This is an optimization exercise on Yosys and OpenROAD, whose aim is small area, not a production implementation.
In this exercise RTL edits were held to simulation tests only and were not proved equivalent to the original.
Some runs may be left out. An edit can pass the tests and still lose a function that they never use.
No activity file was given, so power comes from the tool's default toggle rates.

<file path="flow/config.mk">
export PLATFORM = sky130hd
export DESIGN_NAME = Motor
export DESIGN_NICKNAME = Motor
export VERILOG_FILES = /design/flow/design.v
export SDC_FILE = /design/flow/constraint.sdc
export NUM_CORES = 4
export LEC_CHECK = 0
export CAP_MARGIN = 20
export CORE_MARGIN = 2
export CORE_UTILIZATION = 40
export SLEW_MARGIN = 20
</file>
<file path="flow/constraint.sdc">
create_clock -name core_clock -period 10.0 [get_ports {clk}]
set_input_delay 2.0000 -clock core_clock [delete_from_list [all_inputs] [get_ports {clk}]]
set_output_delay 2.0000 -clock core_clock [all_outputs]
set_load 0.01 [all_outputs]
</file>
<file path="flow/design.v">
`timescale 1ns / 1ps
module CurrentSensor(input clk1,
input rst,
input KS_Circuit_out,
input KS_Circuit_outer,
	input btn,
	input indusensor,
	input indie,
	input turner,
	input superturner,
	input indusoff,
   output IN_1,
	output IN_2,
	output IN_3,
	output IN_4,
	output reg rotation,
	output reg tune
	);
	reg  temp_IN1;
	reg  temp_IN2;
	reg  temp_IN3;
	reg  temp_IN4;
	reg  [25:0] x;
	reg  flag;
	reg jaja;
	reg [27:0] jeje;
	reg flaga;
	reg figi;
	reg [19:0] counter;
	reg [25:0] conte;
  assign IN_2=temp_IN2;
  assign IN_1=temp_IN1;
  assign IN_3=temp_IN3;
  assign IN_4=temp_IN4;
always @ (posedge clk1) 
if (rst) begin
	x<=0;
	flag<=0;
	flaga<=0;
	jaja<=0;
	jeje<=0;
	figi<=0;
	temp_IN1<=0;
	temp_IN2<=0;
	temp_IN3<=0;
	temp_IN4<=1;
	conte <=0;
	rotation<=0;
	tune<=0;
	counter<=0;
end else
begin
	 if ((KS_Circuit_out==0)&&(KS_Circuit_outer==0))   
	  flag<=0;
	 else if((KS_Circuit_out==1)||(KS_Circuit_outer==1))
	 begin
	 if (conte==45000) 
	 begin
		flag<=1;
		conte<=0;
	end
    else if(conte<45000)
	 begin
		flag<=0;
		conte<= conte +1;
		end
	end
	 if ((indusensor==0)&&(indie==0))
	 figi<=0;
	 else if ((indusensor==1)||(indie==1))
	 begin
	 if (counter==1000)
	 begin
	 counter<=0;
		if (indusoff==1)
				 begin
					figi<=0;
				end
		else if (indusoff==0)
					begin
						figi<=1;
					end
	end
    else if(counter<1000)
	 begin
		figi<=0;
		counter<= counter +1;
		end
	end
	 if (figi==1) 
	 begin 		
	 jaja<=1;
	 jeje<=28'd1;
		end
	 else if (figi==0) 
	 begin
		if (jaja==0)
		jeje<=0;
		else if (jaja>0)
		jaja<=jaja+0;
	end
 if (jaja==0)
 begin
		if (flag==1) begin
		   if (x<=26'd49_999)
							begin 	 
							temp_IN1 <=1;
							temp_IN2 <=1;
							temp_IN4 <=1;
			            temp_IN3 <=1;
						   x<=x+1;
							flag<=1;
							end
	     else if (x==26'd49_999) 
	     begin
			flag<=0;
			x<=0;
			end
	 end
 else if (flag==0)
	begin  
		if (turner==0)
		  begin
			 temp_IN1 <=1;
			 temp_IN2 <=0;
			 temp_IN4 <=1;
			temp_IN3 <=0;
	       x<=0;
			 tune<=0;
		  end
	else if (turner ==1)
		begin
			if (superturner==0)  
			begin
			temp_IN1 <=0;
			 temp_IN2 <=1;
			 temp_IN4 <=1;
			temp_IN3 <=0;
	       x<=0;
			end
			else if (superturner==1)  
			begin
			temp_IN1 <=1;
			 temp_IN2 <=0;
			 temp_IN4 <=0;
			temp_IN3 <=1;
	       x<=0;
			end
     end
   end	
end
else  if (jaja>0)
begin	
	if (jeje==1)  
		flaga<=1;		
	else if (jeje==28'd250000)  
	flaga<=0;
		 if (flaga==1)
		 begin  
		temp_IN1 <=1;
		temp_IN2 <=1;
		temp_IN4 <=1;
		temp_IN3 <=1;
		 jeje<=jeje+1;
		 end
		 else if(flaga==0)
		 begin      
		 flaga<=1;
		 jeje<=1;
		 end		
end
if (btn==1)
begin
jaja<=0;
jeje<=0;
tune<=1;
 rotation<=1; 
end
else if (btn==0)
rotation<=0;
end
	endmodule
	`timescale 1ns / 1ps
	module Frequency_Counter( 
	input clk4,
	input rst,
	input freq,
	input freq1,
	input [16:0] angle,
	input rotation,
	output LED1,
	output LED2,
	output LED3,
	output LED4,
	output LED5,
	output LED6,
	output LED7,
	output LED8,
	output RED,
	output BLUE,
	output GREEN,
	output PWMout_L,
	output PWMout_R,
	output reg holder,
	output reg [16:0] lock,
	output reg turner,
	output reg superturner,
	output reg indusoff
		 );
	 reg tempLED1;
	 reg tempLED2;
	 reg tempLED3;
	 reg tempLED4;
	 reg tempLED5;
	 reg tempLED6;
	 reg tempLED7;
	 reg tempLED8;
	 reg currentvalue;
	 reg prevalue;
	 reg [15:0]count;
	 reg [3:0] ref_cnt;
	 reg [23:0] refer;
	 reg flag;
	 reg [3:0]count9;
	 reg [3:0]count10;
	 reg [3:0]count11;
	 reg [3:0]count12;
	 reg [2:0]count99;
	 reg [2:0]count100;
	 reg [2:0]count110;
	 reg [2:0]count120;
	 reg currentvalue1;
	 reg prevalue1;
	 reg [15:0]count1;
	 reg flag1;
	 reg [3:0]count9k;
	 reg [3:0]count10k;
	 reg [3:0]count11k;
	 reg [3:0]count12k;
	 reg [2:0]count99k;
	 reg [2:0]count100k;
	 reg [2:0]count110k;
	 reg [2:0]count120k;
	 reg [15:0] width_l;
	 reg [15:0] width_r;
	 reg  tempPWM_L;
	 reg  tempPWM_R;
	 reg [15:0] counter;
	 reg flaga;
	 reg [27:0] delay;
	 reg stopfreq;
	 reg stopfreq1;
	 reg [27:0] timer;
	 reg speedo;
	 reg [2:0] countRED;
	 reg [2:0] countBLUE;
	 reg [2:0] countGREEN;
	 reg tempRED;
	 reg tempBLUE;
	 reg tempGREEN;
	 reg [27:0] countLED;
	 reg [8:0] spot;
	 assign LED1=tempLED1;
	 assign LED2=tempLED2;
	 assign LED3=tempLED3;
	 assign LED4=tempLED4;
	 assign LED5=tempLED5;
	 assign LED6=tempLED6;
	 assign LED7=tempLED7;
	 assign LED8=tempLED8;
	 always @ (posedge clk4)
	 if (rst) begin
	  width_l<=0;
		width_r<=0;
     tempPWM_L<=0;
	 tempPWM_R<=0;	
	 tempLED1 <=0;
	 tempLED2 <=0;
	 tempLED3 <=0;
	 tempLED4 <=0;
	 tempLED5 <=0;
	 tempLED6 <=0;
	 tempLED7 <=0;
	 tempLED8 <=0;
	 currentvalue<=0;
	 prevalue <=0;
	 count <=0;
	 flag<=1;
	 flaga<=0;
	 ref_cnt<=0;
	 refer<=0;
	 count9<=0;
	 count10<=0;
	 count11<=0;
	 count12<=0;
	 count99<=0;
	 count100<=0;
	 count110<=0;
	 count120<=0;
	 currentvalue1<=0;
	 prevalue1 <=0;
	 count1 <=0;
	 flag1<=1;
	 count9k<=0;
	 count10k<=0;
	 count11k<=0;
	 count12k<=0;
	 count99k<=0;
	 count100k<=0;
	 count110k<=0;
	 count120k<=0;
	 delay<=0;
	 counter<=0;
	 stopfreq<=0;
	 stopfreq1<=0;
	 lock<=0;
	speedo<=0;
	timer<=0;
countRED<=0;
countBLUE<=0;
countGREEN<=0;
countLED<=0;
tempRED<=0;
tempGREEN<=0;
tempBLUE<=0;
spot<=0;
	 holder<=0;
	 turner<=0;
	 superturner<=0;
	 indusoff<=0;
	 end else
	 begin
	 if (freq==1)
	 begin
	    if (stopfreq==1)
			 begin
			 currentvalue<=0;
			 end
	    else if (stopfreq==0)
				begin
					currentvalue<=1;
				end
	end
	else if (freq==0)
	begin
	 currentvalue<=0;
	end
	if (freq1==1)
	 begin
	    if (stopfreq1==1)
			 begin
			 currentvalue1<=0;
			 end
	    else if (stopfreq1==0)
				begin
					currentvalue1<=1;
				end
	end
	else if (freq==0)
	begin
	 currentvalue1<=0;
	end
		if ((currentvalue==0)&&(prevalue==0)) begin  
			count<=0;
			prevalue<=currentvalue;
			flag<=1;
			end
		else if ((currentvalue==1)&&(prevalue==1)) begin  
			prevalue<=currentvalue;
			flag<=1;
			end
		else if ((prevalue==0)&&(currentvalue==1)) begin  
		prevalue<=currentvalue;
		flag<=1;
		end
		else if ((prevalue==1)&&(currentvalue==0)) begin  
		count<=count+0;
		prevalue<=currentvalue;
		flag<=0;
		end
	if (flag==0) begin
		 if (count>5559) begin  
		 tempLED1 <=0;
		 tempLED2 <=0;
		 tempLED3 <=0;
		 tempLED4 <=0;
		 count<=0;
		 end
		 else if((count<=5559)&&(count>5552))begin  
		 tempLED1 <=1;
		 tempLED2 <=0;
		 tempLED3 <=0;
		 tempLED4 <=0;
			stopfreq1<=1;
		 count<=0;
		 count9<=count9+1;
		 end
		  else if((count<=5552)&&(count>5003))begin  
		 tempLED1 <=0;
		 tempLED2 <=0;
		 tempLED3 <=0;
		 tempLED4 <=0;
		 count<=0;
		 end
		 else if((count<=5003)&&(count>4998)) begin  
		 tempLED1 <=1;
		 tempLED2 <=1;
		 tempLED3 <=0;
		 tempLED4 <=0;
			stopfreq1<=1;
		 count<=0;
		  count10<=count10+1;
		 end
		 else if((count<=4998)&&(count>4548)) begin  
		  tempLED1 <=0;
		 tempLED2 <=0;
		 tempLED3 <=0;
		 tempLED4 <=0;
		 count<=0;
		 end
		 else if((count<=4548)&&(count>4543)) begin  
		 tempLED1 <=1;
		 tempLED2 <=1;
		 tempLED3 <=1;
		 tempLED4 <=0;
			stopfreq1<=1;
		 count<=0;
		  count11<=count11+1;
		 end
		 else if((count<=4543)&&(count>4168)) begin  
		  tempLED1 <=0;
		 tempLED2 <=0;
		 tempLED3 <=0;
		 tempLED4 <=0;
		 count<=0;
		 end
		 else if((count<=4168)&&(count>3845)) begin  
		 tempLED1 <=1;
		 tempLED2 <=1;
		 tempLED3 <=1;
		 tempLED4 <=1;
		stopfreq1<=1;
		 count<=0;
		  count12<=count12+1;
		 end
		 else if (count<=3845) begin  
		 tempLED1 <=0;
		 tempLED2 <=0;
		 tempLED3 <=0;
		 tempLED4 <=0;
		 count<=0;
		 end
		 end
	else if (flag==1)
		count<=count+1;
if (count9==4) begin
	count99<=count99+1;
	stopfreq1<=1;
	count9<=0;
	ref_cnt<=ref_cnt+1;
	end
else if (count10==4) begin
	count100<=count100+1;
	count10<=0;
		stopfreq1<=1;
	ref_cnt<=ref_cnt+1;
	end
else if (count11==4) begin
	count110<=count110+1;
	count11<=0;
		stopfreq1<=1;
	ref_cnt<=ref_cnt+1;
	end
else if (count12==4) begin
	count120<=count120+1;
	count12<=0;
	ref_cnt<=ref_cnt+1;
		stopfreq1<=1;
	end
if (ref_cnt==5) begin  
		refer<=100000;
		ref_cnt<=0;
		end
if (refer>0) begin  
	 refer<=refer-1;
	 	stopfreq1<=1;
		stopfreq<=1;
			 if ((count99>count100)&&(count99>count110)&&(count99>count120))
			 begin
			 tempLED5 <=1;
			 speedo<=0;
			 countBLUE<=countBLUE+1;
			 spot<=spot+1;
			 end
			else if ((count100>count99)&&(count100>count110)&&(count100>count120))
		  begin
		 tempLED6 <=1;
		 speedo<=0;
		 countRED<=countRED+1;
		 spot<=spot+1;
			end
			else if ((count110>count99)&&(count110>count100)&&(count110>count120))
		begin
		 tempLED7 <=1;
		 speedo<=0;
		 countGREEN<=countGREEN+1;
		 spot<=spot+1;
		 end
			else if ((count120>count99)&&(count120>count110)&&(count120>count100))
			begin
		 tempLED8 <=1;
		 speedo<=0;
		 end
		 			else if ((count99k>count100k)&&(count99k>count110k)&&(count99k>count120k))
					begin
					speedo<=1;
			 tempLED5 <=1;
			 end
			else if ((count100k>count99k)&&(count100k>count110k)&&(count100k>count120k))
		  begin
		 tempLED6 <=1;
		 speedo<=1;
		 end
			else if ((count110k>count99k)&&(count110k>count100k)&&(count110k>count120k))
		begin
		 tempLED7 <=1;
		 speedo<=1;
		 end
			else if ((count120k>count99k)&&(count120k>count110k)&&(count120k>count100k))
			begin
		 tempLED8 <=1;
			speedo<=1;
			end
end
else if (refer==0)
begin
count99<=0;
	 count100<=0;
	 count110<=0;
	 count120<=0;
	 count99k<=0;
	 count100k<=0;
	 count110k<=0;
	 count120k<=0;
	 tempLED5 <=0;
	 tempLED6 <=0;
	 tempLED7 <=0;
	 tempLED8 <=0;
end
	if ((currentvalue1==0)&&(prevalue1==0)) begin  
			count1<=0;
			prevalue1<=currentvalue1;
			flag1<=1;
			end
		else if ((currentvalue1==1)&&(prevalue1==1)) begin  
			prevalue1<=currentvalue1;
			flag1<=1;
			end
		else if ((prevalue1==0)&&(currentvalue1==1)) begin  
		prevalue1<=currentvalue1;
		flag1<=1;
		end
		else if ((prevalue1==1)&&(currentvalue1==0)) begin  
		count1<=count1+0;
		prevalue1<=currentvalue1;
		flag1<=0;
		end
	if (flag1==0) begin
		 if (count1>5559) begin  
		 tempLED1 <=0;
		 tempLED2 <=0;
		 tempLED3 <=0;
		 tempLED4 <=0;
		 count<=0;
		 end
		 else if((count1<=5559)&&(count1>5552))begin  
		 tempLED1 <=1;
		 tempLED2 <=0;
		 tempLED3 <=0;
		 tempLED4 <=0;
			stopfreq<=1;
		 count1<=0;
		 count9k<=count9k+1;
		 end
		  else if((count1<=5552)&&(count1>5003))begin  
		 tempLED1 <=0;
		 tempLED2 <=0;
		 tempLED3 <=0;
		 tempLED4 <=0;
		 count1<=0;
		 end
		 else if((count1<=5003)&&(count1>4998)) begin  
		 tempLED1 <=1;
		 tempLED2 <=1;
		 tempLED3 <=0;
		 tempLED4 <=0;
			stopfreq<=1;
		 count1<=0;
		  count10k<=count10k+1;
		 end
		 else if((count1<=4998)&&(count1>4548)) begin  
		  tempLED1 <=0;
		 tempLED2 <=0;
		 tempLED3 <=0;
		 tempLED4 <=0;
		 count1<=0;
		 end
		 else if((count1<=4548)&&(count1>4543)) begin  
		 tempLED1 <=1;
		 tempLED2 <=1;
		 tempLED3 <=1;
		 tempLED4 <=0;
		stopfreq<=1;
		 count1<=0;
		  count11k<=count11k+1;
		 end
		 else if((count1<=4543)&&(count1>4168)) begin  
		  tempLED1 <=0;
		 tempLED2 <=0;
		 tempLED3 <=0;
		 tempLED4 <=0;
		 count1<=0;
		 end
		 else if((count1<=4168)&&(count1>3845)) begin  
		 tempLED1 <=1;
		 tempLED2 <=1;
		 tempLED3 <=1;
		 tempLED4 <=1;
			stopfreq<=1;
		 count1<=0;
		  count12k<=count12k+1;
		 end
		 else if (count1<=3845) begin  
		 tempLED1 <=0;
		 tempLED2 <=0;
		 tempLED3 <=0;
		 tempLED4 <=0;
		 count1<=0;
		 end
		 end
	else if (flag1==1)
		count1<=count1+1;
if (count9k==10) begin
	count99k<=count99k+1;
	count9k<=0;
	stopfreq<=1;
	ref_cnt<=ref_cnt+1;
	end
else if (count10k==10) begin
	count100k<=count100k+1;
	count10k<=0;
	stopfreq<=1;
	ref_cnt<=ref_cnt+1;
	end
else if (count11k==10) begin
	count110k<=count110k+1;
	count11k<=0;
	stopfreq<=1;
	ref_cnt<=ref_cnt+1;
	end
else if (count12k==10) begin
	count120k<=count120k+1;
	count12k<=0;
	stopfreq<=1;
	ref_cnt<=ref_cnt+1;
	end
 if (rotation==1)
 begin
 flaga<=1;
 tempLED5<=1;
 speedo<=1;
 delay<=0;
 holder<=0;
 end
if ((tempLED5==1)||(tempLED6==1)||(tempLED7==1)||(tempLED8==1)||(flaga==1)) 
begin
flaga<=1;
holder<=1;
stopfreq<=1;
stopfreq1<=1;
end
else 
begin
flaga<=0;
holder<=0;
stopfreq<=0;
stopfreq1<=0;
end
			counter<=counter+1;			
			if(counter<width_l)
			tempPWM_L <=1;
			else
			tempPWM_L <=0;
	if(counter<width_r)
	tempPWM_R <=1;
	else
	tempPWM_R <=0;
if (flaga==1)  
begin
		  if (angle<=23000)  
				  begin
				  if (speedo==1)
						timer<=90000;
				 else if (speedo==0)
						timer<=100000;
					if ((delay<timer)&&(timer==90000))
						begin
							delay<=delay+1;
							width_l<=50000;
							width_r<=63000;
							flaga<=1;
							holder<=1;
							stopfreq<=1;
							stopfreq1<=1;
							lock<=angle;
							turner<=1;
							superturner<=0;
						end
					else	if ((delay<timer)&&(timer==100000))
						begin
							delay<=delay+1;
							width_l<=63000;
							width_r<=50000;
							flaga<=1;
							holder<=1;
							stopfreq<=1;
							stopfreq1<=1;
							lock<=angle;
							turner<=1;
							superturner<=1;
						end
					else if (delay>=timer)
								begin
								delay<=0;
					flaga<=0;
					holder<=1;
					stopfreq<=0;
					stopfreq1<=0;
					lock<=75002;
					turner<=0;
					superturner<=0;
							end
			 end
	else if (angle==28778)  
				  begin
				  if (speedo==1)
						timer<=90000;
				 else if (speedo==0)
						timer<=88889;
					if ((delay<timer)&&(timer==90000))
						begin
							delay<=delay+1;
							width_l<=50000;
							width_r<=63000;
							flaga<=1;
							holder<=1;
							stopfreq<=1;
							stopfreq1<=1;
							lock<=angle;
							turner<=1;
							superturner<=0;
						end
					else	if ((delay<timer)&&(timer==88889))
						begin
							delay<=delay+1;
							width_l<=63000;
							width_r<=50000;
							flaga<=1;
							holder<=1;
							stopfreq<=1;
							stopfreq1<=1;
							lock<=angle;
							turner<=1;
							superturner<=1;
						end
					else if (delay>=timer)
								begin
								delay<=0;
					flaga<=0;
					holder<=1;
					stopfreq<=0;
					stopfreq1<=0;
					lock<=75002;
					turner<=0;
					superturner<=0;
							end
			 end
	else if (angle==34556)  
				  begin
				  if (speedo==1)
						timer<=90000;
				 else if (speedo==0)
						timer<=77778;
					if ((delay<timer)&&(timer==90000))
						begin
							delay<=delay+1;
							width_l<=50000;
							width_r<=63000;
							flaga<=1;
							holder<=1;
							stopfreq<=1;
							stopfreq1<=1;
							lock<=angle;
							turner<=1;
							superturner<=0;
						end
					else	if ((delay<timer)&&(timer==77778))
						begin
							delay<=delay+1;
							width_l<=63000;
							width_r<=50000;
							flaga<=1;
							holder<=1;
							stopfreq<=1;
							stopfreq1<=1;
							lock<=angle;
							turner<=1;
							superturner<=1;
						end
					else if (delay>=timer)
								begin
								delay<=0;
					flaga<=0;
					holder<=1;
					stopfreq<=0;
					stopfreq1<=0;
					lock<=75002;
					turner<=0;
					superturner<=0;
							end
			 end
	else if (angle==40334)  
				  begin
				    if (speedo==1)
						timer<=120000;
				 else if (speedo==0)
						timer<=66667;
					if (delay<timer) 
						begin
							delay<=delay+1;
							width_l<=63000;
							width_r<=50000;
							flaga<=1;
							holder<=1;
							stopfreq<=1;
							stopfreq1<=1;
							lock<=angle;
							turner<=1;
							superturner<=1;
						end
					else if (delay>=timer)
					begin
					delay<=0;
					flaga<=0;
					holder<=1;
					stopfreq<=0;
					stopfreq1<=0;
					lock<=75002;
					turner<=0;
					superturner<=0;
					end
			 end
	else if (angle==46112)  
				  begin
				  if (speedo==1)
						timer<=130000;
				 else if (speedo==0)
						timer<=55556;
					if (delay<timer) 
						begin
							delay<=delay+1;
							width_l<=63000;
							width_r<=50000;
							flaga<=1;
							holder<=1;
							stopfreq<=1;
							stopfreq1<=1;
							lock<=angle;
							turner<=1;
							superturner<=1;
						end
					else if (delay>=timer)
					begin
					delay<=0;
					flaga<=0;
					holder<=1;
					stopfreq<=0;
					stopfreq1<=0;
					lock<=75002;
					turner<=0;
					superturner<=0;
					end
			 end
else if (angle==51890)  
				  begin
				   if (speedo==1)
						timer<=140000;
				 else if (speedo==0)
						timer<=44444;
				if (delay<timer) 
						begin
							delay<=delay+1;
							width_l<=63000;
							width_r<=50000;
							flaga<=1;
							holder<=1;
							stopfreq<=1;
							stopfreq1<=1;
							lock<=angle;
							turner<=1;
							superturner<=1;
						end
					else if (delay>=timer)
					begin
					delay<=0;
					flaga<=0;
					holder<=1;
					stopfreq<=0;
					stopfreq1<=0;
					lock<=75002;
					turner<=0;
					superturner<=0;
					end
			 end
else if (angle==57668)  
				  begin
				   if (speedo==1)
						timer<=150000;
				 else if (speedo==0)
						timer<=33333;
				  if (delay<timer) 
						begin
							delay<=delay+1;
							width_l<=63000;
							width_r<=50000;
							flaga<=1;
							holder<=1;
							stopfreq<=1;
							stopfreq1<=1;
							lock<=angle;
							turner<=1;
							superturner<=1;
						end
					else if (delay>=timer)
					begin
					delay<=0;
					flaga<=0;
					holder<=1;
					stopfreq<=0;
					stopfreq1<=0;
					lock<=75002;
					turner<=0;
					superturner<=0;
					end
			 end
else if (angle==63446)  
				  begin
				  if (speedo==1)
						timer<=160000;
				 else if (speedo==0)
						timer<=22222;
					if (delay<timer) 
						begin
							delay<=delay+1;
							width_l<=63000;
							width_r<=50000;
							flaga<=1;
							holder<=1;
							stopfreq<=1;
							stopfreq1<=1;
							lock<=angle;
							turner<=1;
							superturner<=1;
						end
					else if (delay>=timer)
					begin
					delay<=0;
					flaga<=0;
					holder<=1;
					stopfreq<=0;
					stopfreq1<=0;
					lock<=75002;
					turner<=0;
					superturner<=0;
					end
			 end
else if (angle==69224)  
				  begin
				  if (speedo==1)
						timer<=180000;
				 else if (speedo==0)
						timer<=11111;
					if (delay<timer) 
						begin
							delay<=delay+1;
							width_l<=63000;
							width_r<=50000;
							flaga<=1;
							holder<=1;
							stopfreq<=1;
							stopfreq1<=1;
							lock<=angle;
							turner<=1;
							superturner<=1;
						end
					else if (delay>=timer)
					begin
					delay<=0;
					flaga<=0;
					holder<=1;
					stopfreq<=0;
					stopfreq1<=0;
					lock<=75002;
					turner<=0;
					superturner<=0;
					end
			 end
    else if ((angle>74900)&&(angle<75200))  
		begin
					if (speedo==1)
						timer<=180000;
				 else if (speedo==0)
						timer<=90000;
					if ((delay<timer)&&(timer==180000))
						begin
							delay<=delay+1;
							width_l<=50000;
							width_r<=63000;
							flaga<=1;
							holder<=1;
							stopfreq<=1;
							stopfreq1<=1;
							lock<=angle;
							turner<=1;
					     superturner<=1;
						  indusoff<=1;
						end
					else	if ((delay<timer)&&(timer==90000))
						begin
							delay<=delay+1;
							width_l<=36000;
							width_r<=36000;
							flaga<=1;
							holder<=1;
							stopfreq<=0;
							stopfreq1<=1;
							lock<=angle;
							turner<=0;
					    superturner<=0;
						end
					else if (delay>=timer)
								begin
								delay<=0;
					flaga<=0;
					holder<=0;
					stopfreq<=0;
					stopfreq1<=0;
					turner<=0;
					indusoff<=0;
					superturner<=0;
							end
	end
		else if (angle==80780)  
				  begin
				  if (speedo==1)
						timer<=140000;
				 else if (speedo==0)
						timer<=11111;
					if (delay<timer) 
						begin
							delay<=delay+1;
							width_l<=50000;
							width_r<=63000;
							flaga<=1;
							holder<=1;
							stopfreq<=1;
							stopfreq1<=1;
							lock<=angle;
							turner<=1;
					    superturner<=0;
						end
					else if (delay>=timer)
					begin
					delay<=0;
					flaga<=0;
					holder<=1;
					stopfreq<=0;
					stopfreq1<=0;
					lock<=75002;
					turner<=0;
					superturner<=0;
					end
			 end
		else if (angle==86558)  
				  begin
				  if (speedo==1)
						timer<=130000;
				 else if (speedo==0)
						timer<=22222;
					if (delay<timer) 
						begin
							delay<=delay+1;
							width_l<=50000;
							width_r<=63000;
							flaga<=1;
							holder<=1;
							stopfreq<=1;
							stopfreq1<=1;
							lock<=angle;
							turner<=1;
					      superturner<=0;
						end
					else if (delay>=timer)
					begin
					delay<=0;
					flaga<=0;
					holder<=1;
					stopfreq<=0;
					stopfreq1<=0;
					lock<=75002;
					turner<=0;
					superturner<=0;
					end
			 end
		else if (angle==92336)  
				  begin
				  if (speedo==1)
						timer<=120000;
				 else if (speedo==0)
						timer<=33333;
					if (delay<timer) 
						begin
							delay<=delay+1;
							width_l<=50000;
							width_r<=63000;
							flaga<=1;
							holder<=1;
							stopfreq<=1;
							stopfreq1<=1;
							lock<=angle;
							turner<=1;
					superturner<=0;
						end
					else if (delay>=timer)
					begin
					lock<=75002;
					delay<=0;
					flaga<=0;
					holder<=1;
					stopfreq<=0;
					stopfreq1<=0;
					turner<=0;
					superturner<=0;
					end
			 end
	else if (angle==98114)  
				  begin
				    if (speedo==1)
						timer<=110000;
				 else if (speedo==0)
						timer<=44444;
					if (delay<timer) 
						begin
							delay<=delay+1;
							width_l<=50000;
							width_r<=63000;
							flaga<=1;
							holder<=1;
							stopfreq<=1;
							stopfreq1<=1;
							lock<=angle;
							turner<=1;
					superturner<=0;
						end
					else if (delay>=timer)
					begin
					delay<=0;
					flaga<=0;
					holder<=1;
					stopfreq<=0;
					stopfreq1<=0;
					lock<=75002;
					turner<=0;
					superturner<=0;
					end
			 end
	else if (angle==103892)  
				  begin
				  if (speedo==1)
						timer<=100000;
				 else if (speedo==0)
						timer<=55556;
					if (delay<timer) 
						begin
							delay<=delay+1;
							width_l<=50000;
							width_r<=63000;
							flaga<=1;
							holder<=1;
							stopfreq<=1;
							stopfreq1<=1;
							lock<=angle;
							turner<=1;
					superturner<=0;
						end
					else if (delay>=timer)
					begin
					delay<=0;
					flaga<=0;
					holder<=1;
					stopfreq<=0;
					stopfreq1<=0;
					lock<=75002;
					turner<=0;
					superturner<=0;
					end
			 end
		else if (angle==109670)  
				  begin
				  if (speedo==1)
						timer<=95000;
				 else if (speedo==0)
						timer<=66667;
					if (delay<timer) 
						begin
							delay<=delay+1;
							width_l<=50000;
							width_r<=63000;
							flaga<=1;
							holder<=1;
							stopfreq<=1;
							stopfreq1<=1;
							lock<=angle;
							turner<=1;
					superturner<=0;
						end
					else if (delay>=timer)
					begin
					delay<=0;
					flaga<=0;
					holder<=1;
					stopfreq<=0;
					stopfreq1<=0;
					lock<=75002;
					turner<=0;
					superturner<=0;
					end
			 end
			else if (angle==115448)  
				  begin
				  if (speedo==1)
						timer<=90000;
				 else if (speedo==0)
						timer<=77778;
					if ((delay<timer)&&(timer==90000))
						begin
							delay<=delay+1;
							width_l<=63000;
							width_r<=50000;
							flaga<=1;
							holder<=1;
							stopfreq<=1;
							stopfreq1<=1;
							lock<=angle;
							turner<=1;
					superturner<=1;
						end
					else	if ((delay<timer)&&(timer==77778))
						begin
							delay<=delay+1;
							width_l<=50000;
							width_r<=63000;
							flaga<=1;
							holder<=1;
							stopfreq<=1;
							stopfreq1<=1;
							lock<=angle;
							turner<=1;
					superturner<=0;
						end
					else if (delay>=timer)
								begin
								delay<=0;
					flaga<=0;
					holder<=1;
					stopfreq<=0;
					stopfreq1<=0;
					lock<=75002;
					turner<=0;
					superturner<=0;
							end
			 end
else if (angle==121226)  
				  begin
				    if (speedo==1)
						timer<=90000;
				 else if (speedo==0)
						timer<=88889;
					if ((delay<timer)&&(timer==90000))
						begin
							delay<=delay+1;
							width_l<=63000;
							width_r<=50000;
							flaga<=1;
							holder<=1;
							stopfreq<=1;
							stopfreq1<=1;
							lock<=angle;
							turner<=1;
					superturner<=0;
						end
					else	if ((delay<timer)&&(timer==88889))
						begin
							delay<=delay+1;
							width_l<=50000;
							width_r<=63000;
							flaga<=1;
							holder<=1;
							stopfreq<=1;
							stopfreq1<=1;
							lock<=angle;
							turner<=1;
					superturner<=1;
						end
					else if (delay>=timer)
								begin
								delay<=0;
					flaga<=0;
					holder<=1;
					stopfreq<=0;
					stopfreq1<=0;
					lock<=75002;
					turner<=0;
					superturner<=0;
							end
			 end
		else if (angle>=127000)  
		begin
				if (speedo==1)
						timer<=90000;
				 else if (speedo==0)
						timer<=100000;
					if ((delay<timer)&&(timer==90000))
						begin
							delay<=delay+1;
							width_l<=63000;
							width_r<=50000;
							flaga<=1;
							holder<=1;
							stopfreq<=1;
							stopfreq1<=1;		
							lock<=angle;
						end
					else	if ((delay<timer)&&(timer==100000))
						begin
							delay<=delay+1;
							width_l<=50000;
							width_r<=63000;
							flaga<=1;
							holder<=1;
							stopfreq<=1;
							stopfreq1<=1;
							lock<=angle;
							turner<=1;
					superturner<=0;
						end
					else if (delay>=timer)
								begin
								delay<=0;
					flaga<=0;
					holder<=1;
					stopfreq<=0;
					stopfreq1<=0;
					lock<=75002;
					turner<=0;
					superturner<=0;
							end
		end
end
else if (flaga==0)
begin
holder<=0;
width_l<=0;
width_r<=0;
turner<=0;
superturner<=0;
end
if (spot==100)
countLED<=250000;
if (countLED>0)
begin 
countLED<=countLED-1;
if ((countRED>countGREEN)&&(countRED>countBLUE))
begin
tempRED<=1;
tempGREEN<=0;
tempBLUE<=0;
end
else if ((countBLUE>countRED)&&(countBLUE>countGREEN))
begin
tempRED<=0;
tempGREEN<=0;
tempBLUE<=1;
end
else if((countGREEN>countRED)&&(countGREEN>countBLUE))
begin
tempRED<=0;
tempGREEN<=1;
tempBLUE<=0;
end
end
else if(count==0)
begin
tempRED<=0;
tempGREEN<=0;
tempBLUE<=0;
countRED<=0;
countGREEN<=0;
countBLUE<=0;
spot<=0;
end
end
assign PWMout_L= tempPWM_L;
assign PWMout_R= tempPWM_R;
assign RED=tempRED;
assign GREEN=tempGREEN;
assign BLUE=tempBLUE;
endmodule
`timescale 1ns / 1ps
module Servo_Motor_PWM(
input clk3,
input rst,
input holder,
input tune,
input [16:0] lock,
output PWM_servo,
output reg [16:0] angle
	 );
	 reg [19:0] counter;
	 reg PWM;
   reg [26:0] val;
	reg flag;
	 assign PWM_servo= PWM;  
	 always @ (posedge clk3)
	 if (rst) begin
	 angle<=23000;
	 val<=0;
	 flag<=1;
	 counter<=0;
	 PWM<=0;
	 end else
	 begin
	 counter<=counter+1;
	 if (counter==1000000)  
		counter<=0;
	if (angle>=127000)  
		flag<=0;		
	else if (angle<=23000)  
	flag<=1;
if (holder==0) 
begin	
	if (val==30000)
	begin  
	    val<=0;
		 if (flag==1) 
		 begin 
		if (tune==0)
		 angle<=angle+5778;
		else if (tune==1)
		angle<=75002; 
		end
		 else if(flag==0)
		 begin
		 if (tune==0)
		 angle<=23000;
		else if (tune==1)
		angle<=75002; 
		end
	end
	else if (val<30000) 
	begin  
		 if (tune==0)
		 val<=val+1;
		else if (tune==1)
		begin
		angle<=75002;
		val<=0; 
		end
	end
end
else if (holder==1)
begin
if (tune==0)
begin
val<=0;
angle<=lock;
end
else if (tune==1)
begin
val<=0;
angle<=75002;
end
end
	if(counter<angle)
			PWM <=1;
			else
			PWM <=0;
		end
	endmodule
`timescale 1ns / 1ps
module Motor(
	input clk,
	input rst,
	input KS_Circuit_out1,
	input KS_Circuit_out2,
	input btn3,
	input freq1,
	input freq,
	input indus,
	input indie,
	output PWM_out_L,
	output PWM_out_R,
	output GREEN,
	output RED,
	output BLUE,
	output IN1,
	output IN2,
	output IN3,
	output IN4,
	output servo,
	output LD1,
	output LD2,
	output LD3,
	output LD4,
	output LD5,
	output LD6,
	output LD7,
	output LD8
	);
wire [16:0] angleval;
wire hold;
wire [16:0] locker;
wire turner;
wire superturner;
wire rotation;
wire indusoff;
wire tune;
CurrentSensor inst(.clk1(clk), .rst(rst), .KS_Circuit_out(KS_Circuit_out1), .KS_Circuit_outer(KS_Circuit_out2), .btn(btn3), .indusensor(indus), .indie(indie), .turner(turner), .superturner(superturner) , .indusoff(indusoff), .IN_1(IN1), .IN_2(IN2), .IN_3(IN3), .IN_4(IN4), .rotation(rotation), .tune(tune));	
Servo_Motor_PWM inst2( .clk3(clk), .rst(rst), .holder(hold), .tune(tune), .lock(locker),  .PWM_servo(servo), .angle(angleval));
Frequency_Counter inst3(.clk4(clk), .rst(rst), .freq(freq), .freq1(freq1), .angle(angleval), .rotation(rotation), .LED1(LD1), .LED2(LD2), .LED3(LD3), .LED4(LD4), .LED5(LD5), .LED6(LD6), .LED7(LD7), .LED8(LD8), .RED(RED), .BLUE(BLUE), .GREEN(GREEN), .PWMout_L(PWM_out_L), .PWMout_R(PWM_out_R), .holder(hold), .lock(locker), .turner(turner), .superturner(superturner), .indusoff(indusoff));
endmodule
</file>
<file path="flow/run.sh">
#!/bin/bash
# synth_recipe.tcl (not shown) runs the flow's synth.tcl, then flattens the netlist and writes it again
# the make line also repeats each setting of config.mk as NAME=value (left out here)
make -C /OpenROAD-flow-scripts/flow DESIGN_CONFIG=/design/flow/config.mk WORK_HOME=/design/flow/orfs CLKGATE_MAP_FILE= SYNTH_SCRIPT=/design/flow/synth_recipe.tcl finish
</file>
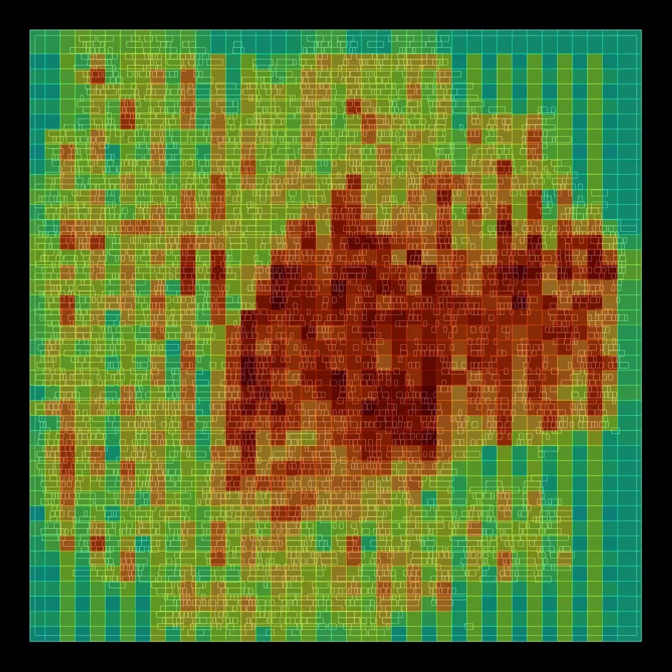
**Above:** run 1 (routing congestion).
Final Util: 44.48%
GR Util All Layers: 26.81%
GR Util met1: 35.31%

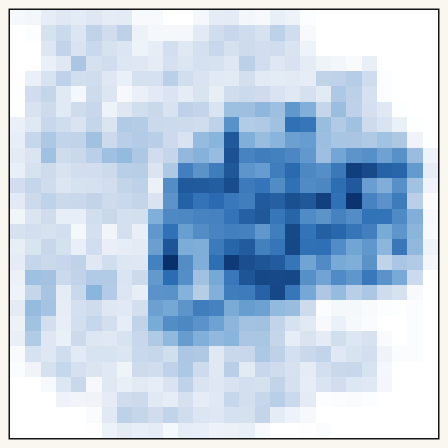
**Above:** run 1 (wiring heat map).
The die is cut into 28 by 28 equal tiles; white is low, dark blue is high, scaled to the fullest tile. Values are wire area over tile area, all layers added.
tiles over half the peak = 20%
nearly empty tiles = 15%
emptiest ninth of the die = lower right
densest ninth of the die = center
fullest tile = 0.85

==> flow_summary.json, run 1 <==
{
  "ys_ff_latch": 475,
  "ys_types": 93,
  "gp_congestion": 1.053,
  "die_area_mm2": 0.07840,
  "seq-power_mw": 2.17,
  "clk_pin_slew_ns": 0.07,
  "synth_top_area_cell": "dfxtp_1",
  "mostFrequentLayoutCells": "nor2_1 (578), dfxtp_1 (475), nand2_1 (298)",
  "cts_buffers": 55,
  "cp_data_arrival_time_ns": 5.18,
  "portBuffers": 26,
  "drt_iter0_drc": 3089,
  "p_seq_share_pct": 35.0,
  "reg2regPathDepth": 12,
  "ctsHoldBuffers": 0,
  "finalClockSkew_ns": 0.03985,
  "reg.largest.list": "inst.jeje (28), inst3.countLED (28), inst3.delay (28)",
  "antenna_left": 0,
  "synth_top_family_by_area": "simple AND/OR/NAND/NOR gates",
  "max_freq_ghz": 0.2113,
  "synthTopCellsByArea": "dfxtp_1 (31%), nor2_1 (7.1%), ha_1 (7.0%)",
  "hold_violations": 0,
  "clockBufferDepth": 3,
  "share_comb_of_total_power_pct": 29.7,
  "synth-seq-area-share_pct": 31.21,
  "cts.sinks": 475,
  "synthArstFlopShare_pct": 0,
  "finalSetupViolations": 0,
  "placementRows": 101,
  "run_status": "complete, no violations",
  "synth.avg_cell_area_um2": 7.533,
  "holdWs_ns": 0.4463,
  "hp-class": "reg -> reg",
  "grt_pass1_wl_mm": 167.4,
  "r2r_setup_slack_ns": 5.27,
  "synthSimpleGateAreaFrac_pct": 29.51,
  "cp_max_fo": 32,
  "clk_latency_ns": 0.66,
  "muxShareOfSynthArea_pct": 1.503,
  "yosysWarnings": 3,
  "cts_tree": "done",
  "synth_xor_area_share_pct": 5.921,
  "start_util_pct": 40.26
}
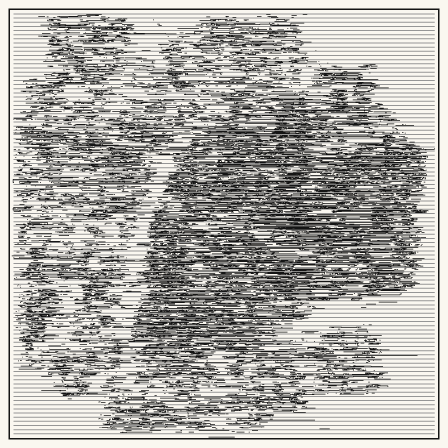
**Above:** run 1 (M1 wires).
Supply wires on this layer in gray.
main direction = horizontal
longest straight run = 66.7 um
via count: 30.52k
WL final: 107.2 mm

run 1: area by class of cell:
cell class                 count  area, um^2
antenna                        2       5.005
clock buffer                  68        1475
clock inverter                33       494.2
fill                        7623       42030
inverter                     167       626.9
multi-input combinational   3195       19600
sequential                   475        9509
tap                          978        1224
timing repair buffer          89       734.5
run 1: how the worst max path moves through the flow:
stage	endpoint	slack [ns]	cells after the start
4_1_cts	inst3.delay[4]	5.49	13
3_5_place_dp	inst3.width_l[11]	5.57	13
6_report	inst3.delay[17]	5.27	12
5_1_grt	inst3.delay[17]	5.05	13
3_3_place_gp	inst3.delay[8]	5.57	13
2_1_floorplan	inst.counter[8]	6.47	10
run 1: layer usage:
layer  track usage, %  up-vias  wire length, um
met5                0        -               13
met3            6.803      396            10540
met2            40.47     1441            45010
met4            13.62        2             5623
li1                 -    14484                -
met1            35.31    14192            46060
run 1: worst max-delay path: stages (launching register included):
cell and delay (ns):
dfxtp_1 0.56, ha_1 0.32, a21oi_1 0.16, o21ai_0 0.09
a221oi_1 0.62, a21o_1 0.73, nand3_1 0.14, buf_4 0.30
a21oi_1 0.84, o21ai_0 0.23, o211ai_1 0.15, a22o_1 0.17
o21ai_0 0.23
## Run 2: files that changed since run 1, shown whole
==> flow/design.v <==
`timescale 1ns / 1ps
module CurrentSensor(input clk1,
input rst,
input KS_Circuit_out,
input KS_Circuit_outer,
	input btn,
	input indusensor,
	input indie,
	input turner,
	input superturner,
	input indusoff,
   output IN_1,
	output IN_2,
	output IN_3,
	output IN_4,
	output reg rotation,
	output reg tune
	);
	reg  temp_IN1;
	reg  temp_IN2;
	reg  temp_IN3;
	reg  temp_IN4;
	reg  [15:0] x;        
	reg  flag;
	reg  jaja;
	reg  [17:0] jeje;     
	reg  flaga;
	reg  figi;
	reg  [9:0] counter;   
	reg  [15:0] conte;    
  assign IN_2=temp_IN2;
  assign IN_1=temp_IN1;
  assign IN_3=temp_IN3;
  assign IN_4=temp_IN4;
always @ (posedge clk1)
if (rst) begin
	x<=0;
	flag<=0;
	flaga<=0;
	jaja<=0;
	jeje<=0;
	figi<=0;
	temp_IN1<=0;
	temp_IN2<=0;
	temp_IN3<=0;
	temp_IN4<=1;
	conte <=0;
	rotation<=0;
	tune<=0;
	counter<=0;
end else begin
	if (!KS_Circuit_out && !KS_Circuit_outer)
		flag<=0;
	else if (conte==16'd45000) begin
		flag<=1;
		conte<=0;
	end else begin
		flag<=0;
		conte<=conte+1'b1;
	end
	if (!indusensor && !indie)
		figi<=0;
	else if (counter==10'd1000) begin
		counter<=0;
		figi<=!indusoff;
	end else begin
		figi<=0;
		counter<=counter+1'b1;
	end
	if (figi) begin
		jaja<=1;
		jeje<=18'd1;
	end else if (!jaja)
		jeje<=0;
	if (!jaja) begin
		if (flag) begin
			if (x<=16'd49999) begin
				temp_IN1<=1;
				temp_IN2<=1;
				temp_IN4<=1;
				temp_IN3<=1;
				x<=x+1'b1;
				flag<=1;
			end
		end else begin
			x<=0;
			if (!turner) begin
				temp_IN1<=1;
				temp_IN2<=0;
				temp_IN4<=1;
				temp_IN3<=0;
				tune<=0;
			end else if (!superturner) begin
				temp_IN1<=0;
				temp_IN2<=1;
				temp_IN4<=1;
				temp_IN3<=0;
			end else begin
				temp_IN1<=1;
				temp_IN2<=0;
				temp_IN4<=0;
				temp_IN3<=1;
			end
		end
	end else begin
		if (jeje==18'd1)
			flaga<=1;
		else if (jeje==18'd250000)
			flaga<=0;
		if (flaga) begin
			temp_IN1<=1;
			temp_IN2<=1;
			temp_IN4<=1;
			temp_IN3<=1;
			jeje<=jeje+1'b1;
		end else begin
			flaga<=1;
			jeje<=18'd1;
		end
	end
	if (btn) begin
		jaja<=0;
		jeje<=0;
		tune<=1;
		rotation<=1;
	end else
		rotation<=0;
end
endmodule
`timescale 1ns / 1ps
module Frequency_Counter(
	input clk4,
	input rst,
	input freq,
	input freq1,
	input ang_a,
	input [4:0] ang_j,
	input rotation,
	output LED1,
	output LED2,
	output LED3,
	output LED4,
	output LED5,
	output LED6,
	output LED7,
	output LED8,
	output RED,
	output BLUE,
	output GREEN,
	output PWMout_L,
	output PWMout_R,
	output reg holder,
	output reg lock_a,
	output reg [4:0] lock_j,
	output reg turner,
	output reg superturner,
	output reg indusoff
	);
	reg tempLED1, tempLED2, tempLED3, tempLED4;
	reg tempLED5, tempLED6, tempLED7, tempLED8;
	reg currentvalue;
	reg prevalue;
	reg [15:0] count;
	reg flag;
	reg [3:0] count9, count10, count11, count12;
	reg [2:0] count99, count100, count110, count120;
	reg currentvalue1;
	reg prevalue1;
	reg [15:0] count1;
	reg flag1;
	reg [3:0] count9k, count10k, count11k, count12k;
	reg [2:0] count99k, count100k, count110k, count120k;
	reg [3:0] ref_cnt;
	reg [16:0] refer;       
	reg [1:0] wsel;
	reg tempPWM_L;
	reg tempPWM_R;
	reg [15:0] counter;
	reg flaga;
	reg [17:0] delay;       
	reg stopfreq;
	reg stopfreq1;
	reg [4:0] timer;
	reg speedo;
	reg [2:0] countRED;
	reg [2:0] countBLUE;
	reg [2:0] countGREEN;
	reg tempRED;
	reg tempBLUE;
	reg tempGREEN;
	reg [17:0] countLED;    
	reg [8:0] spot;
	assign LED1=tempLED1;
	assign LED2=tempLED2;
	assign LED3=tempLED3;
	assign LED4=tempLED4;
	assign LED5=tempLED5;
	assign LED6=tempLED6;
	assign LED7=tempLED7;
	assign LED8=tempLED8;
	assign PWMout_L=tempPWM_L;
	assign PWMout_R=tempPWM_R;
	assign RED=tempRED;
	assign GREEN=tempGREEN;
	assign BLUE=tempBLUE;
	localparam [4:0] T_0=0, T_11111=1, T_22222=2, T_33333=3, T_44444=4,
		T_55556=5, T_66667=6, T_77778=7, T_88889=8, T_90000=9, T_95000=10,
		T_100000=11, T_110000=12, T_120000=13, T_130000=14, T_140000=15,
		T_150000=16, T_160000=17, T_180000=18;
	reg [17:0] tval;
	always @* begin
		case (timer)
			T_11111:  tval = 18'd11111;
			T_22222:  tval = 18'd22222;
			T_33333:  tval = 18'd33333;
			T_44444:  tval = 18'd44444;
			T_55556:  tval = 18'd55556;
			T_66667:  tval = 18'd66667;
			T_77778:  tval = 18'd77778;
			T_88889:  tval = 18'd88889;
			T_90000:  tval = 18'd90000;
			T_95000:  tval = 18'd95000;
			T_100000: tval = 18'd100000;
			T_110000: tval = 18'd110000;
			T_120000: tval = 18'd120000;
			T_130000: tval = 18'd130000;
			T_140000: tval = 18'd140000;
			T_150000: tval = 18'd150000;
			T_160000: tval = 18'd160000;
			T_180000: tval = 18'd180000;
			default:  tval = 18'd0;
		endcase
	end
	wire run = delay < tval;
	reg [4:0] cls;
	always @* begin
		if (ang_a) begin
			if (ang_j>=5'd3 && ang_j<=5'd21) cls = ang_j - 5'd3;
			else cls = 5'd31;
		end else begin
			if (ang_j<=5'd3) cls = 5'd0;
			else if (ang_j==5'd13) cls = 5'd9;
			else if (ang_j==5'd22) cls = 5'd18;
			else cls = 5'd31;
		end
	end
	reg [4:0] t1, t0;
	always @* begin
		case (cls)
			5'd0:  begin t1=T_90000;  t0=T_100000; end
			5'd1:  begin t1=T_90000;  t0=T_88889;  end
			5'd2:  begin t1=T_90000;  t0=T_77778;  end
			5'd3:  begin t1=T_120000; t0=T_66667;  end
			5'd4:  begin t1=T_130000; t0=T_55556;  end
			5'd5:  begin t1=T_140000; t0=T_44444;  end
			5'd6:  begin t1=T_150000; t0=T_33333;  end
			5'd7:  begin t1=T_160000; t0=T_22222;  end
			5'd8:  begin t1=T_180000; t0=T_11111;  end
			5'd9:  begin t1=T_180000; t0=T_90000;  end
			5'd10: begin t1=T_140000; t0=T_11111;  end
			5'd11: begin t1=T_130000; t0=T_22222;  end
			5'd12: begin t1=T_120000; t0=T_33333;  end
			5'd13: begin t1=T_110000; t0=T_44444;  end
			5'd14: begin t1=T_100000; t0=T_55556;  end
			5'd15: begin t1=T_95000;  t0=T_66667;  end
			5'd16: begin t1=T_90000;  t0=T_77778;  end
			5'd17: begin t1=T_90000;  t0=T_88889;  end
			default: begin t1=T_90000; t0=T_100000; end
		endcase
	end
	wire twoway = (cls<=5'd2) || (cls>=5'd16 && cls<=5'd18);
	wire hit1 = run && (timer==t1);
	wire hit0 = run && (timer==t0);
	wire act = tempLED5 | tempLED6 | tempLED7 | tempLED8 | flaga;
	always @ (posedge clk4)
	if (rst) begin
		wsel<=0;
		tempPWM_L<=0;
		tempPWM_R<=0;
		tempLED1<=0;
		tempLED2<=0;
		tempLED3<=0;
		tempLED4<=0;
		tempLED5<=0;
		tempLED6<=0;
		tempLED7<=0;
		tempLED8<=0;
		currentvalue<=0;
		prevalue<=0;
		count<=0;
		flag<=1;
		flaga<=0;
		ref_cnt<=0;
		refer<=0;
		count9<=0;
		count10<=0;
		count11<=0;
		count12<=0;
		count99<=0;
		count100<=0;
		count110<=0;
		count120<=0;
		currentvalue1<=0;
		prevalue1<=0;
		count1<=0;
		flag1<=1;
		count9k<=0;
		count10k<=0;
		count11k<=0;
		count12k<=0;
		count99k<=0;
		count100k<=0;
		count110k<=0;
		count120k<=0;
		delay<=0;
		counter<=0;
		stopfreq<=0;
		stopfreq1<=0;
		lock_a<=0;
		lock_j<=0;
		speedo<=0;
		timer<=T_0;
		countRED<=0;
		countBLUE<=0;
		countGREEN<=0;
		countLED<=0;
		tempRED<=0;
		tempGREEN<=0;
		tempBLUE<=0;
		spot<=0;
		holder<=0;
		turner<=0;
		superturner<=0;
		indusoff<=0;
	end else begin
		currentvalue <= freq & ~stopfreq;
		if (freq1)
			currentvalue1 <= ~stopfreq1;
		else if (!freq)
			currentvalue1 <= 0;
		prevalue <= currentvalue;
		flag <= ~(prevalue & ~currentvalue);
		if (!flag) begin
			count <= 0;
			if (count>16'd5559) begin
				{tempLED1,tempLED2,tempLED3,tempLED4} <= 4'b0000;
			end else if (count>16'd5552) begin
				{tempLED1,tempLED2,tempLED3,tempLED4} <= 4'b1000;
				count9<=count9+1'b1;
			end else if (count>16'd5003) begin
				{tempLED1,tempLED2,tempLED3,tempLED4} <= 4'b0000;
			end else if (count>16'd4998) begin
				{tempLED1,tempLED2,tempLED3,tempLED4} <= 4'b1100;
				count10<=count10+1'b1;
			end else if (count>16'd4548) begin
				{tempLED1,tempLED2,tempLED3,tempLED4} <= 4'b0000;
			end else if (count>16'd4543) begin
				{tempLED1,tempLED2,tempLED3,tempLED4} <= 4'b1110;
				count11<=count11+1'b1;
			end else if (count>16'd4168) begin
				{tempLED1,tempLED2,tempLED3,tempLED4} <= 4'b0000;
			end else if (count>16'd3845) begin
				{tempLED1,tempLED2,tempLED3,tempLED4} <= 4'b1111;
				count12<=count12+1'b1;
			end else begin
				{tempLED1,tempLED2,tempLED3,tempLED4} <= 4'b0000;
			end
		end else
			count <= count+1'b1;
		if (count9==4'd4) begin
			count99<=count99+1'b1;
			count9<=0;
			ref_cnt<=ref_cnt+1'b1;
		end else if (count10==4'd4) begin
			count100<=count100+1'b1;
			count10<=0;
			ref_cnt<=ref_cnt+1'b1;
		end else if (count11==4'd4) begin
			count110<=count110+1'b1;
			count11<=0;
			ref_cnt<=ref_cnt+1'b1;
		end else if (count12==4'd4) begin
			count120<=count120+1'b1;
			count12<=0;
			ref_cnt<=ref_cnt+1'b1;
		end
		if (ref_cnt==4'd5) begin
			refer<=17'd100000;
			ref_cnt<=0;
		end
		if (refer!=0) begin
			refer<=refer-1'b1;
			if ((count99>count100)&&(count99>count110)&&(count99>count120)) begin
				tempLED5<=1;
				speedo<=0;
				countBLUE<=countBLUE+1'b1;
				spot<=spot+1'b1;
			end else if ((count100>count99)&&(count100>count110)&&(count100>count120)) begin
				tempLED6<=1;
				speedo<=0;
				countRED<=countRED+1'b1;
				spot<=spot+1'b1;
			end else if ((count110>count99)&&(count110>count100)&&(count110>count120)) begin
				tempLED7<=1;
				speedo<=0;
				countGREEN<=countGREEN+1'b1;
				spot<=spot+1'b1;
			end else if ((count120>count99)&&(count120>count110)&&(count120>count100)) begin
				tempLED8<=1;
				speedo<=0;
			end else if ((count99k>count100k)&&(count99k>count110k)&&(count99k>count120k)) begin
				speedo<=1;
				tempLED5<=1;
			end else if ((count100k>count99k)&&(count100k>count110k)&&(count100k>count120k)) begin
				tempLED6<=1;
				speedo<=1;
			end else if ((count110k>count99k)&&(count110k>count100k)&&(count110k>count120k)) begin
				tempLED7<=1;
				speedo<=1;
			end else if ((count120k>count99k)&&(count120k>count110k)&&(count120k>count100k)) begin
				tempLED8<=1;
				speedo<=1;
			end
		end else begin
			count99<=0;
			count100<=0;
			count110<=0;
			count120<=0;
			count99k<=0;
			count100k<=0;
			count110k<=0;
			count120k<=0;
			tempLED5<=0;
			tempLED6<=0;
			tempLED7<=0;
			tempLED8<=0;
		end
		prevalue1 <= currentvalue1;
		flag1 <= ~(prevalue1 & ~currentvalue1);
		if (!currentvalue1 && !prevalue1)
			count1 <= 0;
		if (!flag1) begin
			if (count1>16'd5559) begin
				{tempLED1,tempLED2,tempLED3,tempLED4} <= 4'b0000;
				count <= 0;
			end else if (count1>16'd5552) begin
				{tempLED1,tempLED2,tempLED3,tempLED4} <= 4'b1000;
				count1<=0;
				count9k<=count9k+1'b1;
			end else if (count1>16'd5003) begin
				{tempLED1,tempLED2,tempLED3,tempLED4} <= 4'b0000;
				count1<=0;
			end else if (count1>16'd4998) begin
				{tempLED1,tempLED2,tempLED3,tempLED4} <= 4'b1100;
				count1<=0;
				count10k<=count10k+1'b1;
			end else if (count1>16'd4548) begin
				{tempLED1,tempLED2,tempLED3,tempLED4} <= 4'b0000;
				count1<=0;
			end else if (count1>16'd4543) begin
				{tempLED1,tempLED2,tempLED3,tempLED4} <= 4'b1110;
				count1<=0;
				count11k<=count11k+1'b1;
			end else if (count1>16'd4168) begin
				{tempLED1,tempLED2,tempLED3,tempLED4} <= 4'b0000;
				count1<=0;
			end else if (count1>16'd3845) begin
				{tempLED1,tempLED2,tempLED3,tempLED4} <= 4'b1111;
				count1<=0;
				count12k<=count12k+1'b1;
			end else begin
				{tempLED1,tempLED2,tempLED3,tempLED4} <= 4'b0000;
				count1<=0;
			end
		end else
			count1 <= count1+1'b1;
		if (count9k==4'd10) begin
			count99k<=count99k+1'b1;
			count9k<=0;
			ref_cnt<=ref_cnt+1'b1;
		end else if (count10k==4'd10) begin
			count100k<=count100k+1'b1;
			count10k<=0;
			ref_cnt<=ref_cnt+1'b1;
		end else if (count11k==4'd10) begin
			count110k<=count110k+1'b1;
			count11k<=0;
			ref_cnt<=ref_cnt+1'b1;
		end else if (count12k==4'd10) begin
			count120k<=count120k+1'b1;
			count12k<=0;
			ref_cnt<=ref_cnt+1'b1;
		end
		if (rotation) begin
			tempLED5<=1;
			speedo<=1;
			delay<=0;
		end
		flaga<=act;
		holder<=act;
		stopfreq<=act;
		stopfreq1<=act;
		counter<=counter+1'b1;
		case (wsel)
			2'd1: begin tempPWM_L <= counter<16'd50000; tempPWM_R <= counter<16'd63000; end
			2'd2: begin tempPWM_L <= counter<16'd63000; tempPWM_R <= counter<16'd50000; end
			2'd3: begin tempPWM_L <= counter<16'd36000; tempPWM_R <= counter<16'd36000; end
			default: begin tempPWM_L <= 0; tempPWM_R <= 0; end
		endcase
		if (flaga) begin
			if (cls!=5'd31) begin
				timer <= speedo ? t1 : t0;
				if (!run) begin
					delay<=0;
					flaga<=0;
					stopfreq<=0;
					stopfreq1<=0;
					turner<=0;
					superturner<=0;
					if (cls==5'd9) begin
						holder<=0;
						indusoff<=0;
					end else begin
						holder<=1;
						lock_a<=1;
						lock_j<=5'd12;
					end
				end else if (!twoway && cls!=5'd9) begin
					delay<=delay+1'b1;
					flaga<=1;
					holder<=1;
					stopfreq<=1;
					stopfreq1<=1;
					lock_a<=ang_a;
					lock_j<=ang_j;
					turner<=1;
					if (cls<=5'd8) begin
						wsel<=2'd2;
						superturner<=1;
					end else begin
						wsel<=2'd1;
						superturner<=0;
					end
				end else if (hit1 || hit0) begin
					delay<=delay+1'b1;
					flaga<=1;
					holder<=1;
					stopfreq1<=1;
					lock_a<=ang_a;
					lock_j<=ang_j;
					stopfreq<=1;
					case (cls)
						5'd9: if (hit1) begin
							wsel<=2'd1; turner<=1; superturner<=1; indusoff<=1;
						end else begin
							wsel<=2'd3; turner<=0; superturner<=0; stopfreq<=0;
						end
						5'd16: if (hit1) begin
							wsel<=2'd2; turner<=1; superturner<=1;
						end else begin
							wsel<=2'd1; turner<=1; superturner<=0;
						end
						5'd17: if (hit1) begin
							wsel<=2'd2; turner<=1; superturner<=0;
						end else begin
							wsel<=2'd1; turner<=1; superturner<=1;
						end
						5'd18: if (hit1) begin
							wsel<=2'd2;
						end else begin
							wsel<=2'd1; turner<=1; superturner<=0;
						end
						default: if (hit1) begin    
							wsel<=2'd1; turner<=1; superturner<=0;
						end else begin
							wsel<=2'd2; turner<=1; superturner<=1;
						end
					endcase
				end
			end
		end else begin
			holder<=0;
			wsel<=0;
			turner<=0;
			superturner<=0;
		end
		if (spot==9'd100)
			countLED<=18'd250000;
		if (countLED!=0) begin
			countLED<=countLED-1'b1;
			if ((countRED>countGREEN)&&(countRED>countBLUE)) begin
				tempRED<=1;
				tempGREEN<=0;
				tempBLUE<=0;
			end else if ((countBLUE>countRED)&&(countBLUE>countGREEN)) begin
				tempRED<=0;
				tempGREEN<=0;
				tempBLUE<=1;
			end else if ((countGREEN>countRED)&&(countGREEN>countBLUE)) begin
				tempRED<=0;
				tempGREEN<=1;
				tempBLUE<=0;
			end
		end else if (count==0) begin
			tempRED<=0;
			tempGREEN<=0;
			tempBLUE<=0;
			countRED<=0;
			countGREEN<=0;
			countBLUE<=0;
			spot<=0;
		end
	end
endmodule
`timescale 1ns / 1ps
module Servo_Motor_PWM(
input clk3,
input rst,
input holder,
input tune,
input lock_a,
input [4:0] lock_j,
output PWM_servo,
output reg ang_a,
output reg [4:0] ang_j
	 );
	reg [7:0] cnt_m;    
	reg [12:0] cnt_r;   
	reg PWM;
	reg [14:0] val;     
	reg flag;
	assign PWM_servo = PWM;
	always @ (posedge clk3)
	if (rst) begin
		ang_a<=1;
		ang_j<=5'd3;
		val<=0;
		flag<=1;
		cnt_m<=0;
		cnt_r<=0;
		PWM<=0;
	end else begin
		if (cnt_m==8'd173 && cnt_r==13'd406) begin
			cnt_m<=0;
			cnt_r<=0;
		end else if (cnt_r==13'd5777) begin
			cnt_m<=cnt_m+1'b1;
			cnt_r<=0;
		end else
			cnt_r<=cnt_r+1'b1;
		if (ang_a ? (ang_j==5'd21) : (ang_j==5'd22))
			flag<=0;
		else if (ang_a ? (ang_j==5'd3) : (ang_j<=5'd3))
			flag<=1;
		if (holder || tune)
			val<=0;
		else if (val==15'd30000)
			val<=0;
		else
			val<=val+1'b1;
		if (tune) begin
			ang_a<=1;
			ang_j<=5'd12;
		end else if (holder) begin
			ang_a<=lock_a;
			ang_j<=lock_j;
		end else if (val==15'd30000) begin
			if (flag)
				ang_j<=ang_j+1'b1;
			else begin
				ang_a<=1;
				ang_j<=5'd3;
			end
		end
		PWM <= (cnt_m < {3'b000, ang_j}) ||
		       (ang_a && cnt_m == {3'b000, ang_j} && cnt_r < 13'd5666);
	end
endmodule
`timescale 1ns / 1ps
module Motor(
	input clk,
	input rst,
	input KS_Circuit_out1,
	input KS_Circuit_out2,
	input btn3,
	input freq1,
	input freq,
	input indus,
	input indie,
	output PWM_out_L,
	output PWM_out_R,
	output GREEN,
	output RED,
	output BLUE,
	output IN1,
	output IN2,
	output IN3,
	output IN4,
	output servo,
	output LD1,
	output LD2,
	output LD3,
	output LD4,
	output LD5,
	output LD6,
	output LD7,
	output LD8
	);
wire ang_a;
wire [4:0] ang_j;
wire hold;
wire lock_a;
wire [4:0] lock_j;
wire turner;
wire superturner;
wire rotation;
wire indusoff;
wire tune;
CurrentSensor inst(.clk1(clk), .rst(rst), .KS_Circuit_out(KS_Circuit_out1), .KS_Circuit_outer(KS_Circuit_out2), .btn(btn3), .indusensor(indus), .indie(indie), .turner(turner), .superturner(superturner), .indusoff(indusoff), .IN_1(IN1), .IN_2(IN2), .IN_3(IN3), .IN_4(IN4), .rotation(rotation), .tune(tune));
Servo_Motor_PWM inst2(.clk3(clk), .rst(rst), .holder(hold), .tune(tune), .lock_a(lock_a), .lock_j(lock_j), .PWM_servo(servo), .ang_a(ang_a), .ang_j(ang_j));
Frequency_Counter inst3(.clk4(clk), .rst(rst), .freq(freq), .freq1(freq1), .ang_a(ang_a), .ang_j(ang_j), .rotation(rotation), .LED1(LD1), .LED2(LD2), .LED3(LD3), .LED4(LD4), .LED5(LD5), .LED6(LD6), .LED7(LD7), .LED8(LD8), .RED(RED), .BLUE(BLUE), .GREEN(GREEN), .PWMout_L(PWM_out_L), .PWMout_R(PWM_out_R), .holder(hold), .lock_a(lock_a), .lock_j(lock_j), .turner(turner), .superturner(superturner), .indusoff(indusoff));
endmodule
==> flow/config.mk <==
export PLATFORM = sky130hd
export DESIGN_NAME = Motor
export DESIGN_NICKNAME = Motor
export VERILOG_FILES = /design/flow/design.v
export SDC_FILE = /design/flow/constraint.sdc
export NUM_CORES = 4
export LEC_CHECK = 0
export CAP_MARGIN = 20
export CORE_MARGIN = 2
export CORE_UTILIZATION = 40
export CTS_BUF_LIST = sky130_fd_sc_hd__clkbuf_4
export SLEW_MARGIN = 20
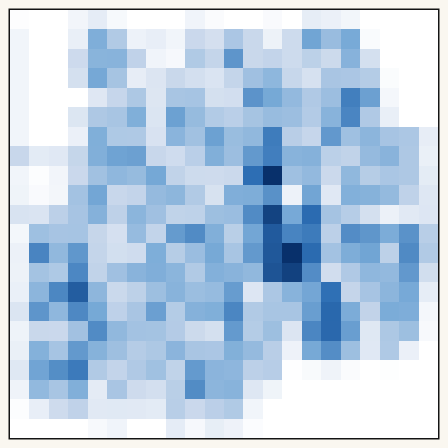
**Above:** run 2 (wiring heat map).
The die is cut into 22 by 22 equal tiles; white is low, dark blue is high, scaled to the fullest tile. Values are wire area over tile area, all layers added.
fullest tile = 0.48
densest ninth of the die = center
tiles over half the peak = 16%
mean over tiles = 0.14
nearly empty tiles = 16%
via count: 16.35k
WL final: 42.98 mm

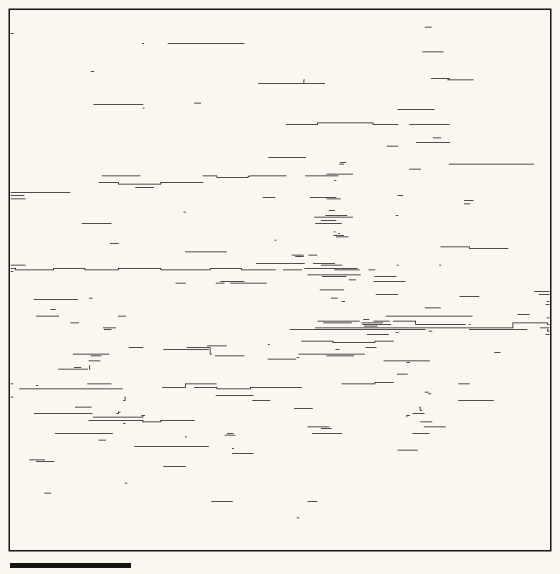
**Above:** run 2 (metal 3).
The bar under the picture is 50 um long.
wire length on this layer = 1990 um
main direction = horizontal
nets with wire on the layer = 108
longest straight run = 81.2 um
share of all routed wire = 4.6%
routing usage on met3: 3.994%

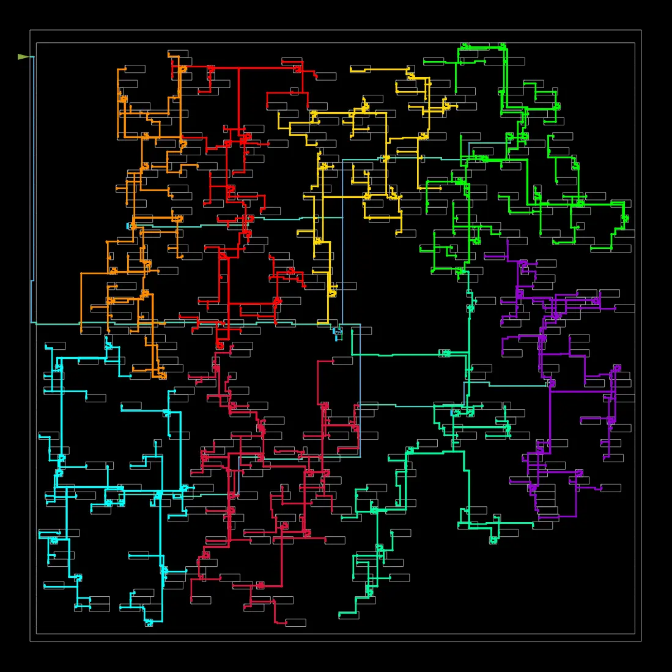
**Above:** run 2 (clock tree after CTS).
Clock Tree Root: clkbuf_4
clock sinks: 350
H-tree depth: 3
Seq Cell Count: 350
CTS buffer count: 97

==> flow_summary.json, run 2 <==
{
  "run_status": "complete, no violations",
  "synthSimpleGateAreaFrac_pct": 26.54,
  "r2r_setup_slack_ns": 5.09,
  "nClkBuffers": 140,
  "portBuffers": 26,
  "cp_slowest_cell": "a32oi_1",
  "hp-class": "reg -> reg",
  "finalClockSkew_ns": 0.04603,
  "synthTopCellsByArea": "dfxtp_1 (37%), ha_1 (9.1%), nor2_1 (7.1%)",
  "hold_violations": 0,
  "multi_input_area_mm2": 0.01121,
  "track_usage_pct": 17.43,
  "synth.avg_cell_area_um2": 8.133,
  "cp_data_arrival_time_ns": 5.60,
  "yosysWarnings": 3,
  "fill_cells": 4682,
  "slowest_delay_ns": 0.75,
  "ys_types": 88,
  "synth_top_family_by_area": "simple AND/OR/NAND/NOR gates",
  "synthArstFlopShare_pct": 0,
  "cp_num_cells": 14,
  "synth_top_area_cell": "dfxtp_1",
  "drt_iter0_drc": 897,
  "tap_cells": 607,
  "die_area_mm2": 0.04940,
  "bufAreaShareNonClock_pct": 1.688,
  "crit_path_end": "inst3.tval[12]",
  "gp_congestion": 0.8649,
  "antenna_left": 0,
  "start_util_pct": 40.76,
  "final-seq-area_mm2": 0.007007,
  "seq_share_pct": 33.29
}
run 2: changes by cell type in the layout (fill, tap and decap cells not counted), moves of 43 or more:
cell and change:
and3_1 -67, buf_4 -49, a21oi_1 -163, o21ai_0 -145, nor3_1 -71, dfxtp_1 -125
clkbuf_4 +140, o211ai_1 -43, nand3_1 -52, clkbuf_16 -55, nor2_1 -218, nand2_1 -117
run 2: per-layer routing:
metal  routed length [um]  share of wire [%]  vias up  GRT usage [%]
met5                    0                  0        -              0
met4                 1069                2.5        0          6.997
met3                 1986                4.6       90          3.994
met2                19580                 46      309          28.70
met1                20340                 47     7610          22.03
li1                     -                  -     8336              -
run 2: how the worst min path moves through the flow:
| stage | end | depth (start not counted) | startpoint | slack (ns) |
|---|---|---|---|---|
| floorplan | inst3.flag | 1 | inst3.prevalue | 0.34 |
| global placement | inst3.flag | 1 | inst3.prevalue | 0.35 |
| detailed placement | inst3.flag | 1 | inst3.prevalue | 0.36 |
| CTS | inst3.flag | 1 | inst3.prevalue | 0.37 |
| global route | inst3.flag | 1 | inst3.prevalue | 0.39 |
| finish | inst3.flag | 1 | inst3.prevalue | 0.36 |
==> inputs of run 3 (changes only) <==
--- a/flow/config.mk
+++ b/flow/config.mk
@@ -8,5 +8,4 @@
 export CAP_MARGIN = 20
 export CORE_MARGIN = 2
 export CORE_UTILIZATION = 40
-export CTS_BUF_LIST = sky130_fd_sc_hd__clkbuf_4
 export SLEW_MARGIN = 20
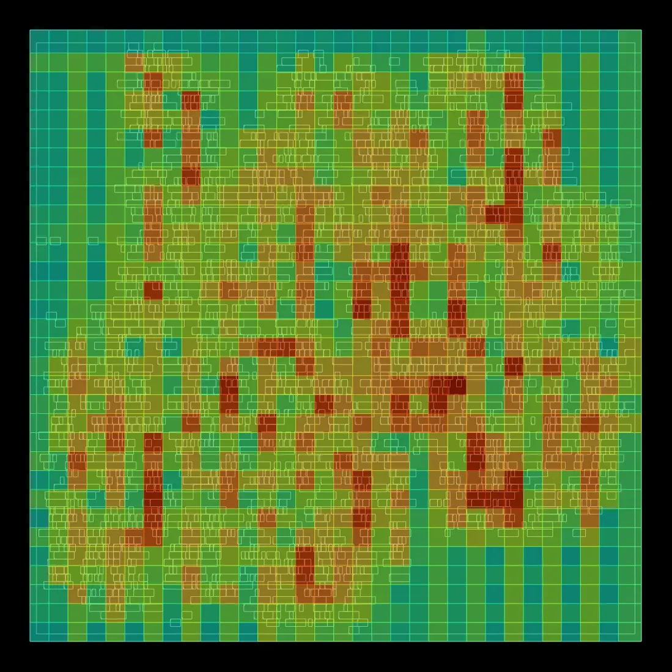
**Above:** run 3 (routing congestion).
GR Util met1: 22.22%
GR Util All Layers: 17.10%
WL/cell: 14.32 um

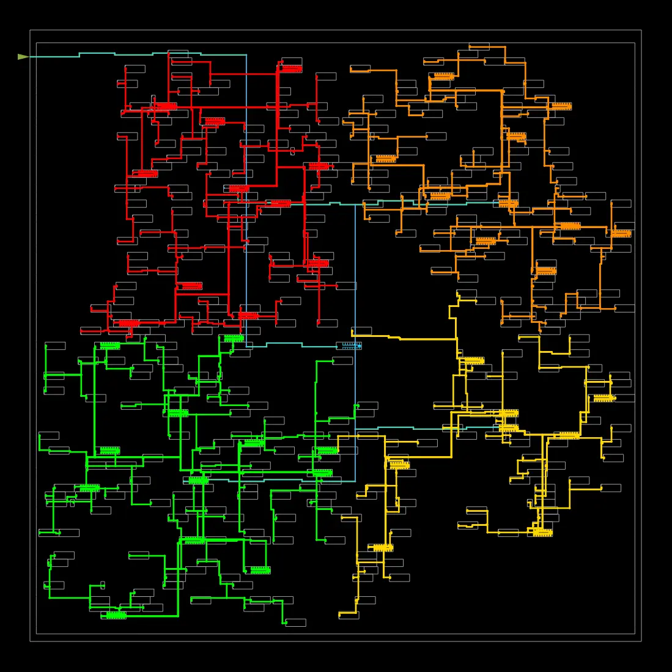
**Above:** run 3 (clock tree after CTS).
H-tree depth: 2
Clock Tree Root: clkbuf_16

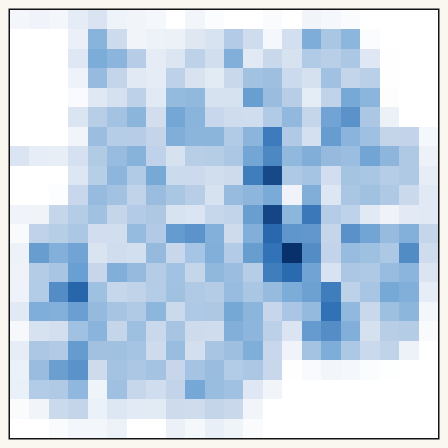
**Above:** run 3 (wiring heat map).
The die is cut into 22 by 22 equal tiles; white is low, dark blue is high, scaled to the fullest tile. Values are wire area over tile area, all layers added.
densest ninth of the die = center
fullest tile = 0.53
mean over tiles = 0.14
tiles over half the peak = 9.9%
nearly empty tiles = 17%
via count: 15.96k
WL final: 42.56 mm

==> flow_summary.json, run 3 <==
{
  "start_util_pct": 40.76,
  "holdWs_ns": 0.3639,
  "n_all_inverters": 128,
  "cp_max_fo": 12,
  "run_status": "complete, no violations",
  "share_comb_of_total_power_pct": 18.9,
  "finalSetupViolations": 0,
  "clk_latency_ns": 0.57,
  "seq_cells": 350,
  "seq_share_pct": 33.07,
  "dominant_cells": "multi-input gates",
  "antenna_left": 0,
  "cp_common_cell": "ha_1",
  "hp-class": "reg -> reg",
  "cp_data_arrival_time_ns": 5.34,
  "gp_congestion": 0.8649,
  "p_seq_share_pct": 41.1,
  "ys_ff_latch": 350,
  "multi_input_area_mm2": 0.01121,
  "die_area_mm2": 0.04940,
  "portBuffers": 26,
  "cts.sinks": 350,
  "grt_pass1_wl_mm": 72.37,
  "num_antenna_cells": 0,
  "hold_violations": 0,
  "cts_buffers": 42,
  "clk_pin_slew_ns": 0.06,
  "synth-seq-area-share_pct": 36.77,
  "tap_cells": 607,
  "drt_iter0_drc": 984,
  "finalClockSkew_ns": 0.01749,
  "slowest_delay_ns": 0.74,
  "hold_depth": 1,
  "yosysWarnings": 3,
  "worst-path-buf-inv": 1,
  "clockBufferDepth": 3,
  "cp_num_cells": 14,
  "max_freq_ghz": 0.2040,
  "synthTopCellsByArea": "dfxtp_1 (37%), ha_1 (9.1%), nor2_1 (7.1%)"
}
==> run 3: cell counts after synthesis <==
No cell type changed its count.
==> run 3: layer usage <==
layer	vias to the layer above	share of wire (%)	GRT usage, %
li1	8154	-	-
met4	0	2.4	5.405
met1	7444	48	22.22
met3	89	4.4	3.187
met2	275	45	28.64
met5	-	0	0
==> run 3: cells by family (layout without fill, tap and decap cells) <==
| family | Yosys count | after routing | share of synthesized area (%) |
|---|---|---|---|
| xor+xnor | 178 | 178 | 8.182 |
| fa+ha+maj | 139 | 139 | 9.127 |
| flops | 350 | 350 | 36.77 |
| buf+inv | 218 | 240 | 4.452 |
| compound gates | 395 | 395 | 13.40 |
| simple gates | 1036 | 1036 | 26.54 |
| mux | 27 | 27 | 1.523 |
==> run 3: worst paths after layout <==
| check | startpoint | slack, ns | endpoint |
|---|---|---|---|
| setup / recovery | inst2.ang_j[0] | 5.10 | inst3.tval[12] |
| setup reg to reg | inst2.ang_j[0] | 5.10 | inst3.tval[12] |
| hold reg to reg | inst3.prevalue | 0.36 | inst3.flag |
| hold / removal | inst3.prevalue | 0.36 | inst3.flag |
==> inputs of run 4 (changes only) <==
--- a/flow/config.mk
+++ b/flow/config.mk
@@ -8,4 +8,6 @@
 export CAP_MARGIN = 20
 export CORE_MARGIN = 2
 export CORE_UTILIZATION = 40
+export CTS_BUF_LIST = sky130_fd_sc_hd__clkbuf_8
+export CTS_CLUSTER_SIZE = 30
 export SLEW_MARGIN = 20
==> flow_summary.json, run 4 <==
{
  "run_status": "complete, no violations",
  "track_usage_pct": 17.38,
  "holdWs_ns": 0.3635,
  "use_met2_pct": 28.41,
  "cp_max_fo": 12,
  "synth_top_area_cell": "dfxtp_1",
  "gp_congestion": 0.8649,
  "synth.avg_cell_area_um2": 8.133,
  "portBuffers": 26,
  "grt_busiest_layer": "met2",
  "mostFrequentLayoutCells": "nor2_1 (360), dfxtp_1 (350), nand2_1 (181)",
  "finalSetupViolations": 0,
  "crit_path_end": "inst3.tval[12]",
  "met3RoutedLength_mm": 1.862,
  "reg2regPathDepth": 14,
  "ys_types": 88,
  "ctsHoldBuffers": 0,
  "m1WireLength_mm": 20.43,
  "r2r_end": "inst3.tval[12]",
  "cts.sinks": 350,
  "min_to": "inst3.flag",
  "cp_data_arrival_time_ns": 5.43,
  "hold_depth": 1,
  "placementRows": 79,
  "max_freq_ghz": 0.2029,
  "hold_violations": 0,
  "drt_iter0_drc": 893,
  "synth-seq-area-share_pct": 36.77,
  "synthArstFlopShare_pct": 0,
  "clockBufferDepth": 3,
  "clk_latency_ns": 0.64,
  "avgRoutedWirePerCell_um": 14.22,
  "p_seq_share_pct": 43.3,
  "hp-class": "reg -> reg",
  "ys_ff_latch": 350,
  "grtUsageMet3_pct": 3.756
}
[run 4: cell count changes in the layout (fill, tap and decap cells not counted)]
cell	change
clkbuf_16	-43
clkbuf_8	+70
inv_8	+2
clkbuf_1	-7
clkinvlp_4	+1
clkinv_2	-3
inv_16	-1
inv_6	-1
inv_1	+21
bufinv_16	-2
[run 4: logic make-up after synthesis]
logic type / count (synthesis) / share of synthesized area [%]
flops: 350 / 36.77
simple gates: 1036 / 26.54
buf+inv: 218 / 4.452
mux: 27 / 1.523
xor+xnor: 178 / 8.182
compound gates: 395 / 13.40
fa+ha+maj: 139 / 9.127
[run 4: layout make-up]
type                    instances  area, um^2
well taps                     607       759.5
inverters                     128       480.5
clock inverters                30       141.4
repair buffers                 39       355.3
flip-flops and latches        350        7007
multi-input cells            1775       11210
clock buffers                  80        1101
fillers                      4613       25700
[run 4: critical path, cell delays in order (launching register included)]
cell and delay [ns]:
dfxtp_1 0.43, ha_1 0.41, nand3b_1 0.28, a21bo_1 0.27, a32oi_1 0.75, o21ai_1 0.14
a32o_1 0.34, nor3_1 0.21, o22ai_1 0.24, nor2_1 0.42, inv_1 0.18, ha_1 0.46
nand2_1 0.08, a31o_1 0.23, or3_1 0.34
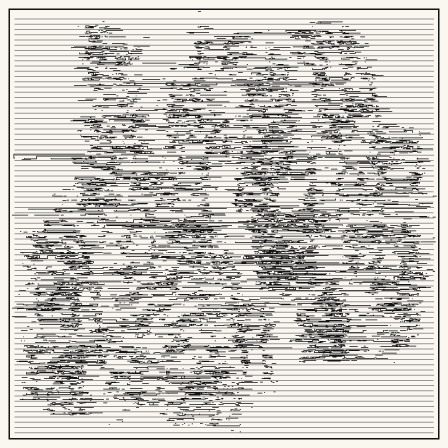
**Above:** run 4 (M1 wires).
Supply wires on this layer in gray.
main direction = horizontal
share of all routed wire = 48%
nets with wire on the layer = 2359
wire length on this layer = 20.4 mm
via count: 16.09k
WL final: 42.79 mm
GR Util met1: 22.29%

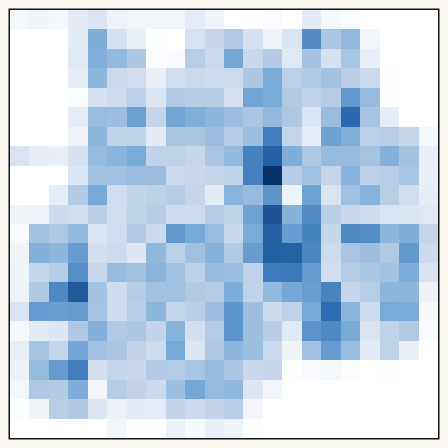
**Above:** run 4 (wiring heat map).
The die is cut into 22 by 22 equal tiles; white is low, dark blue is high, scaled to the fullest tile. Values are wire area over tile area, all layers added.
tiles over half the peak = 11%
fullest tile = 0.53
densest ninth of the die = center

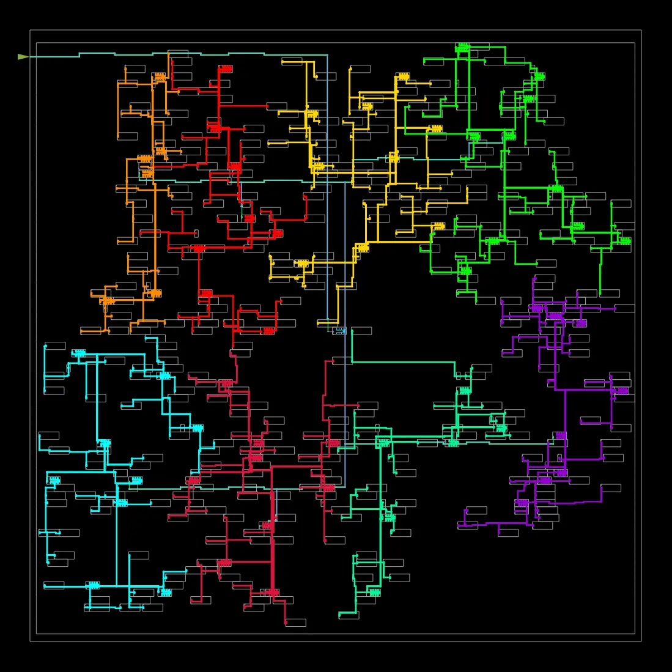
**Above:** run 4 (clock tree after CTS).
Clock Tree Root: clkbuf_8
CTS buffer count: 66
H-tree depth: 3

==> inputs of run 5 (changes only) <==
--- a/flow/design.v
+++ b/flow/design.v
@@ -20,70 +20,78 @@
 	reg  temp_IN2;
 	reg  temp_IN3;
 	reg  temp_IN4;
-	reg  [15:0] x;        
+	reg  [15:0] x;
 	reg  flag;
 	reg  jaja;
-	reg  [17:0] jeje;     
+	reg  [17:0] jeje;
 	reg  flaga;
 	reg  figi;
-	reg  [9:0] counter;   
-	reg  [15:0] conte;    
+	reg  [9:0] counter;
+	reg  [15:0] conte;
+	localparam [15:0] X_0 = 16'h0001, X_50000 = 16'h7b11;
+	localparam [17:0] J_0 = 18'h00001, J_1 = 18'h00002, J_250000 = 18'h16385;
+	localparam [9:0]  C_0 = 10'h001, C_1000 = 10'h3ac;
+	localparam [15:0] K_0 = 16'h0001, K_45000 = 16'h38c2;
+	wire [15:0] x_inc     = {x[14:0], x[15]^x[14]^x[12]^x[3]};
+	wire [17:0] jeje_inc  = {jeje[16:0], jeje[17]^jeje[10]};
+	wire [9:0]  cnt_inc   = {counter[8:0], counter[9]^counter[6]};
+	wire [15:0] conte_inc = {conte[14:0], conte[15]^conte[14]^conte[12]^conte[3]};
   assign IN_2=temp_IN2;
   assign IN_1=temp_IN1;
   assign IN_3=temp_IN3;
   assign IN_4=temp_IN4;
 always @ (posedge clk1)
 if (rst) begin
-	x<=0;
+	x<=X_0;
 	flag<=0;
 	flaga<=0;
 	jaja<=0;
-	jeje<=0;
+	jeje<=J_0;
 	figi<=0;
 	temp_IN1<=0;
 	temp_IN2<=0;
 	temp_IN3<=0;
 	temp_IN4<=1;
-	conte <=0;
+	conte<=K_0;
 	rotation<=0;
 	tune<=0;
-	counter<=0;
+	counter<=C_0;
 end else begin
 	if (!KS_Circuit_out && !KS_Circuit_outer)
 		flag<=0;
-	else if (conte==16'd45000) begin
+	else if (conte==K_45000) begin
 		flag<=1;
-		conte<=0;
+		conte<=K_0;
 	end else begin
 		flag<=0;
-		conte<=conte+1'b1;
+		conte<=conte_inc;
 	end
 	if (!indusensor && !indie)
 		figi<=0;
-	else if (counter==10'd1000) begin
-		counter<=0;
+	else if (counter==C_1000) begin
+		counter<=C_0;
 		figi<=!indusoff;
 	end else begin
 		figi<=0;
-		counter<=counter+1'b1;
+		counter<=cnt_inc;
 	end
 	if (figi) begin
 		jaja<=1;
-		jeje<=18'd1;
+		jeje<=J_1;
 	end else if (!jaja)
-		jeje<=0;
+		jeje<=J_0;
 	if (!jaja) begin
 		if (flag) begin
-			if (x<=16'd49999) begin
+			if (x!=X_50000) begin
 				temp_IN1<=1;
 				temp_IN2<=1;
 				temp_IN4<=1;
 				temp_IN3<=1;
-				x<=x+1'b1;
+				x<=x_inc;
 				flag<=1;
 			end
 		end else begin
-			x<=0;
+			x<=X_0;
 			if (!turner) begin
 				temp_IN1<=1;
 				temp_IN2<=0;
@@ -103,24 +111,24 @@
 			end
 		end
 	end else begin
-		if (jeje==18'd1)
+		if (jeje==J_1)
 			flaga<=1;
-		else if (jeje==18'd250000)
+		else if (jeje==J_250000)
 			flaga<=0;
 		if (flaga) begin
 			temp_IN1<=1;
 			temp_IN2<=1;
 			temp_IN4<=1;
 			temp_IN3<=1;
-			jeje<=jeje+1'b1;
+			jeje<=jeje_inc;
 		end else begin
 			flaga<=1;
-			jeje<=18'd1;
+			jeje<=J_1;
 		end
 	end
 	if (btn) begin
 		jaja<=0;
-		jeje<=0;
+		jeje<=J_0;
 		tune<=1;
 		rotation<=1;
 	end else
@@ -162,7 +170,7 @@
 	reg prevalue;
 	reg [15:0] count;
 	reg flag;
-	reg [3:0] count9, count10, count11, count12;
+	reg [2:0] count9, count10, count11, count12;
 	reg [2:0] count99, count100, count110, count120;
 	reg currentvalue1;
 	reg prevalue1;
@@ -172,6 +180,8 @@
 	reg [2:0] count99k, count100k, count110k, count120k;
 	reg [3:0] ref_cnt;
 	reg [16:0] refer;       
+	localparam [16:0] RF_TOP = 17'h00001, RF_0 = 17'h1f979;
+	wire [16:0] refer_dec = {refer[15:0], refer[16]^refer[13]};
 	reg [1:0] wsel;
 	reg tempPWM_L;
 	reg tempPWM_R;
@@ -189,6 +199,8 @@
 	reg tempBLUE;
 	reg tempGREEN;
 	reg [17:0] countLED;    
+	localparam [17:0] CL_TOP = 18'h00001, CL_0 = 18'h16385;
+	wire [17:0] countLED_dec = {countLED[16:0], countLED[17]^countLED[10]};
 	reg [8:0] spot;
 	assign LED1=tempLED1;
 	assign LED2=tempLED2;
@@ -291,7 +303,7 @@
 		flag<=1;
 		flaga<=0;
 		ref_cnt<=0;
-		refer<=0;
+		refer<=RF_0;
 		count9<=0;
 		count10<=0;
 		count11<=0;
@@ -323,7 +335,7 @@
 		countRED<=0;
 		countBLUE<=0;
 		countGREEN<=0;
-		countLED<=0;
+		countLED<=CL_0;
 		tempRED<=0;
 		tempGREEN<=0;
 		tempBLUE<=0;
@@ -367,29 +379,29 @@
 			end
 		end else
 			count <= count+1'b1;
-		if (count9==4'd4) begin
+		if (count9==3'd4) begin
 			count99<=count99+1'b1;
 			count9<=0;
 			ref_cnt<=ref_cnt+1'b1;
-		end else if (count10==4'd4) begin
+		end else if (count10==3'd4) begin
 			count100<=count100+1'b1;
 			count10<=0;
 			ref_cnt<=ref_cnt+1'b1;
-		end else if (count11==4'd4) begin
+		end else if (count11==3'd4) begin
 			count110<=count110+1'b1;
 			count11<=0;
 			ref_cnt<=ref_cnt+1'b1;
-		end else if (count12==4'd4) begin
+		end else if (count12==3'd4) begin
 			count120<=count120+1'b1;
 			count12<=0;
 			ref_cnt<=ref_cnt+1'b1;
 		end
 		if (ref_cnt==4'd5) begin
-			refer<=17'd100000;
+			refer<=RF_TOP;
 			ref_cnt<=0;
 		end
-		if (refer!=0) begin
-			refer<=refer-1'b1;
+		if (refer!=RF_0) begin
+			refer<=refer_dec;
 			if ((count99>count100)&&(count99>count110)&&(count99>count120)) begin
 				tempLED5<=1;
 				speedo<=0;
@@ -585,9 +597,9 @@
 			superturner<=0;
 		end
 		if (spot==9'd100)
-			countLED<=18'd250000;
-		if (countLED!=0) begin
-			countLED<=countLED-1'b1;
+			countLED<=CL_TOP;
+		if (countLED!=CL_0) begin
+			countLED<=countLED_dec;
 			if ((countRED>countGREEN)&&(countRED>countBLUE)) begin
 				tempRED<=1;
 				tempGREEN<=0;
@@ -626,45 +638,54 @@
 	 );
 	reg [7:0] cnt_m;    
 	reg [12:0] cnt_r;   
+	reg r_lo;
 	reg PWM;
 	reg [14:0] val;     
+	localparam [12:0] R_0 = 13'h0001, R_406 = 13'h0bb3, R_5665 = 13'h0eec, R_5777 = 13'h128d;
+	localparam [14:0] V_0 = 15'h0001, V_30000 = 15'h2fd5;
+	wire [12:0] r_inc = {cnt_r[11:0], cnt_r[12]^cnt_r[3]^cnt_r[2]^cnt_r[0]};
+	wire [14:0] v_inc = {val[13:0], val[14]^val[13]};
 	reg flag;
 	assign PWM_servo = PWM;
 	always @ (posedge clk3)
 	if (rst) begin
 		ang_a<=1;
 		ang_j<=5'd3;
-		val<=0;
+		val<=V_0;
 		flag<=1;
 		cnt_m<=0;
-		cnt_r<=0;
+		cnt_r<=R_0;
+		r_lo<=1;
 		PWM<=0;
 	end else begin
-		if (cnt_m==8'd173 && cnt_r==13'd406) begin
+		if (cnt_m==8'd173 && cnt_r==R_406) begin
 			cnt_m<=0;
-			cnt_r<=0;
-		end else if (cnt_r==13'd5777) begin
+			cnt_r<=R_0;
+			r_lo<=1;
+		end else if (cnt_r==R_5777) begin
 			cnt_m<=cnt_m+1'b1;
-			cnt_r<=0;
-		end else
-			cnt_r<=cnt_r+1'b1;
+			cnt_r<=R_0;
+			r_lo<=1;
+		end else begin
+			cnt_r<=r_inc;
+			if (cnt_r==R_5665)
+				r_lo<=0;
+		end
 		if (ang_a ? (ang_j==5'd21) : (ang_j==5'd22))
 			flag<=0;
 		else if (ang_a ? (ang_j==5'd3) : (ang_j<=5'd3))
 			flag<=1;
-		if (holder || tune)
-			val<=0;
-		else if (val==15'd30000)
-			val<=0;
+		if (holder || tune || val==V_30000)
+			val<=V_0;
 		else
-			val<=val+1'b1;
+			val<=v_inc;
 		if (tune) begin
 			ang_a<=1;
 			ang_j<=5'd12;
 		end else if (holder) begin
 			ang_a<=lock_a;
 			ang_j<=lock_j;
-		end else if (val==15'd30000) begin
+		end else if (val==V_30000) begin
 			if (flag)
 				ang_j<=ang_j+1'b1;
 			else begin
@@ -673,7 +694,7 @@
 			end
 		end
 		PWM <= (cnt_m < {3'b000, ang_j}) ||
-		       (ang_a && cnt_m == {3'b000, ang_j} && cnt_r < 13'd5666);
+		       (ang_a && cnt_m == {3'b000, ang_j} && r_lo);
 	end
 endmodule
 `timescale 1ns / 1ps
==> flow/flow/run.sh (new file) <==
#!/bin/bash
set -euo pipefail
bash standard.sh "CTS_ARGS=-sink_clustering_enable -repair_clock_nets -dont_use_dummy_load -buf_list sky130_fd_sc_hd__clkbuf_4" finish > make_finish.log 2>&1
==> flow/standard.sh (new file) <==
#!/bin/bash
# synth_recipe.tcl (not shown) runs the flow's synth.tcl, then flattens the netlist and writes it again
# the make line also repeats each setting of config.mk as NAME=value (left out here)
make -C /OpenROAD-flow-scripts/flow DESIGN_CONFIG=/design/flow/config.mk WORK_HOME=/design/flow/orfs CLKGATE_MAP_FILE= SYNTH_SCRIPT=/design/flow/synth_recipe.tcl "${@:-finish}"
--- a/flow/config.mk
+++ b/flow/config.mk
@@ -8,6 +8,4 @@
 export CAP_MARGIN = 20
 export CORE_MARGIN = 2
 export CORE_UTILIZATION = 40
-export CTS_BUF_LIST = sky130_fd_sc_hd__clkbuf_8
-export CTS_CLUSTER_SIZE = 30
 export SLEW_MARGIN = 20
removed: flow/run.sh
==> flow_summary.json, run 5 <==
{
  "die_area_mm2": 0.04670,
  "dr_wl_met2_mm": 19.03,
  "worst-path-buf-inv": 2,
  "run_status": "complete, no violations",
  "synthSimpleGateAreaFrac_pct": 24.90,
  "cts_tree": "done",
  "share_comb_of_total_power_pct": 16.6,
  "multi_input_area_share_pct": 52.79,
  "final-seq-area_mm2": 0.006948,
  "drt_iter0_drc": 1173,
  "max_freq_ghz": 0.1888,
  "num_antenna_cells": 1,
  "clk_pin_slew_ns": 0.06,
  "hp-class": "reg -> reg",
  "synth_top_family_by_area": "simple AND/OR/NAND/NOR gates",
  "hold_depth": 1,
  "slowest_delay_ns": 0.56,
  "fill_cells": 4467,
  "clockBufferDepth": 3,
  "cts.sinks": 347,
  "seq_cells": 347,
  "cp_max_fo": 18,
  "synth_compound_area_share_pct": 16.90,
  "ys_ff_latch": 347,
  "seq_share_pct": 35.90,
  "n_all_inverters": 110,
  "ys_types": 94,
  "tap_cells": 592,
  "path_cells": "inv_1 > ha_1 > nor2b_1 > a21oi_1 > o2111a_1 > nor2_1 > inv_1 > ha_1 > and4_4 > or4_1 > a222oi_1 > nand3_1 > o211ai_2 > nand2_1 > o221a_2",
  "grt_use_met1_pct": 24.57,
  "met3RoutedLength_mm": 2.101,
  "p_seq_share_pct": 51.1,
  "hold_violations": 0,
  "gp_congestion": 0.8817,
  "placementRows": 77,
  "clk_share_pct": 3.646,
  "nNonClkBuffers": 35,
  "synth_xor_area_share_pct": 4.478,
  "grt_pass1_wl_mm": 72.44,
  "finalClockSkew_ns": 0.09112,
  "htreeDepth": 3,
  "dominant_cells": "multi-input gates"
}
==> run 5: changes by cell type after synthesis, sizes merged, moves of 20 or more <==
cell    before  now
nor2       361  228
xor2        99   46
nand3      116   77
nand2      182  219
xnor2       79   46
nand4       53   32
o211ai       8   29
or3         41   21
==> run 5: worst paths after layout <==
check / startpoint / endpoint
worst max-delay path: inst2.ang_j[1] / inst3.lock_j[3]
worst min-delay path: inst3.prevalue / inst3.flag
worst max register to register: inst2.ang_j[1] / inst3.lock_j[3]
worst min register to register: inst3.prevalue / inst3.flag
==> run 5: per-stage QoR <==
step	hold slack, ns	setup WS, ns
2_1_floorplan	0.3434	5.913
3_3_place_gp	0.3535	4.929
3_5_place_dp	0.3574	4.797
4_1_cts	0.3661	4.731
5_1_grt	0.3746	4.251
6_report	0.3614	4.702
==> run 5: worst reg2reg max path: cells and delay by family (launching register included) <==
kind / cells / cell delay [ns]
buffers and inverters: 2 / 0.38
AND/OR/NAND/NOR: 6 / 1.93
AO/OA/AOI/OAI: 5 / 1.71
flip-flops: 1 / 0.56
adder cells (fa/ha/maj): 2 / 0.60
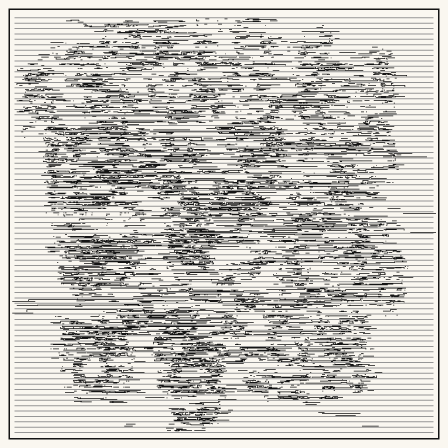
**Above:** run 5 (M1 wires).
Supply wires on this layer in gray.
share of all routed wire = 48%
wire length on this layer = 20.6 mm
main direction = horizontal
via count: 15.35k
WL final: 42.72 mm

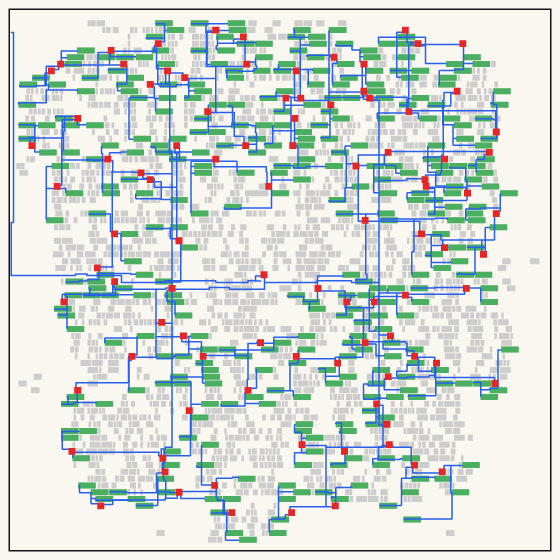
**Above:** run 5 (clock distribution).
flip-flops -> green  # count 347
clock wires -> blue  # length 5140 um
clock-net drivers -> red  # count 94
routed clock nets = 95

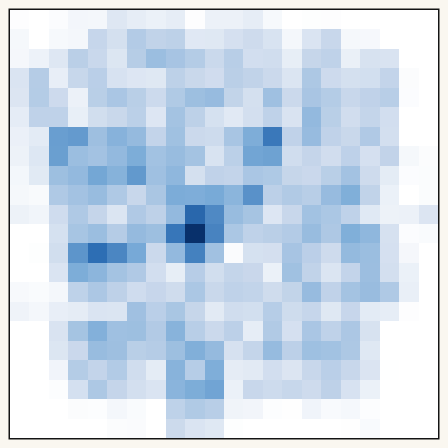
**Above:** run 5 (wiring heat map).
The die is cut into 22 by 22 equal tiles; white is low, dark blue is high, scaled to the fullest tile. Values are wire area over tile area, all layers added.
nearly empty tiles = 19%
emptiest ninth of the die = lower right
fullest tile = 0.67
WL/cell: 15.35 um
GR Util All Layers: 18.43%

==> inputs of run 6 (changes only) <==
==> flow/run.sh (new file) <==
#!/bin/bash
# synth_recipe.tcl (not shown) runs the flow's synth.tcl, then flattens the netlist and writes it again
# the make line also repeats each setting of config.mk as NAME=value (left out here)
make -C /OpenROAD-flow-scripts/flow DESIGN_CONFIG=/design/flow/config.mk WORK_HOME=/design/flow/orfs CLKGATE_MAP_FILE= SYNTH_SCRIPT=/design/flow/synth_recipe.tcl finish
--- a/flow/config.mk
+++ b/flow/config.mk
@@ -8,4 +8,5 @@
 export CAP_MARGIN = 20
 export CORE_MARGIN = 2
 export CORE_UTILIZATION = 40
+export CTS_BUF_LIST = sky130_fd_sc_hd__clkbuf_4
 export SLEW_MARGIN = 20
removed: flow/flow/run.sh
removed: flow/standard.sh
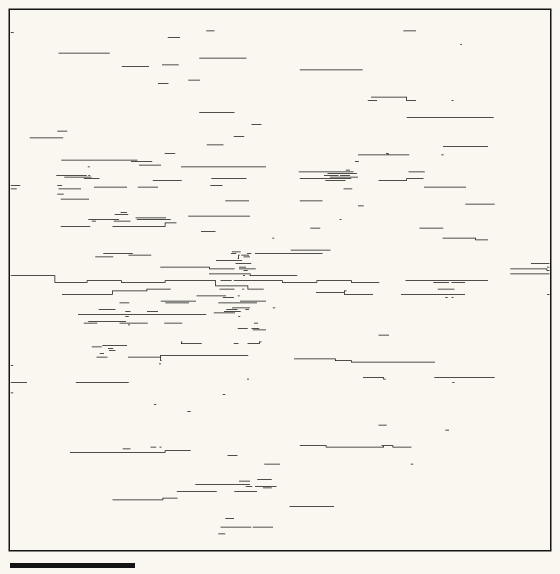
**Above:** run 6 (metal 3).
The bar under the picture is 50 um long.
longest straight run = 51.1 um
share of all routed wire = 4.6%
nets with wire on the layer = 112
main direction = horizontal
wire length on this layer = 1970 um

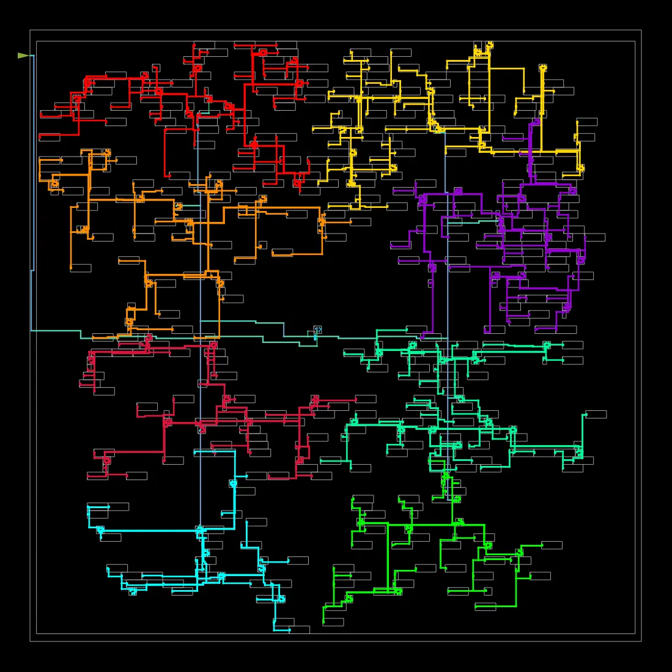
**Above:** run 6 (clock tree after CTS).
Clock Tree Root: clkbuf_4
clock sinks: 347
Seq Cell Count: 347
CTS buffer count: 94

==> flow_summary.json, run 6 <==
{
  "p_comb_mw": 0.481,
  "synth-seq-area-share_pct": 38.60,
  "share_comb_of_total_power_pct": 15.0,
  "drt_iter0_drc": 1061,
  "synth.avg_cell_area_um2": 8.305,
  "ys_types": 94,
  "antenna_found_initial": 1,
  "hold_violations": 0,
  "hp-class": "reg -> reg",
  "finalSetupViolations": 0,
  "gp_congestion": 0.8817,
  "top_layer_used": "met4",
  "cts_tree": "done",
  "m1WireLength_mm": 20.81,
  "post_cts_resized": 0,
  "holdWs_ns": 0.3793,
  "die_area_mm2": 0.04670,
  "antenna_left": 0,
  "start_kind": "register",
  "p_seq_share_pct": 46.4,
  "ctsHoldBuffers": 0,
  "setup_ws_ns": 4.619,
  "crit_required_ns": 10.70,
  "run_status": "complete, no violations",
  "clk_pin_slew_ns": 0.06,
  "r2r_setup_slack_ns": 4.62,
  "clk_latency_ns": 0.82,
  "portBuffers": 26,
  "mostFrequentLayoutCells": "dfxtp_1 (346), nor2_1 (227), nand2_1 (219)",
  "path_cells": "inv_1 > ha_1 > nor2b_1 > a21oi_1 > o2111a_1 > nor2_1 > inv_1 > ha_1 > and4_4 > or4_1 > a222oi_1 > nand3_1 > o211ai_2 > nand2_1 > o221a_2",
  "use_met2_pct": 29.85,
  "grtUsageMet3_pct": 3.312,
  "cp_data_arrival_time_ns": 6.08,
  "placementRows": 77,
  "cp_slowest_cell": "dfxtp_1",
  "pre_cts_ws_ns": 4.797,
  "synthTopCellsByArea": "dfxtp_1 (39%), ha_1 (8.9%), nor2_1 (4.8%)",
  "post-route-util_pct": 44.71,
  "ys_ff_latch": 347,
  "start_util_pct": 40.61,
  "grt_busiest_layer": "met2",
  "finalClockSkew_ns": 0.06835,
  "grt_use_met1_pct": 24.76,
  "finalNonFillerCells": 2857,
  "dr_wl_met2_mm": 19.37,
  "sw_frac_of_total_pct": 30.06,
  "yosysWarnings": 3,
  "clockBufferDepth": 3,
  "synth_top_area_cell": "dfxtp_1",
  "grt_pass1_wl_mm": 73.02,
  "worst-path-buf-inv": 2
}
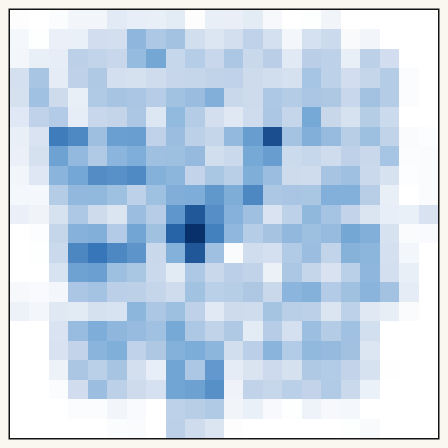
**Above:** run 6 (wiring heat map).
The die is cut into 22 by 22 equal tiles; white is low, dark blue is high, scaled to the fullest tile. Values are wire area over tile area, all layers added.
mean over tiles = 0.15
emptiest ninth of the die = lower right
nearly empty tiles = 17%
fullest tile = 0.60
tiles over half the peak = 7.9%
GR Util All Layers: 18.57%
WL final: 43.08 mm
WL/cell: 15.08 um
via count: 15.49k

## run 6: cell counts after synthesis
Identical to the previous run, type by type.
## run 6: layout make-up
class	count	area [um^2]
Antenna cell	1	2.502
Clock buffer	129	968.4
Clock inverter	39	196.4
Fill cell	4458	24500
Inverter	110	412.9
Multi-Input combinational cell	1604	10220
Sequential cell	347	6948
Tap cell	592	740.7
Timing Repair Buffer	35	329.1
## run 6: worst paths after layout
| path | endpoint | startpoint | cells past startpoint |
|---|---|---|---|
| worst max-delay path | inst3.lock_j[3] | inst2.ang_j[1] | 15 |
| worst min-delay path | inst3.flag | inst3.prevalue | 1 |
| worst max register to register | inst3.lock_j[3] | inst2.ang_j[1] | 15 |
| worst min register to register | inst3.flag | inst3.prevalue | 1 |
## run 6: kinds of logic after synthesis
family	Yosys count	share of synthesized area (%)
AO/OA/AOI/OAI	462	16.90
flip-flops	347	38.60
AND/OR/NAND/NOR	895	24.90
XOR/XNOR	92	4.478
adder cells (fa/ha/maj)	128	8.899
buffers and inverters	216	4.665
multiplexers	27	1.550
==> inputs of run 7 (changes only) <==
==> flow/flow/run.sh (new file) <==
#!/bin/bash
set -euo pipefail
bash standard.sh "CTS_ARGS=-sink_clustering_enable -repair_clock_nets -dont_use_dummy_load -buf_list sky130_fd_sc_hd__clkbuf_8 -sink_clustering_size 20 -sink_clustering_max_diameter 60" finish > make_finish.log 2>&1
==> flow/standard.sh (new file) <==
#!/bin/bash
# synth_recipe.tcl (not shown) runs the flow's synth.tcl, then flattens the netlist and writes it again
# the make line also repeats each setting of config.mk as NAME=value (left out here)
make -C /OpenROAD-flow-scripts/flow DESIGN_CONFIG=/design/flow/config.mk WORK_HOME=/design/flow/orfs CLKGATE_MAP_FILE= SYNTH_SCRIPT=/design/flow/synth_recipe.tcl "${@:-finish}"
--- a/flow/config.mk
+++ b/flow/config.mk
@@ -8,5 +8,4 @@
 export CAP_MARGIN = 20
 export CORE_MARGIN = 2
 export CORE_UTILIZATION = 40
-export CTS_BUF_LIST = sky130_fd_sc_hd__clkbuf_4
 export SLEW_MARGIN = 20
removed: flow/run.sh
==> flow_summary.json, run 7 <==
{
  "hold_depth": 1,
  "cp_num_cells": 15,
  "fill_cells": 4451,
  "synth_xor_area_share_pct": 4.478,
  "cp_slowest_cell": "dfxtp_1",
  "mostFrequentLayoutCells": "dfxtp_1 (346), nor2_1 (227), nand2_1 (219)",
  "ys_ff_latch": 347,
  "synth_compound_area_share_pct": 16.90,
  "crit_path_start": "inst2.ang_j[1]",
  "cp_data_arrival_time_ns": 5.87,
  "min_from": "inst3.stopfreq",
  "synth_top_area_cell": "dfxtp_1",
  "path_cells": "inv_1 > ha_1 > nor2b_1 > a21oi_1 > o2111a_1 > nor2_1 > inv_1 > ha_1 > and4_4 > or4_1 > a222oi_1 > nand3_1 > o211ai_2 > nand2_1 > o221a_2",
  "post-route-util_pct": 43.01,
  "synth-seq-area-share_pct": 38.60,
  "crit_required_ns": 10.55,
  "clk_pin_slew_ns": 0.12,
  "tap_cells": 592,
  "synthTopCellsByArea": "dfxtp_1 (39%), ha_1 (8.9%), nor2_1 (4.8%)",
  "grt_pass1_wl_mm": 71.23,
  "worst-path-buf-inv": 2,
  "synthSimpleGateAreaFrac_pct": 24.90,
  "synthArstFlopShare_pct": 0,
  "start_kind": "register",
  "drt_iter0_drc": 1137,
  "max_freq_ghz": 0.1879,
  "synth.avg_cell_area_um2": 8.305,
  "n_all_inverters": 110,
  "start_util_pct": 40.61,
  "track_usage_pct": 17.91,
  "multi_input_gates": 1604,
  "hold_violations": 0,
  "seq_cells": 347,
  "dominant_cells": "multi-input gates",
  "nClkBuffers": 30,
  "multi_input_area_mm2": 0.01022,
  "clk_share_pct": 2.166,
  "multi_input_area_share_pct": 53.60,
  "antenna_left": 0,
  "r2r_end": "inst3.lock_j[2]",
  "portBuffers": 26,
  "r2r_setup_slack_ns": 4.68,
  "crit_path_end": "inst3.lock_j[2]",
  "die_area_mm2": 0.04670,
  "avgRoutedWirePerCell_um": 15.49,
  "placementRows": 77,
  "cts_tree": "done",
  "antenna_found_initial": 0,
  "run_status": "complete, no violations",
  "bufAreaShareNonClock_pct": 1.726,
  "synthAdderAreaFrac_pct": 8.899,
  "ctsHoldBuffers": 0,
  "ys_types": 94,
  "cts.sinks": 347,
  "cp_max_fo": 18,
  "synth_top_family_by_area": "simple AND/OR/NAND/NOR gates",
  "seq_share_pct": 36.45,
  "finalClockSkew_ns": 0.07659
}
[run 7: layer usage]
layer  share of wire (%)  GRT usage, %  vias to the layer above
met5                   0             0                        -
met1                  49         24.84                     7132
li1                    -             -                     7560
met4                 2.1         5.023                        0
met3                 4.0         2.161                       55
met2                  45         29.33                      277
[run 7: power breakdown]
part / switching (mW) / internal (mW)
Clock: 0.446 / 0.266
Sequential: 0.0457 / 1.44
Combinational: 0.311 / 0.171
Total: 0.803 / 1.87
[run 7: logic make-up after synthesis]
family                     after synthesis
AOI/OAI and AO/OA                      462
xor gates and xnor gates                92
buffers and inverters                  216
DFF                                    347
muxes                                   27
adders and majority gates              128
and+or+nand+nor                        895
[run 7: stage by stage]
step / setup slack [ns] / area [um^2] / instances / hold slack (ns) / power (mW)
detailed placement: 4.797 / 18640 / 2688 / 0.3574 / 1.987
finish: 4.678 / 19060 / 2718 / 0.3914 / 2.677
global route: 4.235 / 19060 / 2718 / 0.4158 / 2.826
floorplan: 5.913 / 18000 / 2167 / 0.3434 / 1.860
global placement: 4.929 / 18640 / 2688 / 0.3535 / 1.984
CTS: 4.720 / 19050 / 2718 / 0.3964 / 2.711
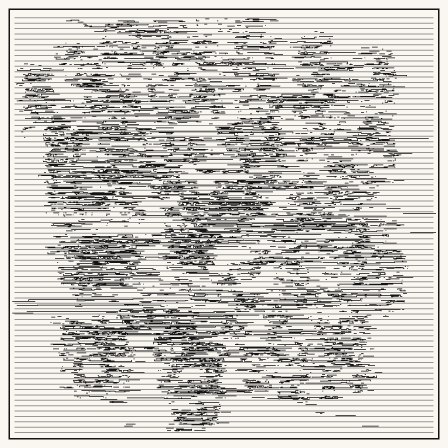
**Above:** run 7 (M1 wires).
Supply wires on this layer in gray.
longest straight run = 74.1 um
wire length on this layer = 20.6 mm
share of all routed wire = 49%
WL final: 42.10 mm
GR Util met1: 24.84%
via count: 15.02k

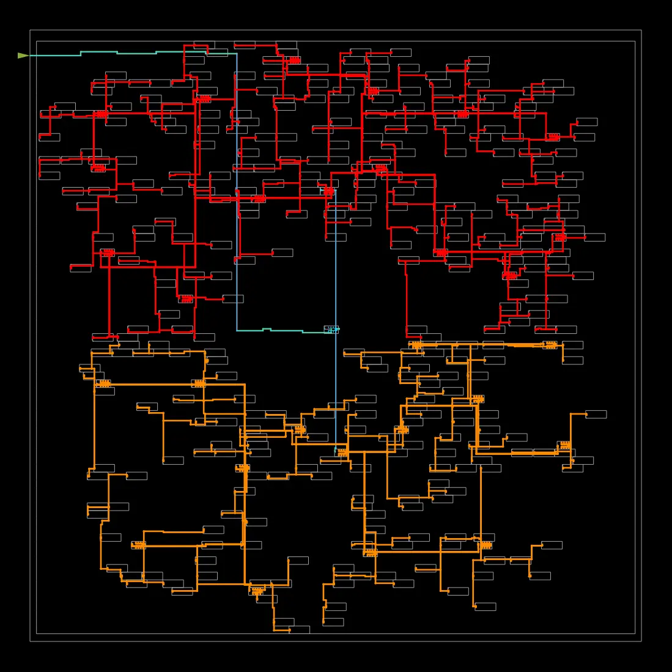
**Above:** run 7 (clock tree after CTS).
Clock Tree Root: clkbuf_8
CTS buffer count: 30
H-tree depth: 1

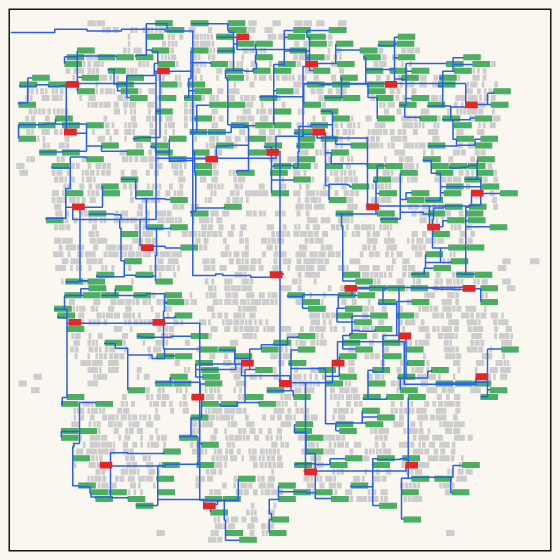
**Above:** run 7 (clock distribution).
clock wires -> blue  # length 4410 um
flip-flops -> green  # count 347
clock-net drivers -> red  # count 30
flops lie = widely spread

==> inputs of run 8 (changes only) <==
==> flow/flow/run.sh (replaced) <==
#!/bin/bash
set -euo pipefail
bash standard.sh "CTS_ARGS=-sink_clustering_enable -repair_clock_nets -dont_use_dummy_load -buf_list sky130_fd_sc_hd__clkbuf_16 -sink_clustering_size 30 -sink_clustering_max_diameter 80" finish > make_finish.log 2>&1
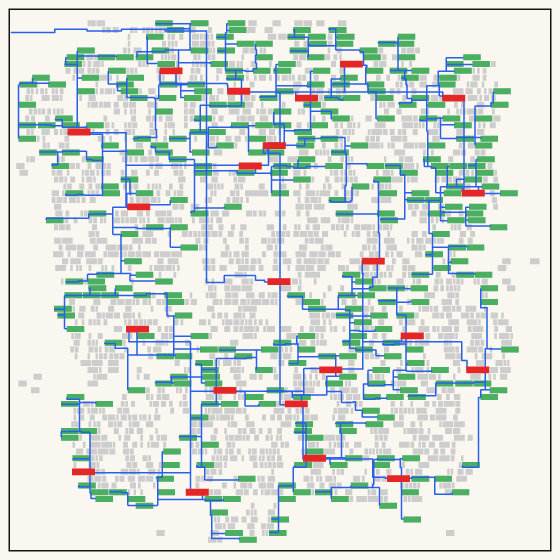
**Above:** run 8 (clock distribution).
clock-net drivers -> red  # count 22
flip-flops -> green  # count 347
clock wires -> blue  # length 4160 um
routed clock nets = 23
flops lie = widely spread

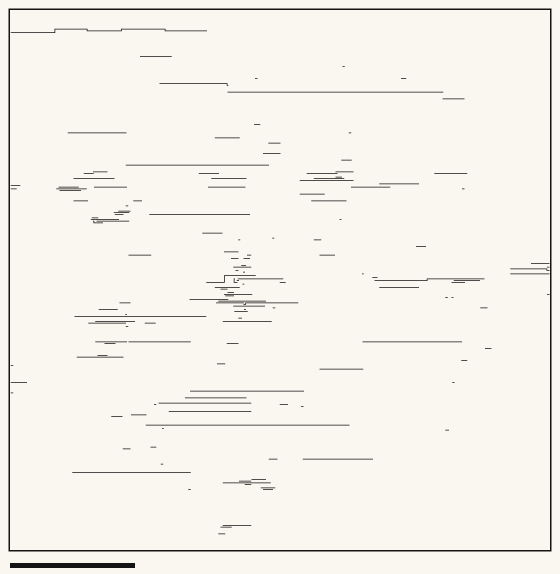
**Above:** run 8 (metal 3).
The bar under the picture is 50 um long.
main direction = horizontal
share of all routed wire = 3.9%
nets with wire on the layer = 102
WL final: 41.75 mm
routing usage on met3: 1.839%
via count: 14.93k

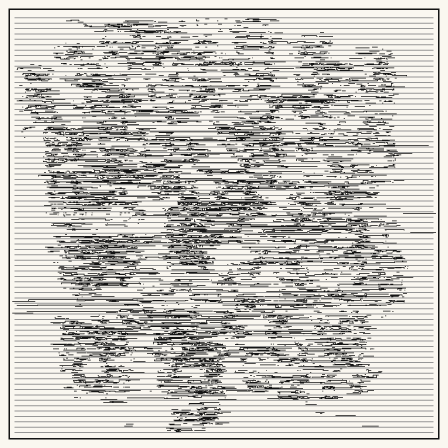
**Above:** run 8 (M1 wires).
Supply wires on this layer in gray.
wire length on this layer = 20.4 mm
longest straight run = 74.1 um
share of all routed wire = 49%

==> flow_summary.json, run 8 <==
{
  "portBuffers": 26,
  "fill_cells": 4441,
  "max_freq_ghz": 0.1875,
  "muxShareOfSynthArea_pct": 1.550,
  "multi_input_gates": 1604,
  "n_all_inverters": 110,
  "clockBufferDepth": 3,
  "nClkBuffers": 22,
  "sw_frac_of_total_pct": 28.75,
  "grt_use_met1_pct": 24.98,
  "synth-seq-area-share_pct": 38.60,
  "start_kind": "register",
  "ys_ff_latch": 347,
  "tap_cells": 592,
  "grt_pass1_wl_mm": 70.86,
  "cp_max_fo": 18,
  "slowest_delay_ns": 0.57,
  "clk_share_pct": 2.868,
  "cts_buffers": 22,
  "grt_busiest_layer": "met2",
  "synthArstFlopShare_pct": 0,
  "final-seq-area_mm2": 0.006948,
  "synthTopCellsByArea": "dfxtp_1 (39%), ha_1 (8.9%), nor2_1 (4.8%)",
  "synth_compound_area_share_pct": 16.90,
  "hp-class": "reg -> reg",
  "cp_slowest_cell": "dfxtp_1",
  "path_cells": "inv_1 > ha_1 > nor2b_1 > a21oi_1 > o2111a_1 > nor2_1 > inv_1 > ha_1 > and4_4 > or4_1 > a222oi_1 > nand3_1 > o211ai_2 > nand2_1 > o221a_2",
  "power_switching_mw": 0.8066,
  "bufAreaShareNonClock_pct": 1.714,
  "avgRoutedWirePerCell_um": 15.41,
  "final_area_mm2": 0.01920,
  "clk_latency_ns": 0.54,
  "post_cts_resized": 0,
  "pg_clk_mw": 0.842,
  "run_status": "complete, no violations",
  "cts.sinks": 347,
  "cp_data_arrival_time_ns": 5.74,
  "htreeDepth": 1,
  "dominant_cells": "multi-input gates",
  "share_comb_of_total_power_pct": 17.2,
  "synthAdderAreaFrac_pct": 8.899,
  "synth_top_area_cell": "dfxtp_1",
  "finalSetupViolations": 0,
  "synthSimpleGateAreaFrac_pct": 24.90,
  "synth_top_family_by_area": "simple AND/OR/NAND/NOR gates",
  "die_area_mm2": 0.04670,
  "p_seq_share_pct": 52.8,
  "clk_pin_slew_ns": 0.08,
  "synth_xor_area_share_pct": 4.478,
  "ctsHoldBuffers": 0,
  "seq-power_mw": 1.48,
  "clock_power_share_pct": 30.0
}
==> run 8: path summary, 6_finish.rpt <==
| path | end | from | slack (ns) | depth (start not counted) |
|---|---|---|---|---|
| hold reg to reg | inst3.flag | inst3.prevalue | 0.38 | 1 |
| hold / removal | inst3.flag | inst3.prevalue | 0.38 | 1 |
| setup reg to reg | inst3.lock_j[3] | inst2.ang_j[1] | 4.67 | 15 |
| setup / recovery | inst3.lock_j[3] | inst2.ang_j[1] | 4.67 | 15 |
==> run 8: stage by stage <==
| stage | power [mW] | cells | utilization (%) | setup slack, ns | hold WS (ns) |
|---|---|---|---|---|---|
| floorplan | 1.860 | 2167 | - | 5.913 | 0.3434 |
| global placement | 1.984 | 2688 | 42.06 | 4.929 | 0.3535 |
| detailed placement | 1.987 | 2688 | 42.06 | 4.797 | 0.3574 |
| CTS | 2.835 | 2710 | 43.30 | 4.729 | 0.3814 |
| global route | 2.950 | 2710 | 43.32 | 4.258 | 0.3971 |
| finish | 2.806 | 2710 | 43.32 | 4.668 | 0.3762 |
==> inputs of run 9 (changes only) <==
==> flow/flow/run.sh (replaced) <==
#!/bin/bash
set -euo pipefail
bash standard.sh "CTS_ARGS=-sink_clustering_enable -repair_clock_nets -dont_use_dummy_load -buf_list {sky130_fd_sc_hd__clkbuf_4 sky130_fd_sc_hd__clkbuf_8} -sink_clustering_size 20 -sink_clustering_max_diameter 60" finish > make_finish.log 2>&1
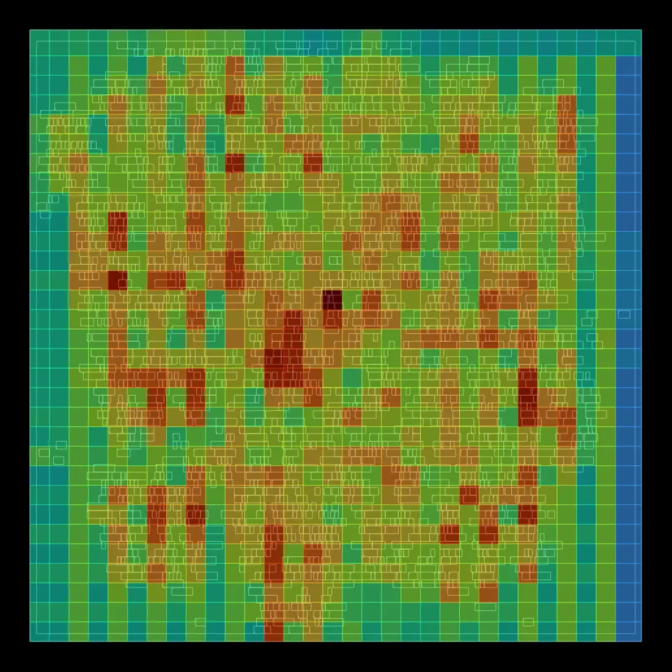
**Above:** run 9 (routing congestion).
GR Util All Layers: 17.91%
Most Crowded Layer GR: met2
WL/cell: 15.49 um
met2 usage in global routing: 29.33%
Final Util: 43.01%

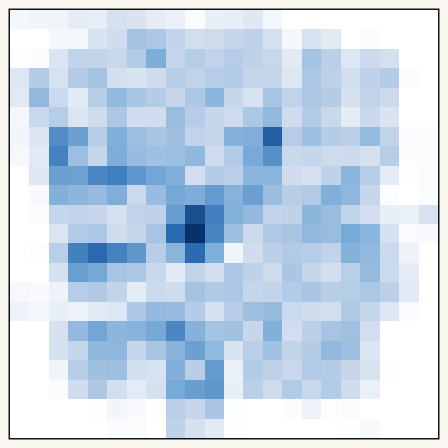
**Above:** run 9 (wiring heat map).
The die is cut into 22 by 22 equal tiles; white is low, dark blue is high, scaled to the fullest tile. Values are wire area over tile area, all layers added.
fullest tile = 0.60
emptiest ninth of the die = lower right
densest ninth of the die = center
WL final: 42.10 mm
via count: 15.02k

==> flow_summary.json, run 9 <==
{
  "start_kind": "register",
  "seq-power_mw": 1.48,
  "grt_use_met1_pct": 24.84,
  "cp_max_fo": 18,
  "share_comb_of_total_power_pct": 18.0,
  "clk_pin_slew_ns": 0.12,
  "drt_iter0_drc": 1137,
  "bufAreaShareNonClock_pct": 1.726,
  "pg_clk_mw": 0.712,
  "r2r_end": "inst3.lock_j[2]",
  "min_from": "inst3.stopfreq",
  "htreeDepth": 1,
  "portBuffers": 26,
  "multi_input_area_mm2": 0.01022,
  "finalNonFillerCells": 2718,
  "antenna_found_initial": 0,
  "seq_share_pct": 36.45,
  "die_area_mm2": 0.04670,
  "holdWs_ns": 0.3914,
  "reg2regPathDepth": 15,
  "clock_power_share_pct": 26.6,
  "pre_cts_ws_ns": 4.797,
  "top_power_group": "registers",
  "grt_pass1_wl_mm": 71.23,
  "final-seq-area_mm2": 0.006948,
  "power_switching_mw": 0.8025,
  "start_util_pct": 40.61,
  "synth-seq-area-share_pct": 38.60,
  "hp-class": "reg -> reg",
  "p_seq_share_pct": 55.4,
  "run_status": "complete, no violations",
  "num_antenna_cells": 0,
  "internal_power_mw": 1.874,
  "cp_data_arrival_time_ns": 5.87
}
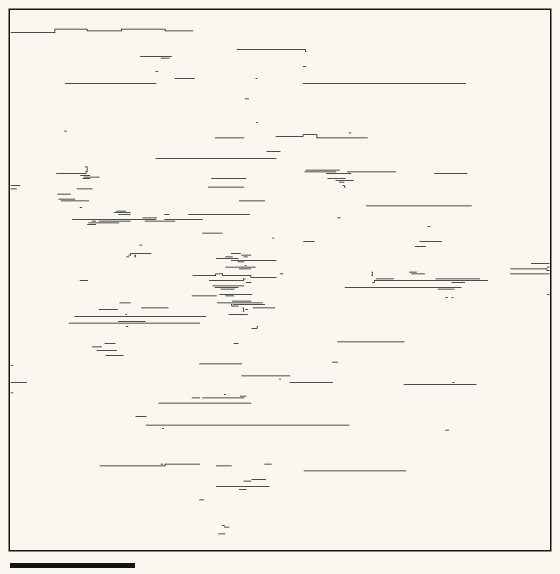
**Above:** run 9 (metal 3).
The bar under the picture is 50 um long.
main direction = horizontal
share of all routed wire = 4.1%
wire length on this layer = 1700 um
longest straight run = 81.2 um
nets with wire on the layer = 108
routing usage on met3: 2.161%

## run 9: worst max path at each step
stage,startpoint,to,slack [ns],cells past startpoint
floorplan,inst2.ang_j[1],inst3.delay[16],5.91,17
global placement,inst2.ang_j[1],inst3.lock_j[2],4.93,15
detailed placement,inst2.ang_j[1],inst3.lock_a,4.80,15
CTS,inst2.ang_j[1],inst3.lock_j[2],4.72,15
global route,inst2.ang_j[1],inst3.lock_j[2],4.23,15
finish,inst2.ang_j[1],inst3.lock_j[2],4.68,15
## run 9: logic make-up after synthesis
group / count (synthesis) / synth area share, %
AND/OR/NAND/NOR: 895 / 24.90
XOR/XNOR: 92 / 4.478
buffers and inverters: 216 / 4.665
adder cells (fa/ha/maj): 128 / 8.899
flip-flops: 347 / 38.60
AO/OA/AOI/OAI: 462 / 16.90
multiplexers: 27 / 1.550
## run 9: critical path, delay by kind of cell (launching register included)
kind / cells / cell delay [ns]
adder cells (fa/ha/maj): 2 / 0.59
AND/OR/NAND/NOR: 6 / 1.94
AO/OA/AOI/OAI: 5 / 1.73
flip-flops: 1 / 0.58
buffers and inverters: 2 / 0.38

==> layout pictures side by side <==
Clock tree after CTS.
(a)
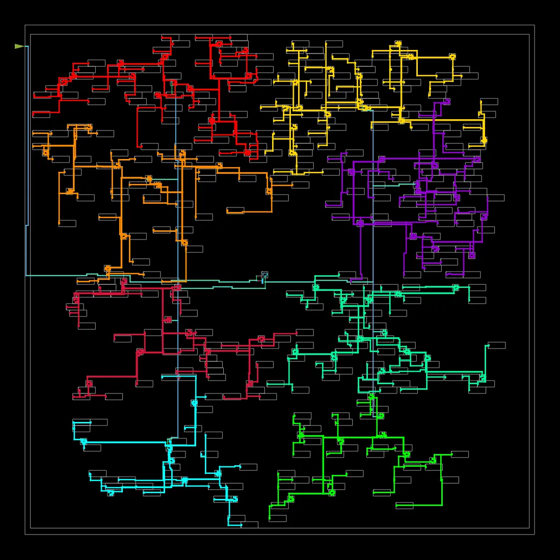
(b)
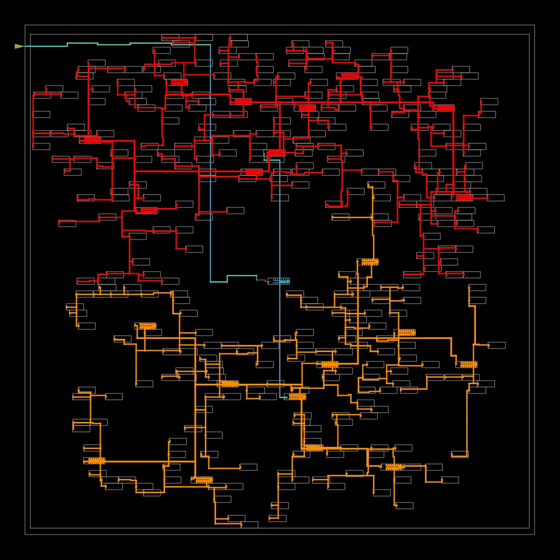
(c)
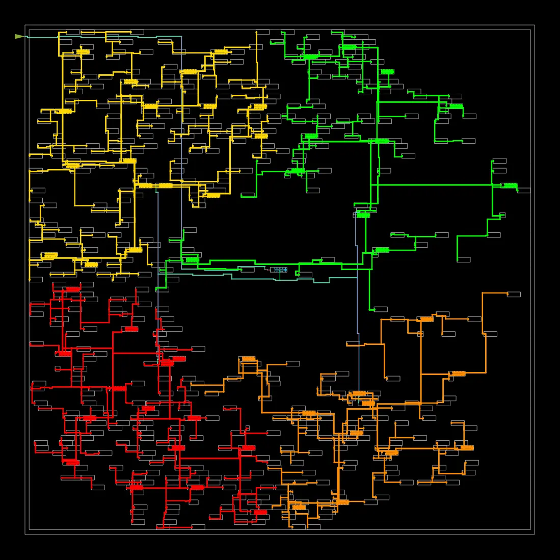
For run 8, see (b).
For run 5, see (a).
For run 1, see (c).
- most sequential cells: (c)


==> layout pictures side by side <==
Routing congestion.
panel A
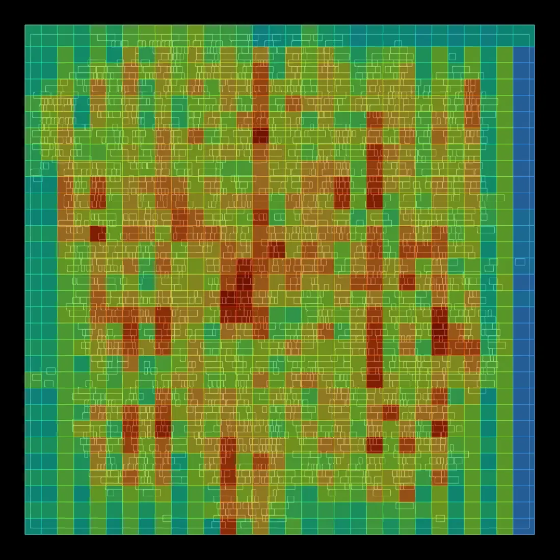
panel B
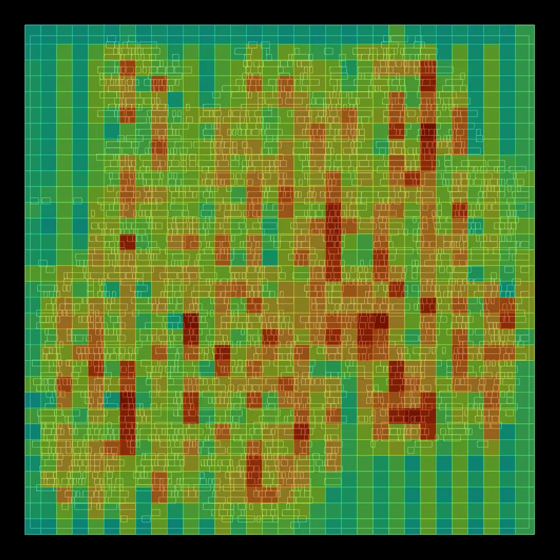
- panel A = run 5
- panel B = run 2

## separate check: timing with driven ports
The flow's constraints put no driver on any port. The routed layouts listed below were extracted and timed again, unchanged, in two steps.
Step 1 sets driving cells, clkbuf_16 on the clock port and buf_2 on the other inputs (assumed; they add their load-dependent delay and slew).
Step 2 moves the port delays by t, midway between the first and last clock arrival at a register: inputs arrive t later, outputs are due t later. That takes back most of the time a late clock gives input paths.
Slacks: ideal / step 1 / step 2; pairs: ideal / step 1.
run | t (ns) | slack for setup (ns) | worst setup path at the end | clock arrival spread, ns | slew at the worst register clock pin (ns)
run 1 | 0.707 | 5.267 / 5.267 / 5.267 | register to register | 0.040 / 0.040 | 0.07 / 0.07
run 2 | 0.850 | 5.094 / 5.094 / 5.094 | register to register | 0.050 / 0.050 | 0.07 / 0.07
run 3 | 0.618 | 5.099 / 5.099 / 5.099 | register to register | 0.018 / 0.018 | 0.06 / 0.06
run 4 | 0.669 | 5.072 / 5.072 / 5.072 | register to register | 0.040 / 0.040 | 0.06 / 0.06
run 5 | 0.794 | 4.702 / 4.702 / 4.702 | register to register | 0.096 / 0.096 | 0.07 / 0.07
run 6 | 0.836 | 4.619 / 4.619 / 4.619 | register to register | 0.081 / 0.081 | 0.08 / 0.08
run 7 | 0.660 | 4.678 / 4.678 / 4.678 | register to register | 0.079 / 0.078 | 0.12 / 0.12
run 8 | 0.587 | 4.668 / 4.668 / 4.668 | register to register | 0.035 / 0.035 | 0.11 / 0.11
run 9 | 0.660 | 4.678 / 4.678 / 4.678 | register to register | 0.079 / 0.078 | 0.12 / 0.12
After both steps every run listed still meets setup and hold.
